This design comes from an exercise in tuning for small area on the open sky130 flow, not from production work.
Only simulation tests tie the RTL to the original design; equivalence was not proved.
Some runs may be left out. An edit can pass the tests and still lose a function that they never use.
The flow treats the clock pin as an ideal source. Dropping or thinning the clock tree relies on that and would not hold on a real chip.
Power is estimated from default activity; no workload was simulated.

[config.mk]
export PLATFORM = sky130hd
export DESIGN_NAME = VendingMachine
export DESIGN_NICKNAME = VendingMachine
export VERILOG_FILES = /design/flow/design.v
export SDC_FILE = /design/flow/constraint.sdc
export NUM_CORES = 4
export LEC_CHECK = 0
export CAP_MARGIN = 20
export CORE_MARGIN = 2
export CORE_UTILIZATION = 60
export GPL_TIMING_DRIVEN = 0
export SLEW_MARGIN = 20
[constraint.sdc]
create_clock -name core_clock -period 10.0 [get_ports {clock}]
set_input_delay 2.0000 -clock core_clock [delete_from_list [all_inputs] [get_ports {clock}]]
set_output_delay 2.0000 -clock core_clock [all_outputs]
set_load 0.01 [all_outputs]
[design.v]
module VendingMachine(
  input        clock,
  input        reset,
  input  [4:0] io_price,
  input        io_coin2Raw,
  input        io_coin5Raw,
  input        io_buyRaw,
  output       io_releaseCan,
  output       io_alarm,
  output [6:0] io_seg,
  output [3:0] io_an
);
  reg  [5:0] c2Deb, c5Deb, buyDeb;
  reg  [2:0] st;
  reg  [6:0] sum;
  reg  [7:0] numCan;
  reg  [7:0] scr;
  reg  [3:0] pos1, pos2;
  reg  [4:0] tick;
  reg  [1:0] sel;
  wire [5:0] c2Deb_n, c5Deb_n, buyDeb_n;
  wire [2:0] st_n;
  wire [6:0] sum_n;
  wire [7:0] numCan_n, scr_n;
  wire [3:0] pos1_n, pos2_n;
  wire [4:0] tick_n;
  wire [1:0] sel_n;
  wire       coin2, coin5, buy, alarm, empty;
  deb_next u_c2(.x(c2Deb), .raw(io_coin2Raw), .reset(reset), .nx(c2Deb_n), .on(coin2));
  deb_next u_c5(.x(c5Deb), .raw(io_coin5Raw), .reset(reset), .nx(c5Deb_n), .on(coin5));
  deb_next u_buy(.x(buyDeb), .raw(io_buyRaw), .reset(reset), .nx(buyDeb_n), .on(buy));
  ctrl_next u_ctrl(.st(st), .sum(sum), .numCan(numCan), .coin2(coin2), .coin5(coin5),
    .buy(buy), .price(io_price), .reset(reset), .st_n(st_n), .sum_n(sum_n),
    .numCan_n(numCan_n), .releaseCan(io_releaseCan), .alarm(alarm), .empty(empty));
  scroll_next u_scroll(.scr(scr), .pos1(pos1), .pos2(pos2), .alarm(alarm), .empty(empty),
    .reset(reset), .scr_n(scr_n), .pos1_n(pos1_n), .pos2_n(pos2_n));
  tick_next u_tick(.tick(tick), .sel(sel), .reset(reset), .tick_n(tick_n), .sel_n(sel_n),
    .an(io_an));
  disp u_disp(.alarm(alarm), .empty(empty), .pos1(pos1), .pos2(pos2), .sel(sel),
    .sum(sum), .price(io_price), .seg(io_seg));
  assign io_alarm = alarm;
  always @(posedge clock)
    if (reset) begin
      c2Deb  <= 6'h0;
      c5Deb  <= 6'h0;
      buyDeb <= 6'h0;
      st     <= 3'd1;
      sum    <= 7'h0;
      numCan <= 8'h3;
      scr    <= 8'h00;
      pos1   <= 4'h0;
      pos2   <= 4'h0;
      tick   <= 5'h01;
      sel    <= 2'h0;
    end else begin
      c2Deb  <= c2Deb_n;
      c5Deb  <= c5Deb_n;
      buyDeb <= buyDeb_n;
      st     <= st_n;
      sum    <= sum_n;
      numCan <= numCan_n;
      scr    <= scr_n;
      pos1   <= pos1_n;
      pos2   <= pos2_n;
      tick   <= tick_n;
      sel    <= sel_n;
    end
endmodule
module disp(
  input        alarm,
  input        empty,
  input  [3:0] pos1,
  input  [3:0] pos2,
  input  [1:0] sel,
  input  [6:0] sum,
  input  [4:0] price,
  output [6:0] seg
);
  wire [6:0] t, num;
  txtc u_t(.alarm(alarm), .pos1(pos1), .pos2(pos2), .sel(sel), .y(t));
  numseg u_num(.sel(sel), .sum(sum), .price(price), .o(num));
  assign seg = ~((alarm | empty) ? t : num);
endmodule
module ctrl_next(st, sum, numCan, coin2, coin5, buy, price, reset, st_n, sum_n, numCan_n, releaseCan, alarm, empty);
  input [2:0] st;
  wire [2:0] st;
  input [6:0] sum;
  wire [6:0] sum;
  input [7:0] numCan;
  wire [7:0] numCan;
  input coin2;
  wire coin2;
  input coin5;
  wire coin5;
  input buy;
  wire buy;
  input [4:0] price;
  wire [4:0] price;
  input reset;
  wire reset;
  output [2:0] st_n;
  wire [2:0] st_n;
  output [6:0] sum_n;
  wire [6:0] sum_n;
  output [7:0] numCan_n;
  wire [7:0] numCan_n;
  output releaseCan;
  wire releaseCan;
  output alarm;
  wire alarm;
  output empty;
  wire empty;
  wire _000_;
  wire _001_;
  wire _002_;
  wire _003_;
  wire _004_;
  wire _005_;
  wire _006_;
  wire _007_;
  wire _008_;
  wire _009_;
  wire _010_;
  wire _011_;
  wire _012_;
  wire _013_;
  wire _014_;
  wire _015_;
  wire _016_;
  wire _017_;
  wire _018_;
  wire _019_;
  wire _020_;
  wire _021_;
  wire _022_;
  wire _023_;
  wire _024_;
  wire _025_;
  wire _026_;
  wire _027_;
  wire _028_;
  wire _029_;
  wire _030_;
  wire _031_;
  wire _032_;
  wire _033_;
  wire _034_;
  wire _035_;
  wire _036_;
  wire _037_;
  wire _038_;
  wire _039_;
  wire _040_;
  wire _041_;
  wire _042_;
  wire _043_;
  wire _044_;
  wire _045_;
  wire _046_;
  wire _047_;
  wire _048_;
  wire _049_;
  wire _050_;
  wire _051_;
  wire _052_;
  wire _053_;
  wire _054_;
  wire _055_;
  wire _056_;
  wire _057_;
  wire _058_;
  wire _059_;
  wire _060_;
  wire _061_;
  wire _062_;
  wire _063_;
  wire _064_;
  wire _065_;
  wire _066_;
  wire _067_;
  wire _068_;
  wire _069_;
  wire _070_;
  wire _071_;
  wire _072_;
  wire _073_;
  wire _074_;
  wire _075_;
  wire _076_;
  wire _077_;
  wire _078_;
  wire _079_;
  assign _032_ = (~(buy));
  assign _033_ = (~(coin2)&~(coin5));
  assign _034_ = (~(numCan[3]));
  assign _035_ = (~(numCan[1]));
  assign _036_ = ((numCan[6])) | ((numCan[4])) | ((numCan[5])) | ((numCan[7]));
  assign _037_ = (~(numCan[0])&~(numCan[2])&~(_036_));
  assign _038_ = (~(_034_)) | (~(_035_)) | (~(_037_));
  assign empty = (~(_038_));
  assign _039_ = (~(st[2]));
  assign _040_ = ((price[4])) | (~(_039_));
  assign _041_ = ((price[3])) | (~(_039_));
  assign _042_ = (~(coin2));
  assign _043_ = (~(_042_)&~(_039_)) | (~(coin5)&~(_039_));
  assign _044_ = ((_039_)&(price[2])) | ((_043_));
  assign _045_ = (~(sum[0]));
  assign _046_ = (~(_045_)&~(_043_)) | (~(st[2])&~(price[0]));
  assign _047_ = (~(st[2])&~(price[1])) | (~(_039_)&~(_042_));
  assign _048_ = ((_046_)&(_047_));
  assign _049_ = (~(sum[1])&~(_048_)) | (~(_046_)&~(_047_));
  assign _050_ = (~(_044_)&~(_049_));
  assign _051_ = (~(_044_)) | (~(_049_));
  assign _052_ = (~(sum[2])&~(_050_)) | (~(_051_));
  assign _053_ = (~(_041_)&~(_052_));
  assign _054_ = (~(_041_)) | (~(_052_));
  assign _055_ = (~(sum[3])&~(_053_)) | (~(_054_));
  assign _056_ = (~(_040_)&~(_055_));
  assign _057_ = (~(sum[4])&~(_056_));
  assign _058_ = (~(_040_)&~(_057_)) | (~(_055_)&~(_057_));
  assign _059_ = (~(sum[5])&~(_058_)&~(sum[6])&~(_032_));
  assign _060_ = (~(_032_)&~(_059_)) | (~(_033_)&~(_059_)) | (~(empty)&~(_059_));
  assign _061_ = (~(st[1]));
  assign _062_ = (~(st[0]));
  assign _063_ = (~(_061_)) | (~(_062_));
  assign _064_ = (~(st[2])&~(_063_));
  assign _065_ = (~(_039_)&~(_061_)) | (~(_032_)&~(_061_));
  assign _066_ = (~(_064_)&~(_065_));
  assign _067_ = ((st[1])&(_066_)) | ((st[2])&(_066_)) | ((_060_)&(_066_));
  assign st_n[1] = (~(reset)&~(_067_));
  assign _068_ = (~(_032_)) | (~(_033_)) | (~(_038_));
  assign _069_ = (~(_061_)) | (~(_039_)) | (~(_068_));
  assign _070_ = (~(_059_)&~(_069_));
  assign _071_ = (~(st[0])&~(_066_));
  assign _072_ = (~(reset));
  assign st_n[0] = (~(_070_)&~(_071_)) | (~(_072_));
  assign _073_ = (~(_064_));
  assign _074_ = (~(numCan[0])&~(_073_));
  assign _075_ = (~(_035_)) | (~(_074_));
  assign _076_ = (~(numCan[2])&~(_075_));
  assign _077_ = (~(_034_)) | (~(_076_));
  assign _078_ = (~(numCan[4])&~(_077_));
  assign _079_ = (~(_078_));
  assign _000_ = (~(numCan[5])&~(_079_));
  assign _001_ = (~(_000_));
  assign _002_ = (~(numCan[6])&~(_001_));
  assign _003_ = (~(numCan[6])&~(_002_)) | (~(_001_)&~(_002_));
  assign numCan_n[6] = (~(reset)&~(_003_));
  assign _004_ = (~(numCan[5])&~(_000_)) | (~(_079_)&~(_000_));
  assign numCan_n[5] = (~(reset)&~(_004_));
  assign _005_ = (~(numCan[4])&~(_078_)) | (~(_077_)&~(_078_));
  assign numCan_n[4] = (~(reset)&~(_005_));
  assign _006_ = ((_034_)&(_077_)) | ((_076_)&(_077_));
  assign numCan_n[3] = (~(reset)&~(_006_));
  assign _007_ = (~(numCan[2])&~(_076_)) | (~(_075_)&~(_076_));
  assign numCan_n[2] = (~(reset)&~(_007_));
  assign numCan_n[1] = (~(_035_)&~(_074_)) | (~(_072_)) | (~(_075_));
  assign numCan_n[0] = ((numCan[0])&(_073_)) | ((reset)) | ((_074_));
  assign _008_ = (~(_040_)&~(_056_)&~(_063_)) | (~(_055_)&~(_056_)&~(_063_));
  assign _009_ = (~(_073_)) | (~(_058_)) | (~(_008_));
  assign _010_ = (~(_073_)&~(_058_)) | (~(_009_));
  assign _011_ = (~(sum[5])&~(_010_));
  assign sum_n[5] = (~(sum[5])&~(reset)&~(_011_)) | (~(_010_)&~(reset)&~(_011_));
  assign _012_ = (~(sum[4])&~(_008_)) | (~(_072_));
  assign sum_n[4] = (~(sum[4])&~(_012_)) | (~(_008_)&~(_012_));
  assign _013_ = (~(_063_)&~(_053_));
  assign _014_ = (~(_054_)&~(sum[3])) | (~(_013_)&~(sum[3]));
  assign sum_n[3] = (~(_054_)&~(_014_)&~(reset)) | (~(_013_)&~(_014_)&~(reset)) | (~(sum[3])&~(_014_)&~(reset));
  assign _015_ = (~(_063_)&~(_050_));
  assign _016_ = (~(_051_)&~(sum[2])) | (~(_015_)&~(sum[2]));
  assign sum_n[2] = (~(_051_)&~(reset)&~(_016_)) | (~(_015_)&~(reset)&~(_016_)) | (~(sum[2])&~(reset)&~(_016_));
  assign _017_ = (~(_046_)&~(_047_));
  assign _018_ = (~(_063_)&~(_017_)&~(_048_));
  assign _019_ = (~(sum[1])&~(_018_));
  assign sum_n[1] = (~(sum[1])&~(reset)&~(_019_)) | (~(_018_)&~(reset)&~(_019_));
  assign _020_ = (~(_063_)&~(_043_));
  assign _021_ = (~(st[2])&~(price[0])) | (~(_020_));
  assign _022_ = (~(_045_)&~(_021_));
  assign sum_n[0] = (~(_045_)&~(reset)&~(_022_)) | (~(_021_)&~(reset)&~(_022_));
  assign _023_ = (~(_061_)) | (~(st[0])) | (~(_033_));
  assign releaseCan = (~(st[2])&~(st[0]));
  assign _024_ = (~(buy)&~(releaseCan)&~(_069_));
  assign _025_ = (~(st[2])&~(_024_)) | (~(_023_)&~(_024_));
  assign st_n[2] = (~(reset)&~(_025_));
  assign _026_ = (~(numCan[7])&~(_002_));
  assign numCan_n[7] = (~(numCan[7])&~(reset)&~(_026_)) | (~(_002_)&~(reset)&~(_026_));
  assign _027_ = (~(sum[5]));
  assign _028_ = (~(_058_));
  assign _029_ = (~(sum[5])&~(_028_)) | (~(_027_)&~(_058_)) | (~(_010_));
  assign _030_ = (~(sum[6])&~(_029_));
  assign _031_ = (~(sum[6])&~(_030_)) | (~(_029_)&~(_030_));
  assign sum_n[6] = (~(reset)&~(_031_));
  assign alarm = (~(_061_)&~(_062_));
endmodule
module deb_next(x, raw, reset, nx, on);
  input [5:0] x;
  wire [5:0] x;
  input raw;
  wire raw;
  input reset;
  wire reset;
  output [5:0] nx;
  wire [5:0] nx;
  output on;
  wire on;
  wire _00_;
  wire _01_;
  wire _02_;
  wire _03_;
  wire _04_;
  wire _05_;
  wire _06_;
  wire _07_;
  assign _00_ = (~(reset));
  assign _01_ = (~(raw));
  assign nx[4] = ((_00_)&(_01_)&(x[3]));
  assign _02_ = (~(raw)&~(x[2]));
  assign nx[3] = (~(reset)&~(_02_));
  assign _03_ = (~(raw)&~(x[1]));
  assign nx[2] = (~(reset)&~(_03_));
  assign _04_ = (~(x[0]));
  assign nx[1] = (~(_01_)&~(reset)) | (~(_04_)&~(reset));
  assign _05_ = ((x[5])) | (~(x[0]));
  assign _06_ = (~(x[2])&~(x[1])&~(x[3])&~(x[4]));
  assign _07_ = ((_06_)) | (~(x[5])) | (~(_04_));
  assign nx[0] = (~(_01_)&~(reset)) | (~(_05_)&~(reset)) | (~(_07_)&~(reset));
  assign nx[5] = ((_00_)&(_01_)&(x[4]));
  assign on = ((x[5])) | (~(_06_));
endmodule
module numseg(sel, sum, price, o);
  input [1:0] sel;
  wire [1:0] sel;
  input [6:0] sum;
  wire [6:0] sum;
  input [4:0] price;
  wire [4:0] price;
  output [6:0] o;
  wire [6:0] o;
  wire _000_;
  wire _001_;
  wire _002_;
  wire _003_;
  wire _004_;
  wire _005_;
  wire _006_;
  wire _007_;
  wire _008_;
  wire _009_;
  wire _010_;
  wire _011_;
  wire _012_;
  wire _013_;
  wire _014_;
  wire _015_;
  wire _016_;
  wire _017_;
  wire _018_;
  wire _019_;
  wire _020_;
  wire _021_;
  wire _022_;
  wire _023_;
  wire _024_;
  wire _025_;
  wire _026_;
  wire _027_;
  wire _028_;
  wire _029_;
  wire _030_;
  wire _031_;
  wire _032_;
  wire _033_;
  wire _034_;
  wire _035_;
  wire _036_;
  wire _037_;
  wire _038_;
  wire _039_;
  wire _040_;
  wire _041_;
  wire _042_;
  wire _043_;
  wire _044_;
  wire _045_;
  wire _046_;
  wire _047_;
  wire _048_;
  wire _049_;
  wire _050_;
  wire _051_;
  wire _052_;
  wire _053_;
  wire _054_;
  wire _055_;
  wire _056_;
  assign _000_ = (~(sel[1]));
  assign _001_ = (~(_000_)&~(sum[0]));
  assign _002_ = (~(sel[1])&~(price[0]));
  assign _003_ = (~(sel[1])) | (~(sum[6]));
  assign _004_ = (~(sum[4])&~(_003_)&~(sum[5]));
  assign _005_ = (~(_000_)&~(sum[6]));
  assign _006_ = (~(sum[5])) | (~(_005_));
  assign _007_ = (~(sum[3])&~(_006_)&~(sum[4]));
  assign _008_ = (~(_006_)&~(_007_));
  assign _009_ = (~(_004_)&~(_008_));
  assign _010_ = (~(_000_)&~(sum[3])) | (~(sel[1])&~(price[3]));
  assign _011_ = (~(_009_)&~(_010_));
  assign _012_ = (~(_009_)&~(_011_)) | (~(_010_)&~(_011_));
  assign _013_ = (~(sum[4])&~(_005_));
  assign _014_ = (~(sum[4])&~(_013_)) | (~(_003_)&~(_013_));
  assign _015_ = (~(sel[1])&~(price[4]));
  assign _016_ = (~(_014_)&~(_015_));
  assign _017_ = (~(sum[3])&~(_006_)) | (~(_016_));
  assign _018_ = (~(_000_)&~(sum[2])) | (~(sel[1])&~(price[2]));
  assign _019_ = (~(_018_));
  assign _020_ = (~(_012_)&~(_017_)&~(_019_));
  assign _021_ = (~(_003_)&~(_020_)&(sum[5]));
  assign _022_ = (~(sel[0])&~(_021_));
  assign _023_ = (~(_022_));
  assign _024_ = (~(_004_)&~(_007_));
  assign _025_ = (~(_017_)&~(_020_)) | (~(_024_));
  assign _026_ = (~(_025_));
  assign _027_ = (~(_019_)&~(_026_));
  assign _028_ = (~(_000_)&~(sum[1])) | (~(sel[1])&~(price[1]));
  assign _029_ = ((_027_)) | ((_028_));
  assign _030_ = (~(_012_)) | (~(_029_));
  assign _031_ = (~(_018_)&~(_025_));
  assign _032_ = (~(_019_)&~(_017_)) | (~(_024_));
  assign _033_ = (~(_012_)&~(_032_)) | (~(_030_)&~(_031_));
  assign _034_ = ((_021_)) | (~(sel[0]));
  assign _035_ = (~(_001_)&~(_002_)&~(_023_)) | (~(_033_)&~(_034_));
  assign _036_ = (~(_019_)&~(_017_));
  assign _037_ = ((_012_)&(_036_)) | ((_029_)&(_036_)) | ((_012_)&(_030_)) | ((_029_)&(_030_));
  assign _038_ = (~(_033_));
  assign _039_ = (~(_028_)) | (~(_038_));
  assign _040_ = (~(_039_));
  assign _041_ = (~(_028_)&~(_038_));
  assign _042_ = (~(_040_)&~(_041_));
  assign _043_ = (~(_026_)&~(_034_)) | (~(_023_)&~(_042_));
  assign _044_ = (~(_043_));
  assign _045_ = (~(_003_)&~(_034_)) | (~(_023_)&~(_037_)) | (~(_044_));
  assign _046_ = (~(_045_));
  assign _047_ = (~(_027_)&~(_031_));
  assign _048_ = (~(_039_)&~(_047_));
  assign _049_ = (~(_027_)&~(_031_)&~(_040_));
  assign _050_ = (~(_023_)&~(_048_)&~(_049_)) | (~(_009_)&~(_022_));
  assign o[4] = (~(_045_)&~(_050_)) | (~(_035_)&~(_046_));
  assign _051_ = (~(_050_));
  assign _052_ = (~(_035_)&~(_051_));
  assign _053_ = (~(_035_)&~(_052_)) | (~(_051_)&~(_052_));
  assign _054_ = (~(_043_)&~(_053_));
  assign _055_ = (~(_044_)&~(_052_));
  assign o[5] = (~(_055_));
  assign _056_ = (~(_051_)&~(o[5]));
  assign o[3] = (~(_054_)&~(_056_));
  assign o[2] = (~(_035_)&~(_055_)) | (~(o[4]));
  assign o[1] = (~(_035_)&~(_045_)) | (~(_046_)&~(_052_));
  assign o[0] = ((_053_)) | (~(_046_));
  assign o[6] = (~(_046_)&~(_056_)) | (~(_051_)&~(_056_));
endmodule
module scroll_next(scr, pos1, pos2, alarm, empty, reset, scr_n, pos1_n, pos2_n);
  input [7:0] scr;
  wire [7:0] scr;
  input [3:0] pos1;
  wire [3:0] pos1;
  input [3:0] pos2;
  wire [3:0] pos2;
  input alarm;
  wire alarm;
  input empty;
  wire empty;
  input reset;
  wire reset;
  output [7:0] scr_n;
  wire [7:0] scr_n;
  output [3:0] pos1_n;
  wire [3:0] pos1_n;
  output [3:0] pos2_n;
  wire [3:0] pos2_n;
  wire _00_;
  wire _01_;
  wire _02_;
  wire _03_;
  wire _04_;
  wire _05_;
  wire _06_;
  wire _07_;
  wire _08_;
  wire _09_;
  wire _10_;
  wire _11_;
  wire _12_;
  wire _13_;
  wire _14_;
  wire _15_;
  wire _16_;
  wire _17_;
  wire _18_;
  wire _19_;
  wire _20_;
  wire _21_;
  wire _22_;
  wire _23_;
  wire _24_;
  wire _25_;
  wire _26_;
  wire _27_;
  wire _28_;
  wire _29_;
  wire _30_;
  wire _31_;
  wire _32_;
  wire _33_;
  wire _34_;
  wire _35_;
  assign _00_ = (~(reset));
  assign _01_ = (~(scr[3])) | (~(scr[7])) | (~(scr[6]));
  assign _02_ = (~(_01_)&(pos2[0]));
  assign _03_ = (~(pos2[1])) | (~(_02_));
  assign _04_ = (~(_00_)) | (~(_03_));
  assign _05_ = (~(pos2[3])&~(_03_)&~(reset));
  assign _06_ = (~(pos2[2])&~(_05_));
  assign pos2_n[2] = (~(pos2[2])&~(_06_)) | (~(_04_)&~(_06_));
  assign _07_ = (~(pos2[1])&~(_02_));
  assign pos2_n[1] = (~(_04_)&~(_07_));
  assign _08_ = (~(_01_));
  assign _09_ = (~(pos2[0])&~(_08_));
  assign pos2_n[0] = (~(reset)&~(_09_)&~(_02_));
  assign _10_ = (~(pos1[1]));
  assign _11_ = (~(pos1[0])) | (~(_08_));
  assign _12_ = (~(_10_)&~(_11_));
  assign _13_ = ((pos1[2])&(_12_));
  assign _14_ = (~(pos1[2])&~(_12_));
  assign _15_ = (~(pos1[2])) | (~(pos1[1])) | (~(pos1[3]));
  assign _16_ = (~(_01_)&~(_15_)) | (~(_00_));
  assign pos1_n[2] = (~(_13_)&~(_14_)&~(_16_));
  assign pos1_n[1] = (~(_10_)&~(_12_)&~(_16_)) | (~(_11_)&~(_12_)&~(_16_));
  assign _17_ = (~(pos1[0])&~(_08_)) | (~(_11_));
  assign pos1_n[0] = (~(_16_)&~(_17_));
  assign _18_ = (~(alarm)&~(empty));
  assign _19_ = (~(_18_)&(scr[0]));
  assign _20_ = ((scr[1])&(_19_)&(scr[2]));
  assign _21_ = ((scr[3])&(_20_)&(scr[4]));
  assign _22_ = ((scr[5])&(_21_));
  assign _23_ = (~(scr[6])&~(_22_));
  assign _24_ = (~(_01_)&~(_18_)) | (~(_00_));
  assign _25_ = ((scr[5])&(_21_)&(scr[6]));
  assign scr_n[6] = (~(_23_)&~(_24_)&~(_25_));
  assign _26_ = (~(scr[5])&~(_21_));
  assign scr_n[5] = (~(_24_)&~(_26_)&~(_22_));
  assign _27_ = ((scr[3])&(_20_));
  assign _28_ = (~(scr[4])&~(_27_));
  assign scr_n[4] = (~(_24_)&~(_28_)&~(_21_));
  assign _29_ = (~(scr[3])&~(_20_));
  assign scr_n[3] = (~(_24_)&~(_29_)&~(_27_));
  assign _30_ = ((scr[1])&(_19_));
  assign _31_ = (~(scr[2])&~(_30_));
  assign scr_n[2] = (~(_24_)&~(_31_)&~(_20_));
  assign _32_ = (~(scr[1])&~(_19_));
  assign scr_n[1] = (~(_24_)&~(_32_)&~(_30_));
  assign _33_ = (~(alarm)&~(empty)&~(scr[0]));
  assign scr_n[0] = (~(_24_)&~(_33_)&~(_19_));
  assign pos2_n[3] = ((_00_)&(_03_)&(pos2[3])) | ((pos2[2])&(_05_));
  assign _34_ = (~(pos1[3])&~(_13_));
  assign pos1_n[3] = (~(_16_)&~(_34_));
  assign _35_ = (~(scr[7])&~(_25_));
  assign scr_n[7] = (~(_24_)&~(_35_));
endmodule
module tick_next(tick, sel, reset, tick_n, sel_n, an);
  input [4:0] tick;
  wire [4:0] tick;
  input [1:0] sel;
  wire [1:0] sel;
  input reset;
  wire reset;
  output [4:0] tick_n;
  wire [4:0] tick_n;
  output [1:0] sel_n;
  wire [1:0] sel_n;
  output [3:0] an;
  wire [3:0] an;
  wire _00_;
  wire _01_;
  wire _02_;
  wire _03_;
  wire _04_;
  wire _05_;
  wire _06_;
  wire _07_;
  wire _08_;
  assign _00_ = (~(sel[0]));
  assign _01_ = (~(tick[0]));
  assign _02_ = (~(tick[2]));
  assign _03_ = (~(_02_)&~(tick[4]));
  assign _04_ = (~(tick[1])) | (~(_01_)) | (~(_03_));
  assign _05_ = (~(_00_)&~(_04_));
  assign sel_n[0] = (~(_00_)&~(reset)&~(_05_)) | (~(_04_)&~(reset)&~(_05_));
  assign _06_ = ((reset)) | (~(_04_));
  assign tick_n[3] = (~(_02_)&~(_06_));
  assign tick_n[2] = (~(_06_)&(tick[1]));
  assign tick_n[1] = (~(reset)&~(_01_));
  assign tick_n[0] = ((_02_)&(tick[4])) | ((reset)) | ((_03_));
  assign _07_ = (~(sel[1]));
  assign an[1] = (~(sel[0])) | (~(_07_));
  assign an[0] = (~(_00_)) | (~(_07_));
  assign an[2] = (~(_00_)) | (~(sel[1]));
  assign an[3] = (~(sel[0])) | (~(sel[1]));
  assign _08_ = (~(sel[1])&~(_05_));
  assign sel_n[1] = (~(sel[1])&~(_08_)&~(reset)) | (~(_05_)&~(_08_)&~(reset));
  assign tick_n[4] = (~(_06_)&(tick[3]));
endmodule
module txtc(alarm, pos1, pos2, sel, y);
  input alarm;
  wire alarm;
  input [3:0] pos1;
  wire [3:0] pos1;
  input [3:0] pos2;
  wire [3:0] pos2;
  input [1:0] sel;
  wire [1:0] sel;
  output [6:0] y;
  wire [6:0] y;
  wire _000_;
  wire _001_;
  wire _002_;
  wire _003_;
  wire _004_;
  wire _005_;
  wire _006_;
  wire _007_;
  wire _008_;
  wire _009_;
  wire _010_;
  wire _011_;
  wire _012_;
  wire _013_;
  wire _014_;
  wire _015_;
  wire _016_;
  wire _017_;
  wire _018_;
  wire _019_;
  wire _020_;
  wire _021_;
  wire _022_;
  wire _023_;
  wire _024_;
  wire _025_;
  wire _026_;
  wire _027_;
  wire _028_;
  wire _029_;
  wire _030_;
  wire _031_;
  wire _032_;
  wire _033_;
  wire _034_;
  wire _035_;
  wire _036_;
  wire _037_;
  wire _038_;
  wire _039_;
  wire _040_;
  wire _041_;
  wire _042_;
  wire _043_;
  wire _044_;
  wire _045_;
  wire _046_;
  wire _047_;
  wire _048_;
  wire _049_;
  wire _050_;
  assign _000_ = (~(alarm));
  assign _001_ = (~(_000_)&~(pos2[1])) | (~(alarm)&~(pos1[1]));
  assign _002_ = (~(sel[1])&~(_001_));
  assign _003_ = ((sel[1])&(_001_));
  assign _004_ = (~(_002_)&~(_003_));
  assign _005_ = (~(_004_));
  assign _006_ = (~(_000_)&~(pos2[0])) | (~(alarm)&~(pos1[0]));
  assign _007_ = ((sel[0])&(_006_));
  assign _008_ = (~(sel[0])&~(_006_));
  assign _009_ = (~(_008_));
  assign _010_ = ((_007_)) | (~(_009_));
  assign _011_ = (~(_005_)&~(_010_));
  assign _012_ = (~(_011_));
  assign _013_ = (~(pos2[2])&~(_012_)&~(_000_));
  assign _014_ = (~(pos2[3]));
  assign _015_ = (~(_003_)&~(_007_)) | (~(sel[1])&~(_001_));
  assign _016_ = (~(pos2[2])&~(_015_));
  assign _017_ = (~(_014_)&~(_016_)) | (~(alarm));
  assign _018_ = (~(_005_)&~(_009_)) | (~(_004_)&~(_008_));
  assign _019_ = (~(_018_));
  assign _020_ = (~(_014_)&~(_017_)&~(_019_)) | (~(_016_)&~(_017_)&~(_019_));
  assign _021_ = (~(_013_)&~(_020_));
  assign _022_ = (~(pos1[2])&~(_015_)) | (~(_000_));
  assign _023_ = (~(pos1[2])&~(_022_)) | (~(_015_)&~(_022_));
  assign _024_ = (~(_010_)&~(_023_));
  assign _025_ = (~(pos2[2])&~(pos2[3])) | (~(_015_)&~(pos2[3]));
  assign _026_ = (~(pos1[3]));
  assign _027_ = (~(_026_)) | (~(_022_));
  assign _028_ = (~(sel[1])&(pos1[1]));
  assign _029_ = (~(pos1[2])&~(_026_)&~(_028_));
  assign _030_ = (~(sel[0])&~(pos1[0]));
  assign _031_ = (~(sel[0])&~(_030_)) | (~(pos1[0])&~(_030_));
  assign _032_ = (~(pos1[2])&~(_029_)&~(_031_)) | (~(_028_)&~(_029_)&~(_031_));
  assign _033_ = (~(_018_)&~(_032_));
  assign _034_ = (~(_018_)&~(_033_)) | (~(_032_)&~(_033_));
  assign _035_ = (~(_026_)&~(_022_)) | (~(_027_)) | (~(_000_)) | (~(_034_));
  assign _036_ = (~(_017_)&~(_025_)) | (~(_035_));
  assign _037_ = (~(_023_));
  assign _038_ = (~(pos1[3])&~(_031_));
  assign _039_ = (~(_037_)&~(_038_));
  assign _040_ = (~(_036_));
  assign _041_ = (~(_012_)&~(_037_)) | (~(_011_)&~(_023_));
  assign y[1] = (~(_040_)&~(_041_)) | (~(_021_));
  assign _042_ = (~(_039_)&~(y[1]));
  assign _043_ = (~(_024_)&~(_042_));
  assign _044_ = (~(_024_)&~(_043_)) | (~(_036_)&~(_043_));
  assign y[5] = (~(pos2[3])&~(_021_)) | (~(_044_));
  assign y[4] = (~(_013_)&~(_042_)) | (~(_024_)&~(_040_));
  assign _045_ = (~(_031_)&~(_035_));
  assign _046_ = (~(_023_)&~(_045_));
  assign y[3] = (~(_032_)&~(_046_)) | (~(_021_));
  assign _047_ = (~(_020_)&(_035_));
  assign y[2] = (~(pos2[3])&~(_021_)) | (~(_047_));
  assign _048_ = (~(alarm)&~(_018_)&~(_026_));
  assign y[0] = (~(_014_)&~(_021_)) | (~(_044_)&~(_048_));
  assign _049_ = ((_026_)) | ((y[2])) | ((_011_));
  assign _050_ = (~(y[4])&~(y[2]));
  assign y[6] = (~(y[3])&~(_050_)) | (~(_049_)&~(_050_)) | (~(y[4])&~(_050_));
endmodule
[flow/run.sh]
#!/bin/bash
# Own layout flow: the standard layout (standard.sh) with three changes:
#  - synthesis maps the logic with an area-only ABC script (dc2, dch, amap; no timing-driven
#    buffering or up-sizing; the 10 ns clock leaves ample slack),
#  - ports are buffered with sky130_fd_sc_hd__buf_1,
#  - the clock tree keeps only 5 of its leaf buffers (collapse_clock.tcl).
# Each make run's full output goes to its own log file in the work folder.
set -euo pipefail
W=$PWD
F=$W/flow

# synthesis script: the standard flow's own, with the abc call pointed at our ABC script
{
  echo 'proc abc {args} {'
  echo '  set i [lsearch -exact $args -script]'
  echo "  if {\$i >= 0} { lset args [expr {\$i + 1}] $F/abc_min.script }"
  echo '  yosys abc {*}$args'
  echo '}'
  cat "$W/synth_recipe.tcl"
} > "$W/own_synth.tcl"

EXTRA=(
  "SYNTH_SCRIPT=$W/own_synth.tcl"
  "BUFFER_PORTS_ARGS=-buffer_cell sky130_fd_sc_hd__buf_1"
  "CTS_ARGS=-sink_clustering_enable -repair_clock_nets -dont_use_dummy_load -buf_list sky130_fd_sc_hd__clkbuf_8 -root_buf sky130_fd_sc_hd__clkbuf_8 -apply_ndr none"
  "POST_CTS_TCL=$F/collapse_clock.tcl"
)

bash "$W/standard.sh" "${EXTRA[@]}" synth > "$W/synth.log" 2>&1
bash "$W/standard.sh" "${EXTRA[@]}" finish > "$W/layout.log" 2>&1
test -s "$W/out/final.def"
[flow/abc_min.script]
strash; dc2; dc2; dch -f; amap; topo
[flow/collapse_clock.tcl]
# POST_CTS hook: the design has few registers, so keep only K of the H-tree's
# leaf buffers (the K that best cover the registers), drive every register
# from its nearest kept leaf buffer, and delete the other leaf buffers.
set K [expr {[info exists ::env(CLOCK_LEAVES)] ? $::env(CLOCK_LEAVES) : 5}]
set block [ord::get_db_block]
set root [$block findInst clkbuf_0_clock]
set rootOut [[$root findITerm X] getNet]
set leaves {}
set sinks {}
foreach it [$rootOut getITerms] {
  set inst [$it getInst]
  if {$inst eq $root} { continue }
  if {[string match "sky130_fd_sc_hd__clkbuf_*" [[$inst getMaster] getName]]} {
    lappend leaves $inst
    foreach s [[[$inst findITerm X] getNet] getITerms] {
      if {[$s getInst] ne $inst} { lappend sinks $s }
    }
  } else {
    lappend sinks $it
  }
}
proc loc {inst} {
  set b [$inst getBBox]
  return [list [expr {([$b xMin] + [$b xMax]) / 2}] [expr {([$b yMin] + [$b yMax]) / 2}]]
}
proc dist {a b} { expr {abs([lindex $a 0] - [lindex $b 0]) + abs([lindex $a 1] - [lindex $b 1])} }
proc combos {lst k} {
  if {$k == 0} { return [list {}] }
  if {[llength $lst] < $k} { return {} }
  set out {}
  set first [lindex $lst 0]
  foreach c [combos [lrange $lst 1 end] [expr {$k - 1}]] { lappend out [concat [list $first] $c] }
  foreach c [combos [lrange $lst 1 end] $k] { lappend out $c }
  return $out
}
set sinkLoc {}
foreach s $sinks { lappend sinkLoc [loc [$s getInst]] }
if {$K > [llength $leaves]} { set K [llength $leaves] }
set best {}
set bestCost -1
foreach c [combos $leaves $K] {
  set cost 0
  foreach sl $sinkLoc {
    set m -1
    foreach l $c { set d [dist $sl [loc $l]]; if {$m < 0 || $d < $m} { set m $d } }
    incr cost $m
  }
  if {$bestCost < 0 || $cost < $bestCost} { set bestCost $cost; set best $c }
}
# reassign every sink to its nearest kept leaf
foreach s $sinks sl $sinkLoc {
  set m -1
  set to {}
  foreach l $best { set d [dist $sl [loc $l]]; if {$m < 0 || $d < $m} { set m $d; set to $l } }
  set net [[$to findITerm X] getNet]
  if {[$s getNet] ne $net} { $s disconnect; $s connect $net }
}
set removed 0
foreach l $leaves {
  if {[lsearch -exact $best $l] >= 0} { continue }
  set out [[$l findITerm X] getNet]
  [$l findITerm A] disconnect
  [$l findITerm X] disconnect
  odb::dbInst_destroy $l
  odb::dbNet_destroy $out
  incr removed
}
puts "collapse_clock: kept [llength $best] of [llength $leaves] leaf buffers, removed $removed, [llength $sinks] sinks"
detailed_placement
estimate_parasitics -placement
[standard.sh]
#!/bin/bash
# synth_recipe.tcl (not shown) runs the flow's synth.tcl, then flattens the netlist and writes it again
# the make line also repeats each setting of config.mk as NAME=value (left out here)
make -C /OpenROAD-flow-scripts/flow DESIGN_CONFIG=/design/flow/config.mk WORK_HOME=/design/flow/orfs CLKGATE_MAP_FILE= SYNTH_SCRIPT=/design/flow/synth_recipe.tcl "${@:-finish}"
Run 1, sequential cells grouped by signal name:
Scale bar: 20 um.
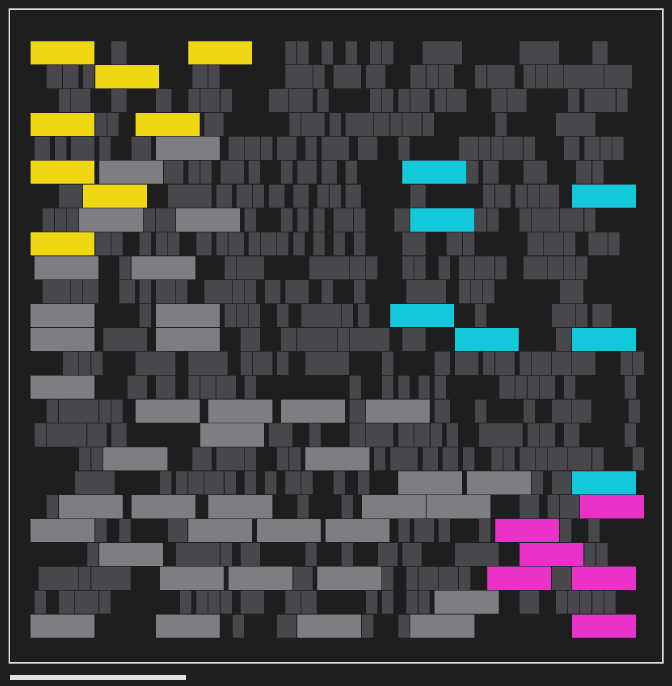
magenta -> c2Deb  # placed flops 6, where lower right
yellow -> scr  # placed flops 8, where upper left
cyan -> sum  # placed flops 7, where middle right
not colored = 38

Run 1, cell classes on the final placement:
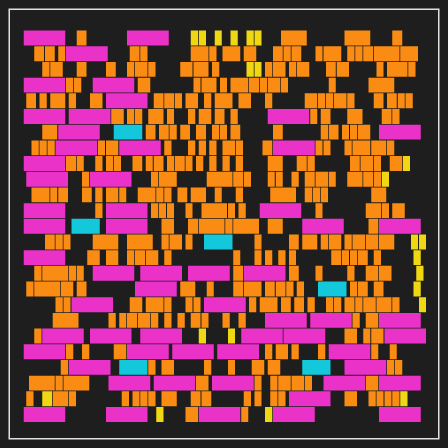
magenta -> registers  # cells 59
orange -> remaining logic cells  # cells 343
yellow -> remaining buffers and delay cells  # cells 22
cyan -> clock-net drivers  # cells 6

==> flow_summary.toml, run 1 <==
[logic_synthesis]
fraction_of_synthesized_area_in_multiplexers_pct = 0
syn-instance-count = 402
synthesized_net_count = 428
ys_ff_latch = 59
xor_xnor_portion_of_the_synthesized_cell_area_pct = 0

[sta]
drv_slew = 0
max_freq_ghz = 0.137
grt_setup_unrepaired = "false"
layout_setup_ws_ns = 2.67
worstMarginPinSlew_ns = 0.833

[worst_hold_path]
min_from = "tick[0]"
hold_class = "reg -> reg"
hold-path-endpoint = "tick[1]"

[placed_design]
gp_congestion = 0.873
place.detailed.instances = 491
io_buffers = 22
place_ws_ns = 2.69

[power]
pwr.group.clock_mw = 0.126
power_density_mw_per_mm2 = 205
seqPwrFrac_pct = 42.0
net_sw_power_mw = 0.253
power.share.combinational_pct = 38.8
power.ir.vdd_worst_mv = 0.130
internal_power_mw = 0.406
static-leakage-power_nw = 1.22

[global_routing]
grt_max_degree = 34
first_pass_grt_wire_length_um = 9890
grt_pass1_vias = 2400
globalRoute.busiestLayer = "met2"

[outcome]
status = "complete, no violations"

[floorplan]
die_height_um = 74.2
count_of_boundary_i_o_pins = 23
die_w_um = 74.2

[cells_and_area]
finish.cell_count_without_fillers = 497
mostFrequentLayoutCell = "sky130_fd_sc_hd__nor2_1"
core_util_final_pct = 67.5
layout-area-overhead-vs-synth_pct = 8.46
multiInputGateArea_sq_mm = 0.00158
layout-drive-gt1-share_pct = 1.63
layout_common_cells = "sky130_fd_sc_hd__nor2_1 (101), sky130_fd_sc_hd__dfxtp_1 (59), sky130_fd_sc_hd__clkinv_1 (54), sky130_fd_sc_hd__nand2_1 (25), sky130_fd_sc_hd__o21ai_0 (23)"
finalNetCount = 458
seqCellArea_sq_mm = 0.00118

[critical_path]
worst_setup_path_end_kind = "output pin"
critical_path_peak_fanout = 4
critPathCapture = "io_seg[3]"
path_common_cell = "sky130_fd_sc_hd__o21ai_0"
path_depth = 21
timing.reg2reg.worst_path_depth = 15
critical_path_required_ns = 8.00

[route]
routedLengthMet1_um = 2860
met3_wirelength_from_detailed_routing_um = 163
dr_wl_met2_um = 2760
via_per_inst = 5.42
Run 1, the clock network:
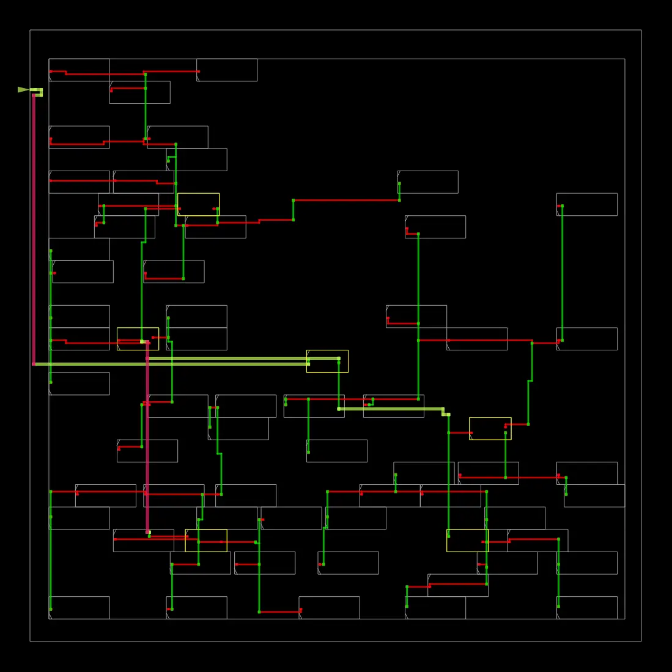
clk_skew: 0.0268 ns
total of clock buffers placed in the layout: 6
clk sink count: 59

## run 1: area by class of cell
class                   count  share of cell area [%]
multi-input cells         289                    49.1
inverters                  54                    6.32
clock buffers               6                    2.57
flip-flops and latches     59                    36.8
repair buffers             22                    2.61
well taps                  67                    2.61
## run 1: Yosys cell counts
master	count
sky130_fd_sc_hd__clkinv_1	54
sky130_fd_sc_hd__a211oi_1	12
sky130_fd_sc_hd__or4_1	1
sky130_fd_sc_hd__o22a_1	4
sky130_fd_sc_hd__nand3_1	6
sky130_fd_sc_hd__dfxtp_1	59
sky130_fd_sc_hd__o22ai_1	13
sky130_fd_sc_hd__a211o_1	2
sky130_fd_sc_hd__a31o_1	1
sky130_fd_sc_hd__a22oi_1	1
sky130_fd_sc_hd__nor3_1	21
sky130_fd_sc_hd__a32oi_1	1
sky130_fd_sc_hd__nand4_1	1
sky130_fd_sc_hd__o32a_1	1
sky130_fd_sc_hd__nor2_1	101
sky130_fd_sc_hd__nand2b_1	1
sky130_fd_sc_hd__o41ai_1	1
sky130_fd_sc_hd__o21bai_1	2
sky130_fd_sc_hd__a21oi_1	12
sky130_fd_sc_hd__a21o_1	1
sky130_fd_sc_hd__nor2b_1	8
sky130_fd_sc_hd__nor4_1	3
sky130_fd_sc_hd__a41oi_1	1
sky130_fd_sc_hd__and2_0	2
sky130_fd_sc_hd__o21ai_0	23
sky130_fd_sc_hd__a31oi_1	5
sky130_fd_sc_hd__o32ai_1	2
sky130_fd_sc_hd__nand2_1	25
sky130_fd_sc_hd__or3_1	4
sky130_fd_sc_hd__o221ai_1	1
sky130_fd_sc_hd__or2_0	6
sky130_fd_sc_hd__o31ai_1	1
sky130_fd_sc_hd__o21a_1	1
sky130_fd_sc_hd__ha_1	16
sky130_fd_sc_hd__and3_1	9
## run 1: cells by family after synthesis
kind of cell / Yosys count
simple gates: 188
compound gates: 85
flops: 59
buf+inv: 54
fa+ha+maj: 16
## run 1: flip-flops by register name (all words and copies together) (netlist names), 3 cells and up
name / count
buyDeb: 6
c2Deb: 6
c5Deb: 6
numCan: 8
pos1: 4
pos2: 4
scr: 8
st: 3
sum: 7
tick: 5
## run 1: per-stage QoR
stage | power, mW | instance area [sq um]
global placement | 0.532 | 3130
floorplan | 0.476 | 2960
detailed placement | 0.537 | 3130
global route | 0.711 | 3210
finish | 0.659 | 3210
==> run 1 -> run 2 <==
--- a/flow/run.sh
+++ b/flow/run.sh
@@ -1,6 +1,7 @@
 #!/bin/bash
-# Own layout flow: the standard layout (standard.sh) with three changes:
-#  - synthesis maps the logic with an area-only ABC script (dc2, dch, amap; no timing-driven
+# Own layout flow: the standard layout (standard.sh) with these changes:
+#  - synthesis leaves adders to ABC (no extract_fa / adder cells) and maps
+#    the logic with an area-only ABC script (dc2, dch, amap; no timing-driven
 #    buffering or up-sizing; the 10 ns clock leaves ample slack),
 #  - ports are buffered with sky130_fd_sc_hd__buf_1,
 #  - the clock tree keeps only 5 of its leaf buffers (collapse_clock.tcl).
@@ -21,6 +22,7 @@
 
 EXTRA=(
   "SYNTH_SCRIPT=$W/own_synth.tcl"
+  "ADDER_MAP_FILE="
   "BUFFER_PORTS_ARGS=-buffer_cell sky130_fd_sc_hd__buf_1"
   "CTS_ARGS=-sink_clustering_enable -repair_clock_nets -dont_use_dummy_load -buf_list sky130_fd_sc_hd__clkbuf_8 -root_buf sky130_fd_sc_hd__clkbuf_8 -apply_ndr none"
   "POST_CTS_TCL=$F/collapse_clock.tcl"
Run 2, gate-type map:
Scale bar: 20 um.
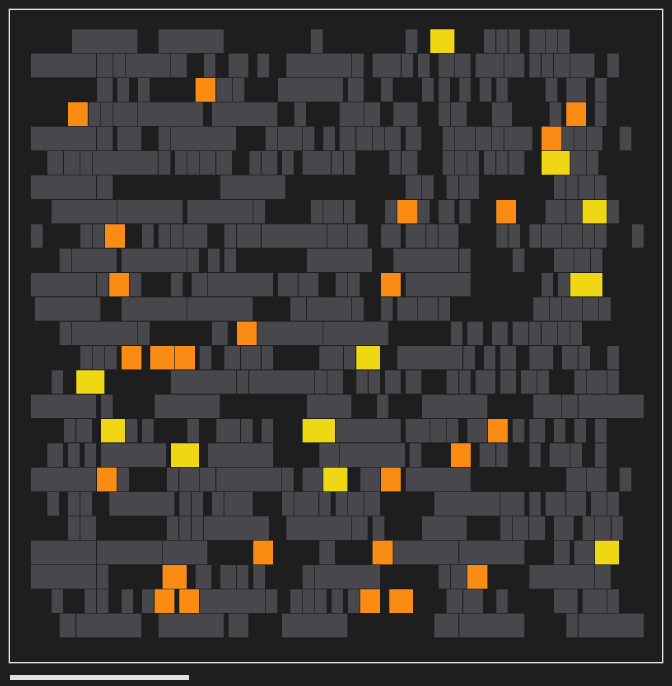
orange -> and/or cells  # cells 25
yellow -> non-inverting ao/oa cells  # cells 11

Run 2, cell classes on the final placement:
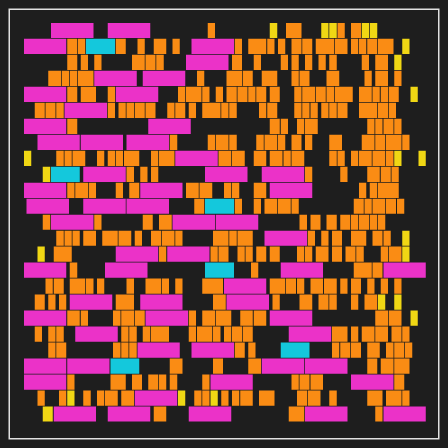
magenta -> registers  # cells 59
orange -> remaining logic cells  # cells 338
cyan -> clock-net drivers  # cells 6
yellow -> remaining buffers and delay cells  # cells 22

Run 2, routing view:
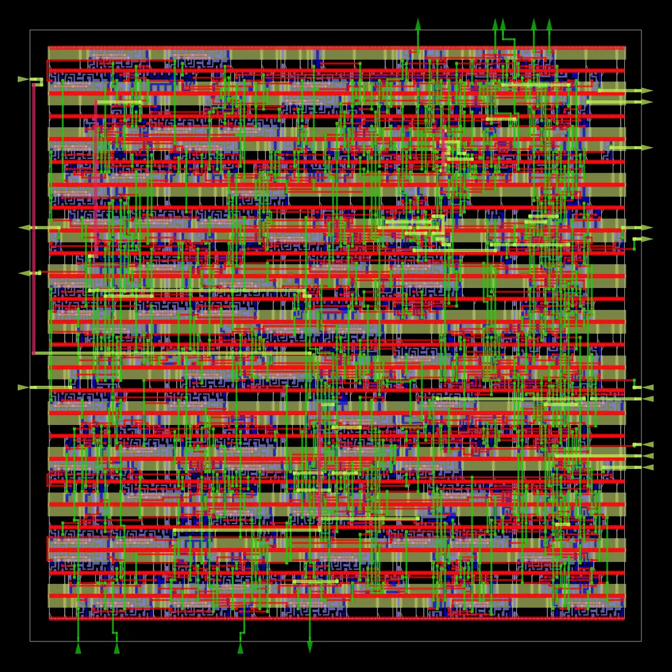
highest metal layer used by the detailed router: met4
DR WL met2: 2630 um
total global routing track utilization: 22.6%

Run 2, sequential cells grouped by signal name:
Scale bar: 20 um.
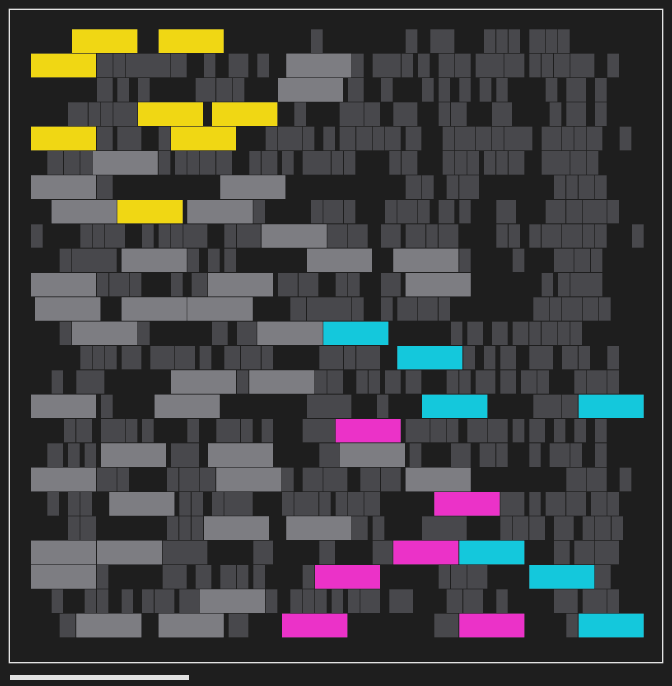
cyan -> sum  # placed flops 7
magenta -> c2Deb  # placed flops 6, where bottom center
yellow -> scr  # placed flops 8, where upper left
not colored = 38

==> flow_summary.toml, run 2 <==
[outcome]
status = "complete, no violations"

[critical_path]
worst_setup_path_end_kind = "output pin"
start_kind = "primary input"
critical-path-max-stage-delay_ns = 0.35
critical_path_required_ns = 8.00
crit_slowest_cell = "sky130_fd_sc_hd__o21ai_0"
critical_path_class = "in -> out"
cp.arrival_ns = 5.02
critical_path_peak_fanout = 4

[global_routing]
grt_max_degree = 34
first_pass_grt_wire_length_um = 10100
grt_pass1_vias = 2341

[floorplan]
die_w_um = 72.8
die_height_um = 72.8
count_of_boundary_i_o_pins = 23

[power]
net_sw_power_mw = 0.275
static-leakage-power_nw = 1.11
internal_power_mw = 0.416
seqPwrFrac_pct = 40.3
power.ir.vdd_worst_mv = 0.131
power.share.combinational_pct = 41.8
power_density_mw_per_mm2 = 224
pwr.group.clock_mw = 0.124

[sta]
clock-skew-final_ns = 0.0197
drv_slew = 0
worstMarginPinSlew_ns = 0.760
max_freq_ghz = 0.143
layout_setup_ws_ns = 2.98
final.hold.worst_slack_ns = 0.421
grt_setup_unrepaired = "false"

[cells_and_area]
finalNetCount = 437
layout_common_cells = "sky130_fd_sc_hd__nor2_1 (94), sky130_fd_sc_hd__dfxtp_1 (59), sky130_fd_sc_hd__clkinv_1 (47), sky130_fd_sc_hd__nand2_1 (29), sky130_fd_sc_hd__a21oi_1 (23)"
biggestRegsByFlops = "numCan x8, scr x8, sum x7"
layout-area-overhead-vs-synth_pct = 8.23
final_area_sq_mm = 0.00308
finish.cell_count_without_fillers = 479
core_util_final_pct = 66.0
layout-drive-gt1-share_pct = 1.65

[placed_design]
post_dp_area_sq_mm = 0.00300
detailedPlacementHpwl_um = 4310
gp_congestion = 0.900
place_ws_ns = 3.03
place.detailed.instances = 473
io_buffers = 22

[logic_synthesis]
syn-instance-count = 397
ys_ff_latch = 59
synthesized_net_count = 407
most_repeated_cell_in_the_gate_level_netlist_after_synthesis = "sky130_fd_sc_hd__nor2_1"
synth.area.top_cells = "sky130_fd_sc_hd__dfxtp_1 (42%), sky130_fd_sc_hd__nor2_1 (12%), sky130_fd_sc_hd__clkinv_1 (6.2%)"
synth_ff_type = "sky130_fd_sc_hd__dfxtp_1"
synth_cell_type_count = 32
netlist_top_cells_count = "sky130_fd_sc_hd__nor2_1 (94), sky130_fd_sc_hd__dfxtp_1 (59), sky130_fd_sc_hd__clkinv_1 (47)"
synth-edff-count = 0
synth-async-reset-ratio_pct = 0

[route]
via_per_inst = 5.73

[worst_hold_path]
hold_class = "reg -> reg"

[cts]
tritoncts_num_sinks = 59
## run 2: cell types whose count changed after synthesis, moves of 4 or more
cell,previous run,this run
sky130_fd_sc_hd__o21a_1,1,6
sky130_fd_sc_hd__nand2_1,25,29
sky130_fd_sc_hd__clkinv_1,54,47
sky130_fd_sc_hd__ha_1,16,0
sky130_fd_sc_hd__nor2_1,101,94
sky130_fd_sc_hd__a21oi_1,12,23
sky130_fd_sc_hd__o22ai_1,13,19
## run 2: final timing paths
kind              slack [ns]        start         to  depth (start not counted)
setup / recovery        2.98  io_price[3]  io_seg[6]                         19
hold / removal          0.42      tick[0]    tick[1]                          2
setup reg to reg        6.42     c5Deb[1]     sum[6]                         17
hold reg to reg         0.42      tick[0]    tick[1]                          2
## run 2: cell families after synthesis
logic type | count (synthesis) | synth area share (%)
flops | 59 | 41.5
compound gates | 104 | 23.1
simple gates | 187 | 29.2
buf+inv | 47 | 6.20
## run 2: per-layer routing
metal	wire length, um	part of all wire, %	vias up	GRT usage, %
met3	253	4.3	8	1.66
li1	-	-	1443	-
met2	2630	45	73	39.3
met5	0	0	-	0
met1	2870	49	1219	31.8
met4	69	1.2	0	2.67
## run 2: final cells by class
| type | count | area, sq um | share of cell area (%) |
|---|---|---|---|
| timing repair buffer | 22 | 83.8 | 2.72 |
| clock buffer | 6 | 82.6 | 2.68 |
| multi-input combinational | 291 | 1490 | 48.3 |
| tap | 54 | 67.6 | 2.20 |
| inverter | 47 | 176 | 5.73 |
| sequential | 59 | 1180 | 38.4 |
## run 2: worst register-to-register path, stage by stage (launching register included)
cell                       delay [ns]
sky130_fd_sc_hd__dfxtp_1         0.32
sky130_fd_sc_hd__or4_1           0.53
sky130_fd_sc_hd__nor2_1          0.29
sky130_fd_sc_hd__o31ai_1         0.15
sky130_fd_sc_hd__a21oi_1         0.21
sky130_fd_sc_hd__nor2b_1         0.19
sky130_fd_sc_hd__nor2b_1         0.08
sky130_fd_sc_hd__nor3_1          0.24
sky130_fd_sc_hd__nor2_1          0.11
sky130_fd_sc_hd__nor2_1          0.14
sky130_fd_sc_hd__o21ai_0         0.14
sky130_fd_sc_hd__and2_0          0.20
sky130_fd_sc_hd__nor3_1          0.23
sky130_fd_sc_hd__and2_0          0.19
sky130_fd_sc_hd__a22oi_1         0.11
sky130_fd_sc_hd__nor2_1          0.18
sky130_fd_sc_hd__nor2_1          0.05
sky130_fd_sc_hd__a211oi_1        0.15
==> run 2 -> run 3 <==
--- a/flow/run.sh
+++ b/flow/run.sh
@@ -4,7 +4,8 @@
 #    the logic with an area-only ABC script (dc2, dch, amap; no timing-driven
 #    buffering or up-sizing; the 10 ns clock leaves ample slack),
 #  - ports are buffered with sky130_fd_sc_hd__buf_1,
-#  - the clock tree keeps only 5 of its leaf buffers (collapse_clock.tcl).
+#  - the clock tree keeps only 4 of its leaf buffers, with a small root buffer
+#    (collapse_clock.tcl).
 # Each make run's full output goes to its own log file in the work folder.
 set -euo pipefail
 W=$PWD
--- a/flow/collapse_clock.tcl
+++ b/flow/collapse_clock.tcl
@@ -1,7 +1,7 @@
-# POST_CTS hook: the design has few registers, so keep only K of the H-tree's
+# POST_CTS hook: the design has few registers, so keep only K (4) of the H-tree's
 # leaf buffers (the K that best cover the registers), drive every register
 # from its nearest kept leaf buffer, and delete the other leaf buffers.
-set K [expr {[info exists ::env(CLOCK_LEAVES)] ? $::env(CLOCK_LEAVES) : 5}]
+set K [expr {[info exists ::env(CLOCK_LEAVES)] ? $::env(CLOCK_LEAVES) : 4}]
 set block [ord::get_db_block]
 set root [$block findInst clkbuf_0_clock]
 set rootOut [[$root findITerm X] getNet]
@@ -65,6 +65,9 @@
   odb::dbNet_destroy $out
   incr removed
 }
+# the root buffer now drives only the K leaf buffers: a small one will do
+# (a narrower cell in the same place stays legal)
+$root swapMaster [[ord::get_db] findMaster sky130_fd_sc_hd__clkbuf_2]
 puts "collapse_clock: kept [llength $best] of [llength $leaves] leaf buffers, removed $removed, [llength $sinks] sinks"
 detailed_placement
 estimate_parasitics -placement
Run 3, signal wires by layer:
Only two layers are drawn.
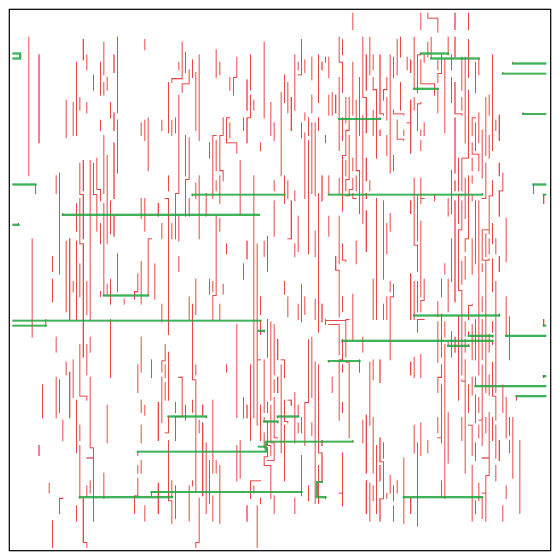
green -> M3  # wire length 293 um
red -> M2  # wire length 2,640 um

Run 3, sequential cells grouped by signal name:
Scale bar: 20 um.
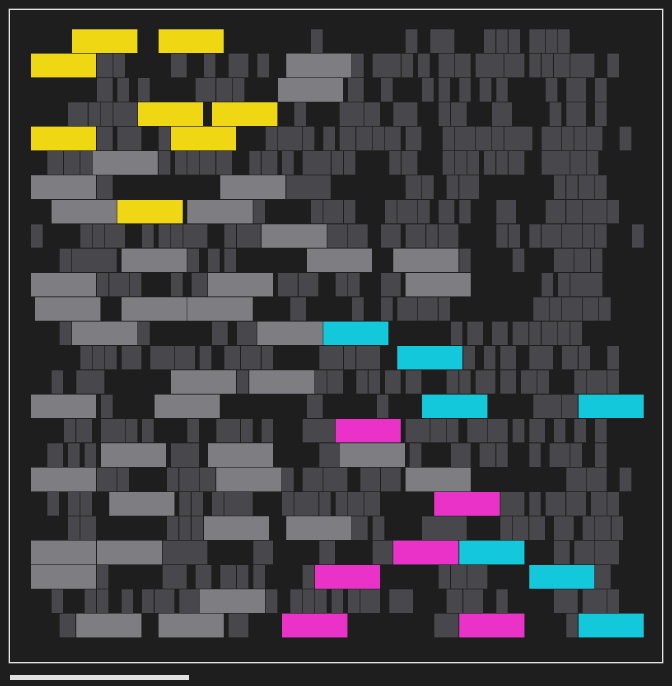
magenta -> c2Deb  # placed flops 6, where bottom center
yellow -> scr  # placed flops 8, where upper left
cyan -> sum  # placed flops 7

Run 3, the clock network:
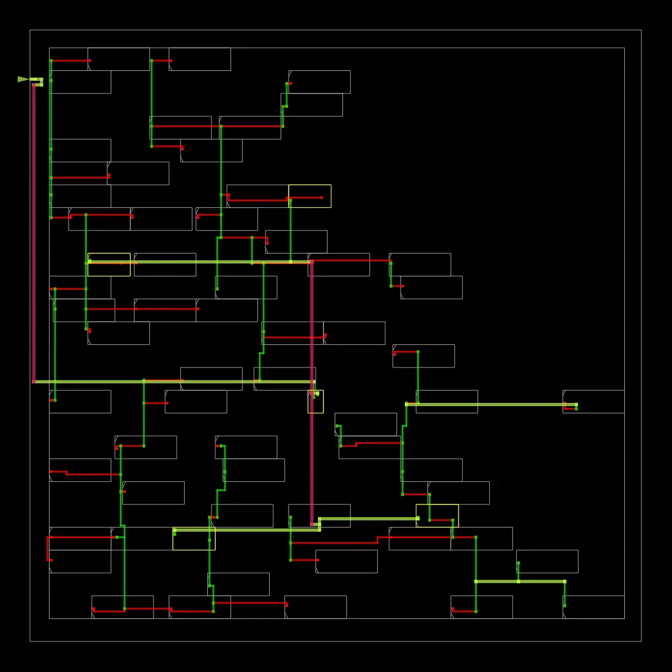
clock distribution power: 0.104 mW
sequential cell count of the final layout: 59
clk_skew: 0.0133 ns

Run 3, gate-type map:
Scale bar: 20 um.
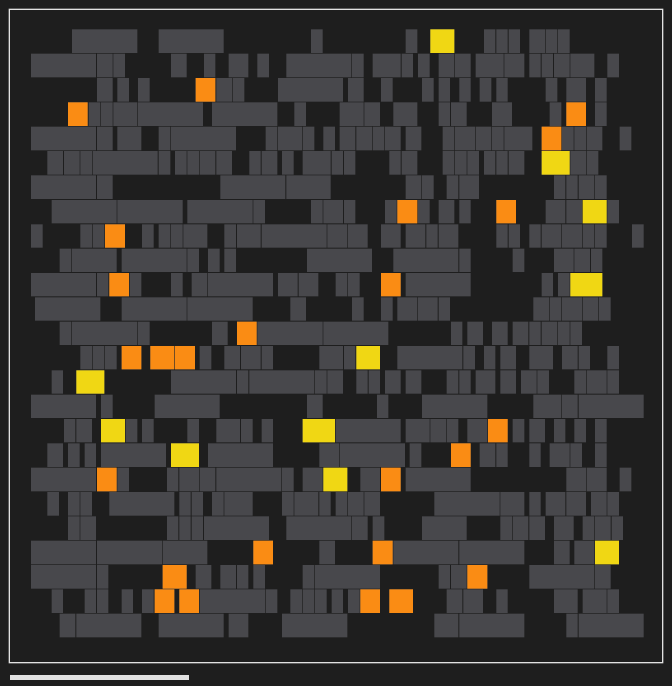
orange -> and/or cells  # cells 25
yellow -> non-inverting ao/oa cells  # cells 11

==> flow_summary.toml, run 3 <==
[critical_path]
critical_path_required_ns = 8.00
critical_path_class = "in -> out"
r2r_setup_slack_ns = 6.42
timing.reg2reg.worst_path_depth = 17
cp.arrival_ns = 5.00
path_depth = 19
crit_slowest_cell = "sky130_fd_sc_hd__o21ai_0"
reg2reg_from = "c5Deb[2]"
critPathCapture = "io_seg[6]"
start_kind = "primary input"

[floorplan]
die_w_um = 72.8

[cells_and_area]
seqCellArea_sq_mm = 0.00118
biggestRegsByFlops = "numCan x8, scr x8, sum x7"
layout_common_cells = "sky130_fd_sc_hd__nor2_1 (94), sky130_fd_sc_hd__dfxtp_1 (59), sky130_fd_sc_hd__clkinv_1 (47), sky130_fd_sc_hd__nand2_1 (29), sky130_fd_sc_hd__a21oi_1 (23)"
layout-area-overhead-vs-synth_pct = 7.44

[cts]
tritoncts_num_sinks = 59

[placed_design]
io_buffers = 22
place_ws_ns = 3.03
detailedPlacementHpwl_um = 4310

[logic_synthesis]
synth_cell_type_count = 32
synth-edff-count = 0
synthesized_net_count = 407
synth_area_in_adders_pct = 0
synth_compound_area_share_pct = 23.1
synth.area.top_cells = "sky130_fd_sc_hd__dfxtp_1 (42%), sky130_fd_sc_hd__nor2_1 (12%), sky130_fd_sc_hd__clkinv_1 (6.2%)"
dominant_combinational_cell_family_by_area_after_synthesis = "simple AND/OR/NAND/NOR gates"
syn-instance-count = 397

[outcome]
status = "complete, no violations"

[sta]
grt_setup_unrepaired = "false"
worstMarginPinSlew_ns = 0.748
max_freq_ghz = 0.143

[route]
via_per_inst = 5.72

[global_routing]
first_pass_grt_wire_length_um = 10100
run 3: report_power, final:
| group | internal (mW) | leakage, nW | switching (mW) |
|---|---|---|---|
| combinational | 0.104 | 0.586 | 0.185 |
| sequential | 0.257 | 0.483 | 0.0210 |
| clock | 0.0383 | 0.0329 | 0.0661 |
| total | 0.400 | 1.10 | 0.272 |
run 3: worst min path at each step:
stage / start / end / slack [ns] / cells past startpoint
6_report: tick[0] / tick[1] / 0.42 / 2
5_1_grt: tick[0] / tick[1] / 0.46 / 2
3_5_place_dp: tick[0] / tick[1] / 0.41 / 2
3_3_place_gp: tick[0] / tick[1] / 0.41 / 2
2_1_floorplan: tick[0] / tick[1] / 0.40 / 2
run 3: area by class of cell:
class	count	area share [%]
inverters	47	5.77
repair buffers	22	2.74
well taps	54	2.21
clock buffers	5	1.97
multi-input cells	291	48.6
flip-flops and latches	59	38.7
run 3: worst reg2reg max path, cell delays in order, from the launching register on:
cell and delay, ns:
sky130_fd_sc_hd__dfxtp_1 0.32, sky130_fd_sc_hd__or4_1 0.54, sky130_fd_sc_hd__nor2_1 0.29, sky130_fd_sc_hd__o31ai_1 0.15
sky130_fd_sc_hd__a21oi_1 0.21, sky130_fd_sc_hd__nor2b_1 0.18, sky130_fd_sc_hd__nor2b_1 0.07, sky130_fd_sc_hd__nor3_1 0.24
sky130_fd_sc_hd__nor2_1 0.11, sky130_fd_sc_hd__nor2_1 0.14, sky130_fd_sc_hd__o21ai_0 0.14, sky130_fd_sc_hd__and2_0 0.20
sky130_fd_sc_hd__nor3_1 0.23, sky130_fd_sc_hd__and2_0 0.20, sky130_fd_sc_hd__a22oi_1 0.11, sky130_fd_sc_hd__nor2_1 0.18
sky130_fd_sc_hd__nor2_1 0.05, sky130_fd_sc_hd__a211oi_1 0.15
run 3: per-layer routing:
metal	track usage, %	routed length (um)
met3	1.52	292
met2	39.6	2640
met1	31.5	2790
met4	2.26	66
met5	0	0
run 3: logic make-up after synthesis:
group | count (synthesis)
buf+inv | 47
simple gates | 187
flops | 59
compound gates | 104
run 3: per-stage QoR:
step | utilization, % | cell area [sq um] | instances | power [mW]
after floorplan | - | 2840 | 397 | 0.504
after global placement | 64.2 | 2990 | 473 | 0.565
after detailed placement | 64.3 | 3000 | 473 | 0.569
after global routing | 65.6 | 3060 | 478 | 0.728
final | 65.6 | 3060 | 478 | 0.672
## Run 4: files that changed since run 3, shown whole
==> design.v <==
module VendingMachine(
  input        clock,
  input        reset,
  input  [4:0] io_price,
  input        io_coin2Raw,
  input        io_coin5Raw,
  input        io_buyRaw,
  output       io_releaseCan,
  output       io_alarm,
  output [6:0] io_seg,
  output [3:0] io_an
);
  reg  [5:0] c2Deb, c5Deb, buyDeb;
  reg  [2:0] st;
  reg  [6:0] sum;
  reg  [7:0] numCan;
  reg  [7:0] scr;
  reg  [3:0] pos1, pos2;
  reg  [4:0] tick;
  reg  [1:0] sel;
  wire [5:0] c2Deb_n, c5Deb_n, buyDeb_n;
  wire [2:0] st_n;
  wire [6:0] sum_n;
  wire [7:0] numCan_n, scr_n;
  wire [3:0] pos1_n, pos2_n;
  wire [4:0] tick_n;
  wire [1:0] sel_n;
  wire       coin2, coin5, buy, alarm, empty;
  deb_next u_c2(.x(c2Deb), .raw(io_coin2Raw), .reset(reset), .nx(c2Deb_n), .on(coin2));
  deb_next u_c5(.x(c5Deb), .raw(io_coin5Raw), .reset(reset), .nx(c5Deb_n), .on(coin5));
  deb_next u_buy(.x(buyDeb), .raw(io_buyRaw), .reset(reset), .nx(buyDeb_n), .on(buy));
  ctrl_next u_ctrl(.st(st), .sum(sum), .numCan(numCan), .coin2(coin2), .coin5(coin5),
    .buy(buy), .price(io_price), .reset(reset), .st_n(st_n), .sum_n(sum_n),
    .numCan_n(numCan_n), .releaseCan(io_releaseCan), .alarm(alarm), .empty(empty));
  scroll_next u_scroll(.scr(scr), .pos1(pos1), .pos2(pos2), .alarm(alarm), .empty(empty),
    .reset(reset), .scr_n(scr_n), .pos1_n(pos1_n), .pos2_n(pos2_n));
  tick_next u_tick(.tick(tick), .sel(sel), .reset(reset), .tick_n(tick_n), .sel_n(sel_n),
    .an(io_an));
  disp u_disp(.alarm(alarm), .empty(empty), .pos1(pos1), .pos2(pos2), .sel(sel),
    .sum(sum), .price(io_price), .seg(io_seg));
  assign io_alarm = alarm;
  always @(posedge clock)
    if (reset) begin
      c2Deb  <= 6'h0;
      c5Deb  <= 6'h0;
      buyDeb <= 6'h0;
      st     <= 3'd1;
      sum    <= 7'h0;
      numCan <= 8'h3;
      scr    <= 8'h00;
      pos1   <= 4'h0;
      pos2   <= 4'h0;
      tick   <= 5'h01;
      sel    <= 2'h0;
    end else begin
      c2Deb  <= c2Deb_n;
      c5Deb  <= c5Deb_n;
      buyDeb <= buyDeb_n;
      st     <= st_n;
      sum    <= sum_n;
      numCan <= numCan_n;
      scr    <= scr_n;
      pos1   <= pos1_n;
      pos2   <= pos2_n;
      tick   <= tick_n;
      sel    <= sel_n;
    end
endmodule
module disp(
  input        alarm,
  input        empty,
  input  [3:0] pos1,
  input  [3:0] pos2,
  input  [1:0] sel,
  input  [6:0] sum,
  input  [4:0] price,
  output [6:0] seg
);
  wire [6:0] t, num;
  wire [3:0] pos = alarm ? pos2 : pos1;
  txtc u_t(.alarm(alarm), .pos(pos), .sel(sel), .y(t));
  numseg u_num(.sel(sel), .sum(sum), .price(price), .o(num));
  assign seg = ~((alarm | empty) ? t : num);
endmodule
module deb_next(x, raw, reset, nx, on);
  input [5:0] x;
  wire [5:0] x;
  input raw;
  wire raw;
  input reset;
  wire reset;
  output [5:0] nx;
  wire [5:0] nx;
  output on;
  wire on;
  wire _00_;
  wire _01_;
  wire _02_;
  wire _03_;
  wire _04_;
  wire _05_;
  wire _06_;
  wire _07_;
  assign _00_ = (~(reset));
  assign _01_ = (~(raw));
  assign nx[4] = ((_00_)&(_01_)&(x[3]));
  assign _02_ = (~(raw)&~(x[2]));
  assign nx[3] = (~(reset)&~(_02_));
  assign _03_ = (~(raw)&~(x[1]));
  assign nx[2] = (~(reset)&~(_03_));
  assign _04_ = (~(x[0]));
  assign nx[1] = (~(_01_)&~(reset)) | (~(_04_)&~(reset));
  assign _05_ = ((x[5])) | (~(x[0]));
  assign _06_ = (~(x[2])&~(x[1])&~(x[3])&~(x[4]));
  assign _07_ = ((_06_)) | (~(x[5])) | (~(_04_));
  assign nx[0] = (~(_01_)&~(reset)) | (~(_05_)&~(reset)) | (~(_07_)&~(reset));
  assign nx[5] = ((_00_)&(_01_)&(x[4]));
  assign on = ((x[5])) | (~(_06_));
endmodule
module ctrl_next(st, sum, numCan, coin2, coin5, buy, price, reset, st_n, sum_n, numCan_n, releaseCan, alarm, empty);
  input [2:0] st;
  wire [2:0] st;
  input [6:0] sum;
  wire [6:0] sum;
  input [7:0] numCan;
  wire [7:0] numCan;
  input coin2;
  wire coin2;
  input coin5;
  wire coin5;
  input buy;
  wire buy;
  input [4:0] price;
  wire [4:0] price;
  input reset;
  wire reset;
  output [2:0] st_n;
  wire [2:0] st_n;
  output [6:0] sum_n;
  wire [6:0] sum_n;
  output [7:0] numCan_n;
  wire [7:0] numCan_n;
  output releaseCan;
  wire releaseCan;
  output alarm;
  wire alarm;
  output empty;
  wire empty;
  wire _000_;
  wire _001_;
  wire _002_;
  wire _003_;
  wire _004_;
  wire _005_;
  wire _006_;
  wire _007_;
  wire _008_;
  wire _009_;
  wire _010_;
  wire _011_;
  wire _012_;
  wire _013_;
  wire _014_;
  wire _015_;
  wire _016_;
  wire _017_;
  wire _018_;
  wire _019_;
  wire _020_;
  wire _021_;
  wire _022_;
  wire _023_;
  wire _024_;
  wire _025_;
  wire _026_;
  wire _027_;
  wire _028_;
  wire _029_;
  wire _030_;
  wire _031_;
  wire _032_;
  wire _033_;
  wire _034_;
  wire _035_;
  wire _036_;
  wire _037_;
  wire _038_;
  wire _039_;
  wire _040_;
  wire _041_;
  wire _042_;
  wire _043_;
  wire _044_;
  wire _045_;
  wire _046_;
  wire _047_;
  wire _048_;
  wire _049_;
  wire _050_;
  wire _051_;
  wire _052_;
  wire _053_;
  wire _054_;
  wire _055_;
  wire _056_;
  wire _057_;
  wire _058_;
  wire _059_;
  wire _060_;
  wire _061_;
  wire _062_;
  wire _063_;
  wire _064_;
  wire _065_;
  wire _066_;
  wire _067_;
  wire _068_;
  wire _069_;
  wire _070_;
  wire _071_;
  wire _072_;
  wire _073_;
  wire _074_;
  wire _075_;
  wire _076_;
  wire _077_;
  wire _078_;
  wire _079_;
  assign _032_ = (~(buy));
  assign _033_ = (~(coin2)&~(coin5));
  assign _034_ = (~(numCan[3]));
  assign _035_ = (~(numCan[1]));
  assign _036_ = ((numCan[6])) | ((numCan[4])) | ((numCan[5])) | ((numCan[7]));
  assign _037_ = (~(numCan[0])&~(numCan[2])&~(_036_));
  assign _038_ = (~(_034_)) | (~(_035_)) | (~(_037_));
  assign empty = (~(_038_));
  assign _039_ = (~(st[2]));
  assign _040_ = ((price[4])) | (~(_039_));
  assign _041_ = ((price[3])) | (~(_039_));
  assign _042_ = (~(coin2));
  assign _043_ = (~(_042_)&~(_039_)) | (~(coin5)&~(_039_));
  assign _044_ = ((_039_)&(price[2])) | ((_043_));
  assign _045_ = (~(sum[0]));
  assign _046_ = (~(_045_)&~(_043_)) | (~(st[2])&~(price[0]));
  assign _047_ = (~(st[2])&~(price[1])) | (~(_039_)&~(_042_));
  assign _048_ = ((_046_)&(_047_));
  assign _049_ = (~(sum[1])&~(_048_)) | (~(_046_)&~(_047_));
  assign _050_ = (~(_044_)&~(_049_));
  assign _051_ = (~(_044_)) | (~(_049_));
  assign _052_ = (~(sum[2])&~(_050_)) | (~(_051_));
  assign _053_ = (~(_041_)&~(_052_));
  assign _054_ = (~(_041_)) | (~(_052_));
  assign _055_ = (~(sum[3])&~(_053_)) | (~(_054_));
  assign _056_ = (~(_040_)&~(_055_));
  assign _057_ = (~(sum[4])&~(_056_));
  assign _058_ = (~(_040_)&~(_057_)) | (~(_055_)&~(_057_));
  assign _059_ = (~(sum[5])&~(_058_)&~(sum[6])&~(_032_));
  assign _060_ = (~(_032_)&~(_059_)) | (~(_033_)&~(_059_)) | (~(empty)&~(_059_));
  assign _061_ = (~(st[1]));
  assign _062_ = (~(st[0]));
  assign _063_ = (~(_061_)) | (~(_062_));
  assign _064_ = (~(st[2])&~(_063_));
  assign _065_ = (~(_039_)&~(_061_)) | (~(_032_)&~(_061_));
  assign _066_ = (~(_064_)&~(_065_));
  assign _067_ = ((st[1])&(_066_)) | ((st[2])&(_066_)) | ((_060_)&(_066_));
  assign st_n[1] = (~(reset)&~(_067_));
  assign _068_ = (~(_032_)) | (~(_033_)) | (~(_038_));
  assign _069_ = (~(_061_)) | (~(_039_)) | (~(_068_));
  assign _070_ = (~(_059_)&~(_069_));
  assign _071_ = (~(st[0])&~(_066_));
  assign _072_ = (~(reset));
  assign st_n[0] = (~(_070_)&~(_071_)) | (~(_072_));
  assign _073_ = (~(_064_));
  assign _074_ = (~(numCan[0])&~(_073_));
  assign _075_ = (~(_035_)) | (~(_074_));
  assign _076_ = (~(numCan[2])&~(_075_));
  assign _077_ = (~(_034_)) | (~(_076_));
  assign _078_ = (~(numCan[4])&~(_077_));
  assign _079_ = (~(_078_));
  assign _000_ = (~(numCan[5])&~(_079_));
  assign _001_ = (~(_000_));
  assign _002_ = (~(numCan[6])&~(_001_));
  assign _003_ = (~(numCan[6])&~(_002_)) | (~(_001_)&~(_002_));
  assign numCan_n[6] = (~(reset)&~(_003_));
  assign _004_ = (~(numCan[5])&~(_000_)) | (~(_079_)&~(_000_));
  assign numCan_n[5] = (~(reset)&~(_004_));
  assign _005_ = (~(numCan[4])&~(_078_)) | (~(_077_)&~(_078_));
  assign numCan_n[4] = (~(reset)&~(_005_));
  assign _006_ = ((_034_)&(_077_)) | ((_076_)&(_077_));
  assign numCan_n[3] = (~(reset)&~(_006_));
  assign _007_ = (~(numCan[2])&~(_076_)) | (~(_075_)&~(_076_));
  assign numCan_n[2] = (~(reset)&~(_007_));
  assign numCan_n[1] = (~(_035_)&~(_074_)) | (~(_072_)) | (~(_075_));
  assign numCan_n[0] = ((numCan[0])&(_073_)) | ((reset)) | ((_074_));
  assign _008_ = (~(_040_)&~(_056_)&~(_063_)) | (~(_055_)&~(_056_)&~(_063_));
  assign _009_ = (~(_073_)) | (~(_058_)) | (~(_008_));
  assign _010_ = (~(_073_)&~(_058_)) | (~(_009_));
  assign _011_ = (~(sum[5])&~(_010_));
  assign sum_n[5] = (~(sum[5])&~(reset)&~(_011_)) | (~(_010_)&~(reset)&~(_011_));
  assign _012_ = (~(sum[4])&~(_008_)) | (~(_072_));
  assign sum_n[4] = (~(sum[4])&~(_012_)) | (~(_008_)&~(_012_));
  assign _013_ = (~(_063_)&~(_053_));
  assign _014_ = (~(_054_)&~(sum[3])) | (~(_013_)&~(sum[3]));
  assign sum_n[3] = (~(_054_)&~(_014_)&~(reset)) | (~(_013_)&~(_014_)&~(reset)) | (~(sum[3])&~(_014_)&~(reset));
  assign _015_ = (~(_063_)&~(_050_));
  assign _016_ = (~(_051_)&~(sum[2])) | (~(_015_)&~(sum[2]));
  assign sum_n[2] = (~(_051_)&~(reset)&~(_016_)) | (~(_015_)&~(reset)&~(_016_)) | (~(sum[2])&~(reset)&~(_016_));
  assign _017_ = (~(_046_)&~(_047_));
  assign _018_ = (~(_063_)&~(_017_)&~(_048_));
  assign _019_ = (~(sum[1])&~(_018_));
  assign sum_n[1] = (~(sum[1])&~(reset)&~(_019_)) | (~(_018_)&~(reset)&~(_019_));
  assign _020_ = (~(_063_)&~(_043_));
  assign _021_ = (~(st[2])&~(price[0])) | (~(_020_));
  assign _022_ = (~(_045_)&~(_021_));
  assign sum_n[0] = (~(_045_)&~(reset)&~(_022_)) | (~(_021_)&~(reset)&~(_022_));
  assign _023_ = (~(_061_)) | (~(st[0])) | (~(_033_));
  assign releaseCan = (~(st[2])&~(st[0]));
  assign _024_ = (~(buy)&~(releaseCan)&~(_069_));
  assign _025_ = (~(st[2])&~(_024_)) | (~(_023_)&~(_024_));
  assign st_n[2] = (~(reset)&~(_025_));
  assign _026_ = (~(numCan[7])&~(_002_));
  assign numCan_n[7] = (~(numCan[7])&~(reset)&~(_026_)) | (~(_002_)&~(reset)&~(_026_));
  assign _027_ = (~(sum[5]));
  assign _028_ = (~(_058_));
  assign _029_ = (~(sum[5])&~(_028_)) | (~(_027_)&~(_058_)) | (~(_010_));
  assign _030_ = (~(sum[6])&~(_029_));
  assign _031_ = (~(sum[6])&~(_030_)) | (~(_029_)&~(_030_));
  assign sum_n[6] = (~(reset)&~(_031_));
  assign alarm = (~(_061_)&~(_062_));
endmodule
module scroll_next(scr, pos1, pos2, alarm, empty, reset, scr_n, pos1_n, pos2_n);
  input [7:0] scr;
  wire [7:0] scr;
  input [3:0] pos1;
  wire [3:0] pos1;
  input [3:0] pos2;
  wire [3:0] pos2;
  input alarm;
  wire alarm;
  input empty;
  wire empty;
  input reset;
  wire reset;
  output [7:0] scr_n;
  wire [7:0] scr_n;
  output [3:0] pos1_n;
  wire [3:0] pos1_n;
  output [3:0] pos2_n;
  wire [3:0] pos2_n;
  wire _00_;
  wire _01_;
  wire _02_;
  wire _03_;
  wire _04_;
  wire _05_;
  wire _06_;
  wire _07_;
  wire _08_;
  wire _09_;
  wire _10_;
  wire _11_;
  wire _12_;
  wire _13_;
  wire _14_;
  wire _15_;
  wire _16_;
  wire _17_;
  wire _18_;
  wire _19_;
  wire _20_;
  wire _21_;
  wire _22_;
  wire _23_;
  wire _24_;
  wire _25_;
  wire _26_;
  wire _27_;
  wire _28_;
  wire _29_;
  wire _30_;
  wire _31_;
  wire _32_;
  wire _33_;
  wire _34_;
  wire _35_;
  assign _00_ = (~(reset));
  assign _01_ = (~(scr[3])) | (~(scr[7])) | (~(scr[6]));
  assign _02_ = (~(_01_)&(pos2[0]));
  assign _03_ = (~(pos2[1])) | (~(_02_));
  assign _04_ = (~(_00_)) | (~(_03_));
  assign _05_ = (~(pos2[3])&~(_03_)&~(reset));
  assign _06_ = (~(pos2[2])&~(_05_));
  assign pos2_n[2] = (~(pos2[2])&~(_06_)) | (~(_04_)&~(_06_));
  assign _07_ = (~(pos2[1])&~(_02_));
  assign pos2_n[1] = (~(_04_)&~(_07_));
  assign _08_ = (~(_01_));
  assign _09_ = (~(pos2[0])&~(_08_));
  assign pos2_n[0] = (~(reset)&~(_09_)&~(_02_));
  assign _10_ = (~(pos1[1]));
  assign _11_ = (~(pos1[0])) | (~(_08_));
  assign _12_ = (~(_10_)&~(_11_));
  assign _13_ = ((pos1[2])&(_12_));
  assign _14_ = (~(pos1[2])&~(_12_));
  assign _15_ = (~(pos1[2])) | (~(pos1[1])) | (~(pos1[3]));
  assign _16_ = (~(_01_)&~(_15_)) | (~(_00_));
  assign pos1_n[2] = (~(_13_)&~(_14_)&~(_16_));
  assign pos1_n[1] = (~(_10_)&~(_12_)&~(_16_)) | (~(_11_)&~(_12_)&~(_16_));
  assign _17_ = (~(pos1[0])&~(_08_)) | (~(_11_));
  assign pos1_n[0] = (~(_16_)&~(_17_));
  assign _18_ = (~(alarm)&~(empty));
  assign _19_ = (~(_18_)&(scr[0]));
  assign _20_ = ((scr[1])&(_19_)&(scr[2]));
  assign _21_ = ((scr[3])&(_20_)&(scr[4]));
  assign _22_ = ((scr[5])&(_21_));
  assign _23_ = (~(scr[6])&~(_22_));
  assign _24_ = (~(_01_)&~(_18_)) | (~(_00_));
  assign _25_ = ((scr[5])&(_21_)&(scr[6]));
  assign scr_n[6] = (~(_23_)&~(_24_)&~(_25_));
  assign _26_ = (~(scr[5])&~(_21_));
  assign scr_n[5] = (~(_24_)&~(_26_)&~(_22_));
  assign _27_ = ((scr[3])&(_20_));
  assign _28_ = (~(scr[4])&~(_27_));
  assign scr_n[4] = (~(_24_)&~(_28_)&~(_21_));
  assign _29_ = (~(scr[3])&~(_20_));
  assign scr_n[3] = (~(_24_)&~(_29_)&~(_27_));
  assign _30_ = ((scr[1])&(_19_));
  assign _31_ = (~(scr[2])&~(_30_));
  assign scr_n[2] = (~(_24_)&~(_31_)&~(_20_));
  assign _32_ = (~(scr[1])&~(_19_));
  assign scr_n[1] = (~(_24_)&~(_32_)&~(_30_));
  assign _33_ = (~(alarm)&~(empty)&~(scr[0]));
  assign scr_n[0] = (~(_24_)&~(_33_)&~(_19_));
  assign pos2_n[3] = ((_00_)&(_03_)&(pos2[3])) | ((pos2[2])&(_05_));
  assign _34_ = (~(pos1[3])&~(_13_));
  assign pos1_n[3] = (~(_16_)&~(_34_));
  assign _35_ = (~(scr[7])&~(_25_));
  assign scr_n[7] = (~(_24_)&~(_35_));
endmodule
module tick_next(tick, sel, reset, tick_n, sel_n, an);
  input [4:0] tick;
  wire [4:0] tick;
  input [1:0] sel;
  wire [1:0] sel;
  input reset;
  wire reset;
  output [4:0] tick_n;
  wire [4:0] tick_n;
  output [1:0] sel_n;
  wire [1:0] sel_n;
  output [3:0] an;
  wire [3:0] an;
  wire _00_;
  wire _01_;
  wire _02_;
  wire _03_;
  wire _04_;
  wire _05_;
  wire _06_;
  wire _07_;
  wire _08_;
  assign _00_ = (~(sel[0]));
  assign _01_ = (~(tick[0]));
  assign _02_ = (~(tick[2]));
  assign _03_ = (~(_02_)&~(tick[4]));
  assign _04_ = (~(tick[1])) | (~(_01_)) | (~(_03_));
  assign _05_ = (~(_00_)&~(_04_));
  assign sel_n[0] = (~(_00_)&~(reset)&~(_05_)) | (~(_04_)&~(reset)&~(_05_));
  assign _06_ = ((reset)) | (~(_04_));
  assign tick_n[3] = (~(_02_)&~(_06_));
  assign tick_n[2] = (~(_06_)&(tick[1]));
  assign tick_n[1] = (~(reset)&~(_01_));
  assign tick_n[0] = ((_02_)&(tick[4])) | ((reset)) | ((_03_));
  assign _07_ = (~(sel[1]));
  assign an[1] = (~(sel[0])) | (~(_07_));
  assign an[0] = (~(_00_)) | (~(_07_));
  assign an[2] = (~(_00_)) | (~(sel[1]));
  assign an[3] = (~(sel[0])) | (~(sel[1]));
  assign _08_ = (~(sel[1])&~(_05_));
  assign sel_n[1] = (~(sel[1])&~(_08_)&~(reset)) | (~(_05_)&~(_08_)&~(reset));
  assign tick_n[4] = (~(_06_)&(tick[3]));
endmodule
module txtc(alarm, pos, sel, y);
  input alarm;
  wire alarm;
  input [3:0] pos;
  wire [3:0] pos;
  input [1:0] sel;
  wire [1:0] sel;
  output [6:0] y;
  wire [6:0] y;
  wire _00_;
  wire _01_;
  wire _02_;
  wire _03_;
  wire _04_;
  wire _05_;
  wire _06_;
  wire _07_;
  wire _08_;
  wire _09_;
  wire _10_;
  wire _11_;
  wire _12_;
  wire _13_;
  wire _14_;
  wire _15_;
  wire _16_;
  wire _17_;
  wire _18_;
  wire _19_;
  wire _20_;
  wire _21_;
  wire _22_;
  wire _23_;
  wire _24_;
  wire _25_;
  wire _26_;
  wire _27_;
  wire _28_;
  wire _29_;
  wire _30_;
  wire _31_;
  wire _32_;
  wire _33_;
  wire _34_;
  wire _35_;
  wire _36_;
  wire _37_;
  wire _38_;
  wire _39_;
  wire _40_;
  assign _00_ = (~(sel[1]));
  assign _01_ = (~(pos[1])&~(_00_));
  assign _02_ = (~(pos[1])) | (~(_00_));
  assign _03_ = (~(pos[1])&~(_00_)) | (~(_02_));
  assign _04_ = (~(sel[0]));
  assign _05_ = (~(pos[0])&~(_03_)&~(_04_));
  assign _06_ = (~(_01_)&~(_05_));
  assign _07_ = (~(pos[2])&~(_06_));
  assign _08_ = ((pos[2])&(_06_));
  assign _09_ = (~(_07_)&~(_08_));
  assign _10_ = (~(pos[3])&~(_08_));
  assign _11_ = (~(_10_));
  assign _12_ = (~(_04_)&~(pos[0]));
  assign _13_ = (~(_04_)&~(_12_)) | (~(pos[0])&~(_12_));
  assign _14_ = (~(_13_));
  assign _15_ = (~(_03_)&~(_14_));
  assign _16_ = (~(pos[3]));
  assign _17_ = (~(_16_)&~(_07_));
  assign _18_ = (~(_17_));
  assign _19_ = (~(_11_)&~(_15_)) | (~(_18_));
  assign _20_ = (~(_09_)&(_19_));
  assign _21_ = (~(_04_)&~(_05_)) | (~(pos[0])&~(_05_)) | (~(_03_)&~(_05_));
  assign _22_ = (~(_21_));
  assign _23_ = (~(_17_)&~(_22_));
  assign _24_ = (~(_09_)&~(_13_));
  assign _25_ = (~(_11_)&~(_14_));
  assign _26_ = (~(alarm)&~(_24_)&~(_25_));
  assign _27_ = (~(alarm)&~(_26_)) | (~(_23_)&~(_26_));
  assign y[5] = (~(_20_)&~(_27_));
  assign _28_ = (~(_15_));
  assign _29_ = (~(alarm)&~(_21_));
  assign _30_ = (~(alarm)&~(_29_)&~(_19_)) | (~(_28_)&~(_29_)&~(_19_)) | (~(_21_)&~(_29_)&~(_19_));
  assign _31_ = (~(_10_)&~(_28_)) | (~(y[5]));
  assign _32_ = (~(_31_));
  assign _33_ = (~(y[5])&~(_30_));
  assign y[4] = (~(_30_)&~(_33_)) | (~(_32_)&~(_33_));
  assign _34_ = (~(_02_));
  assign _35_ = (~(_16_)&~(_14_));
  assign _36_ = (~(_35_));
  assign y[3] = (~(pos[2])&~(_34_)&~(_36_)) | (~(_31_)&~(_35_));
  assign _37_ = (~(alarm)&~(_19_));
  assign _38_ = (~(_32_)&~(_37_)) | (~(_23_));
  assign y[2] = (~(_38_));
  assign _39_ = (~(_28_)&~(_20_));
  assign _40_ = (~(pos[2])&~(alarm)) | (~(_39_));
  assign y[1] = (~(_37_)&~(_38_)) | (~(_40_));
  assign y[0] = (~(_31_)&~(pos[3])&~(_25_)) | (~(_31_)&~(_22_)&~(_25_)) | (~(_40_)&~(pos[3])&~(_25_)) | (~(_40_)&~(_22_)&~(_25_));
  assign y[6] = (~(_18_)&~(_31_)) | ((_30_));
endmodule
module numseg(sel, sum, price, o);
  input [1:0] sel;
  wire [1:0] sel;
  input [6:0] sum;
  wire [6:0] sum;
  input [4:0] price;
  wire [4:0] price;
  output [6:0] o;
  wire [6:0] o;
  wire _000_;
  wire _001_;
  wire _002_;
  wire _003_;
  wire _004_;
  wire _005_;
  wire _006_;
  wire _007_;
  wire _008_;
  wire _009_;
  wire _010_;
  wire _011_;
  wire _012_;
  wire _013_;
  wire _014_;
  wire _015_;
  wire _016_;
  wire _017_;
  wire _018_;
  wire _019_;
  wire _020_;
  wire _021_;
  wire _022_;
  wire _023_;
  wire _024_;
  wire _025_;
  wire _026_;
  wire _027_;
  wire _028_;
  wire _029_;
  wire _030_;
  wire _031_;
  wire _032_;
  wire _033_;
  wire _034_;
  wire _035_;
  wire _036_;
  wire _037_;
  wire _038_;
  wire _039_;
  wire _040_;
  wire _041_;
  wire _042_;
  wire _043_;
  wire _044_;
  wire _045_;
  wire _046_;
  wire _047_;
  wire _048_;
  wire _049_;
  wire _050_;
  wire _051_;
  wire _052_;
  wire _053_;
  wire _054_;
  wire _055_;
  wire _056_;
  assign _000_ = (~(sel[1]));
  assign _001_ = (~(_000_)&~(sum[0]));
  assign _002_ = (~(sel[1])&~(price[0]));
  assign _003_ = (~(sel[1])) | (~(sum[6]));
  assign _004_ = (~(sum[4])&~(_003_)&~(sum[5]));
  assign _005_ = (~(_000_)&~(sum[6]));
  assign _006_ = (~(sum[5])) | (~(_005_));
  assign _007_ = (~(sum[3])&~(_006_)&~(sum[4]));
  assign _008_ = (~(_006_)&~(_007_));
  assign _009_ = (~(_004_)&~(_008_));
  assign _010_ = (~(_000_)&~(sum[3])) | (~(sel[1])&~(price[3]));
  assign _011_ = (~(_009_)&~(_010_));
  assign _012_ = (~(_009_)&~(_011_)) | (~(_010_)&~(_011_));
  assign _013_ = (~(sum[4])&~(_005_));
  assign _014_ = (~(sum[4])&~(_013_)) | (~(_003_)&~(_013_));
  assign _015_ = (~(sel[1])&~(price[4]));
  assign _016_ = (~(_014_)&~(_015_));
  assign _017_ = (~(sum[3])&~(_006_)) | (~(_016_));
  assign _018_ = (~(_000_)&~(sum[2])) | (~(sel[1])&~(price[2]));
  assign _019_ = (~(_018_));
  assign _020_ = (~(_012_)&~(_017_)&~(_019_));
  assign _021_ = (~(_003_)&~(_020_)&(sum[5]));
  assign _022_ = (~(sel[0])&~(_021_));
  assign _023_ = (~(_022_));
  assign _024_ = (~(_004_)&~(_007_));
  assign _025_ = (~(_017_)&~(_020_)) | (~(_024_));
  assign _026_ = (~(_025_));
  assign _027_ = (~(_019_)&~(_026_));
  assign _028_ = (~(_000_)&~(sum[1])) | (~(sel[1])&~(price[1]));
  assign _029_ = ((_027_)) | ((_028_));
  assign _030_ = (~(_012_)) | (~(_029_));
  assign _031_ = (~(_018_)&~(_025_));
  assign _032_ = (~(_019_)&~(_017_)) | (~(_024_));
  assign _033_ = (~(_012_)&~(_032_)) | (~(_030_)&~(_031_));
  assign _034_ = ((_021_)) | (~(sel[0]));
  assign _035_ = (~(_001_)&~(_002_)&~(_023_)) | (~(_033_)&~(_034_));
  assign _036_ = (~(_019_)&~(_017_));
  assign _037_ = ((_012_)&(_036_)) | ((_029_)&(_036_)) | ((_012_)&(_030_)) | ((_029_)&(_030_));
  assign _038_ = (~(_033_));
  assign _039_ = (~(_028_)) | (~(_038_));
  assign _040_ = (~(_039_));
  assign _041_ = (~(_028_)&~(_038_));
  assign _042_ = (~(_040_)&~(_041_));
  assign _043_ = (~(_026_)&~(_034_)) | (~(_023_)&~(_042_));
  assign _044_ = (~(_043_));
  assign _045_ = (~(_003_)&~(_034_)) | (~(_023_)&~(_037_)) | (~(_044_));
  assign _046_ = (~(_045_));
  assign _047_ = (~(_027_)&~(_031_));
  assign _048_ = (~(_039_)&~(_047_));
  assign _049_ = (~(_027_)&~(_031_)&~(_040_));
  assign _050_ = (~(_023_)&~(_048_)&~(_049_)) | (~(_009_)&~(_022_));
  assign o[4] = (~(_045_)&~(_050_)) | (~(_035_)&~(_046_));
  assign _051_ = (~(_050_));
  assign _052_ = (~(_035_)&~(_051_));
  assign _053_ = (~(_035_)&~(_052_)) | (~(_051_)&~(_052_));
  assign _054_ = (~(_043_)&~(_053_));
  assign _055_ = (~(_044_)&~(_052_));
  assign o[5] = (~(_055_));
  assign _056_ = (~(_051_)&~(o[5]));
  assign o[3] = (~(_054_)&~(_056_));
  assign o[2] = (~(_035_)&~(_055_)) | (~(o[4]));
  assign o[1] = (~(_035_)&~(_045_)) | (~(_046_)&~(_052_));
  assign o[0] = ((_053_)) | (~(_046_));
  assign o[6] = (~(_046_)&~(_056_)) | (~(_051_)&~(_056_));
endmodule
==> flow/run.sh <==
#!/bin/bash
# Own layout flow: the standard layout (standard.sh) with these changes:
#  - synthesis leaves adders to ABC (no extract_fa / adder cells) and maps
#    the logic with an area-only ABC script (dch, amap, mfs2; no timing-driven
#    buffering or up-sizing; the 10 ns clock leaves ample slack),
#  - ports are buffered with sky130_fd_sc_hd__buf_1,
#  - the clock tree keeps only 4 of its leaf buffers, with a small root buffer
#    (collapse_clock.tcl).
# Each make run's full output goes to its own log file in the work folder.
set -euo pipefail
W=$PWD
F=$W/flow

# synthesis script: the standard flow's own, with the abc call pointed at our ABC script
{
  echo 'proc abc {args} {'
  echo '  set i [lsearch -exact $args -script]'
  echo "  if {\$i >= 0} { lset args [expr {\$i + 1}] $F/abc_min.script }"
  echo '  yosys abc {*}$args'
  echo '}'
  cat "$W/synth_recipe.tcl"
} > "$W/own_synth.tcl"

EXTRA=(
  "SYNTH_SCRIPT=$W/own_synth.tcl"
  "ADDER_MAP_FILE="
  "BUFFER_PORTS_ARGS=-buffer_cell sky130_fd_sc_hd__buf_1"
  "CTS_ARGS=-sink_clustering_enable -repair_clock_nets -dont_use_dummy_load -buf_list sky130_fd_sc_hd__clkbuf_8 -root_buf sky130_fd_sc_hd__clkbuf_8 -apply_ndr none"
  "POST_CTS_TCL=$F/collapse_clock.tcl"
)

bash "$W/standard.sh" "${EXTRA[@]}" synth > "$W/synth.log" 2>&1
bash "$W/standard.sh" "${EXTRA[@]}" finish > "$W/layout.log" 2>&1
test -s "$W/out/final.def"
==> flow/abc_min.script <==
strash; dch -f; amap; mfs2; strash; dch -f; amap; topo
Run 4, sequential cells grouped by signal name:
Scale bar: 20 um.
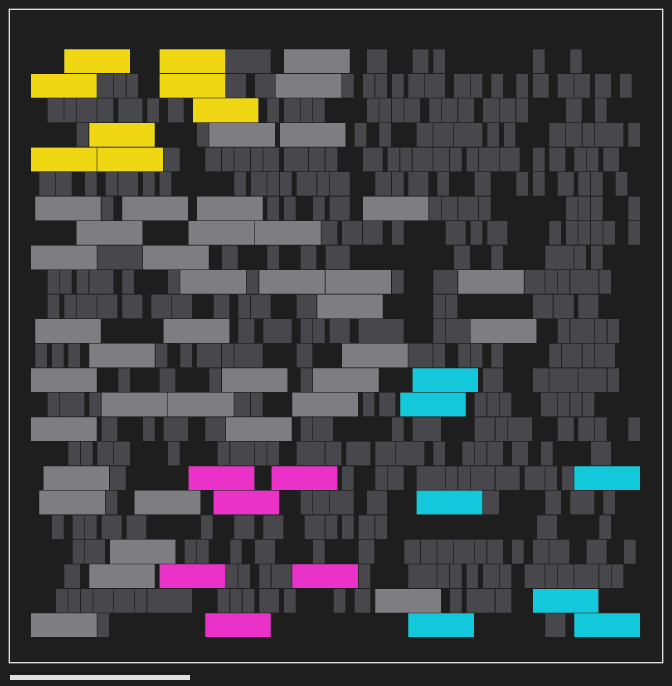
cyan -> sum  # placed flops 7
yellow -> scr  # placed flops 8, where upper left
magenta -> c2Deb  # placed flops 6
not colored = 38

Run 4, signal wires by layer:
Only two layers are drawn.
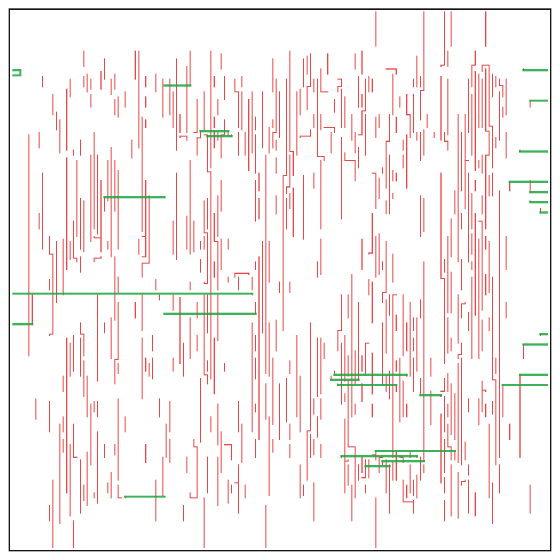
red -> M2  # wire length 2,580 um
green -> M3  # wire length 159 um

Run 4, routing view:
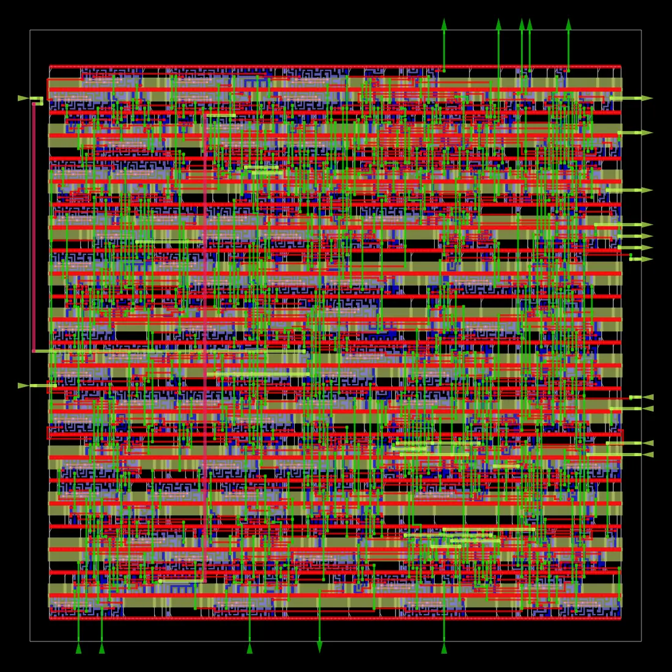
via total after detailed routing: 2,645
met3 wirelength from detailed routing: 159 um
sum of routed wire segments on met1: 2840 um

Run 4, cell classes on the final placement:
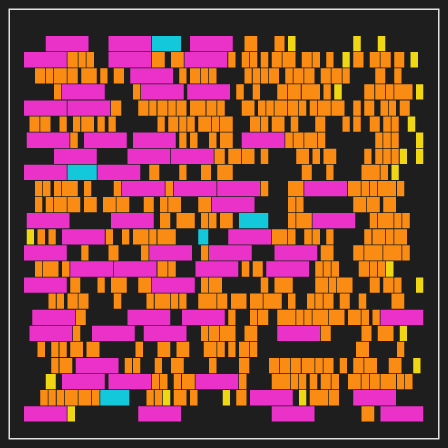
magenta -> registers  # cells 59
yellow -> remaining buffers and delay cells  # cells 22
cyan -> clock-net drivers  # cells 5
orange -> remaining logic cells  # cells 331

==> flow_summary.toml, run 4 <==
[sta]
max_freq_ghz = 0.131
grt_setup_unrepaired = "false"

[floorplan]
count_of_boundary_i_o_pins = 23

[critical_path]
reg2reg_from = "c2Deb[2]"
start_kind = "register"
worst_setup_path_end_kind = "output pin"

[power]
seqPwrFrac_pct = 43.4
power_density_mw_per_mm2 = 215
net_sw_power_mw = 0.256
power_sequential_mw = 0.281
powerComb_mw = 0.261
switch_share_pct = 39.6

[placed_design]
io_buffers = 22
place_ws_ns = 2.74

[cells_and_area]
finish.cell_count_without_fillers = 469
layout-drive-gt1-share_pct = 1.44

[global_routing]
globalRoute.busiestLayer = "met2"
grtUsageMet2_pct = 41.3
met1_track_demand_over_resource_pct = 30.5
grt_max_degree = 34
groute.usage.overall_pct = 22.7

[outcome]
status = "complete, no violations"

[logic_synthesis]
most_repeated_cell_in_the_gate_level_netlist_after_synthesis = "sky130_fd_sc_hd__nor2_1"
syn-instance-count = 390

[route]
highest_layer = "met4"
run 4: changes by cell type after synthesis, sizes merged, moves of 3 or more:
cell / previous run / this run
o21ai: 20 / 27
and2: 3 / 6
nor2: 94 / 90
nand3: 9 / 4
o221ai: 0 / 3
nor4: 1 / 4
or2: 8 / 4
clkinv: 47 / 51
o31ai: 3 / 0
nor2b: 9 / 6
run 4: layout make-up:
class,count,area (sq um),area share [%]
multi-input cells,280,1430,47.5
repair buffers,22,83.8,2.78
inverters,51,191,6.36
clock buffers,5,60.1,2.00
well taps,52,65.1,2.16
flip-flops and latches,59,1180,39.2
run 4: worst max-delay path, cell delays in order, from the launching register on:
cell                       delay (ns)
sky130_fd_sc_hd__dfxtp_1         0.63
sky130_fd_sc_hd__clkinv_1        0.41
sky130_fd_sc_hd__or4_1           0.63
sky130_fd_sc_hd__nor2_1          0.15
sky130_fd_sc_hd__clkinv_1        0.08
sky130_fd_sc_hd__a31oi_1         0.30
sky130_fd_sc_hd__nor2_1          0.09
sky130_fd_sc_hd__a21oi_1         0.25
sky130_fd_sc_hd__nor3_1          0.12
sky130_fd_sc_hd__o21ai_0         0.24
sky130_fd_sc_hd__clkinv_1        0.12
sky130_fd_sc_hd__nor2_1          0.13
sky130_fd_sc_hd__or2_0           0.16
sky130_fd_sc_hd__nand2_1         0.08
sky130_fd_sc_hd__o32ai_1         0.20
sky130_fd_sc_hd__clkinv_1        0.14
sky130_fd_sc_hd__nand2_1         0.12
sky130_fd_sc_hd__nor2_1          0.05
sky130_fd_sc_hd__o32ai_1         0.48
sky130_fd_sc_hd__nand2_1         0.18
sky130_fd_sc_hd__nand2_1         0.11
sky130_fd_sc_hd__clkinv_1        0.09
sky130_fd_sc_hd__nand2_1         0.08
sky130_fd_sc_hd__nand2_1         0.07
sky130_fd_sc_hd__a21oi_1         0.15
sky130_fd_sc_hd__a31oi_1         0.05
sky130_fd_sc_hd__buf_1           0.14
run 4: final timing paths:
path	end	slack, ns	cells past startpoint
min	tick[1]	0.43	2
max	io_seg[3]	2.34	26
max reg2reg	sum[6]	6.15	18
min reg2reg	tick[1]	0.43	2
run 4: kinds of logic after synthesis:
logic type | share of synthesized area, %
AO/OA/AOI/OAI | 23.2
buffers and inverters | 6.83
flip-flops | 42.2
AND/OR/NAND/NOR | 27.8

==> separate check: timing with driven ports <==
The results above use ideal ports. As a check the final layouts listed here were re-extracted and re-timed, cells and wires unchanged. Step 1 (the two cells are an assumption about what drives the block):
set clk [get_ports {clock}]
set_driving_cell -lib_cell sky130_fd_sc_hd__clkbuf_16 $clk
set_driving_cell -lib_cell sky130_fd_sc_hd__buf_2 [delete_from_list [all_inputs] $clk]
Step 2 moves the port delays by t, midway between the first and last clock arrival at a register: inputs arrive t later, outputs are due t later. That takes back most of the time a late clock gives input paths. a / b / c = ideal / step 1 / step 2; a / b = the first two.
run	t, ns	setup WS [ns]	hold slack, ns
run 1	0.337	2.675 / 2.651 / 2.651	0.388 / 0.388 / 0.388
run 2	0.334	2.985 / 2.961 / 2.961	0.421 / 0.421 / 0.421
run 3	0.419	2.997 / 2.973 / 2.973	0.423 / 0.423 / 0.423
run 4	0.412	2.342 / 2.318 / 2.679	0.428 / 0.428 / 0.428
After both steps setup and hold are still met in every run listed.
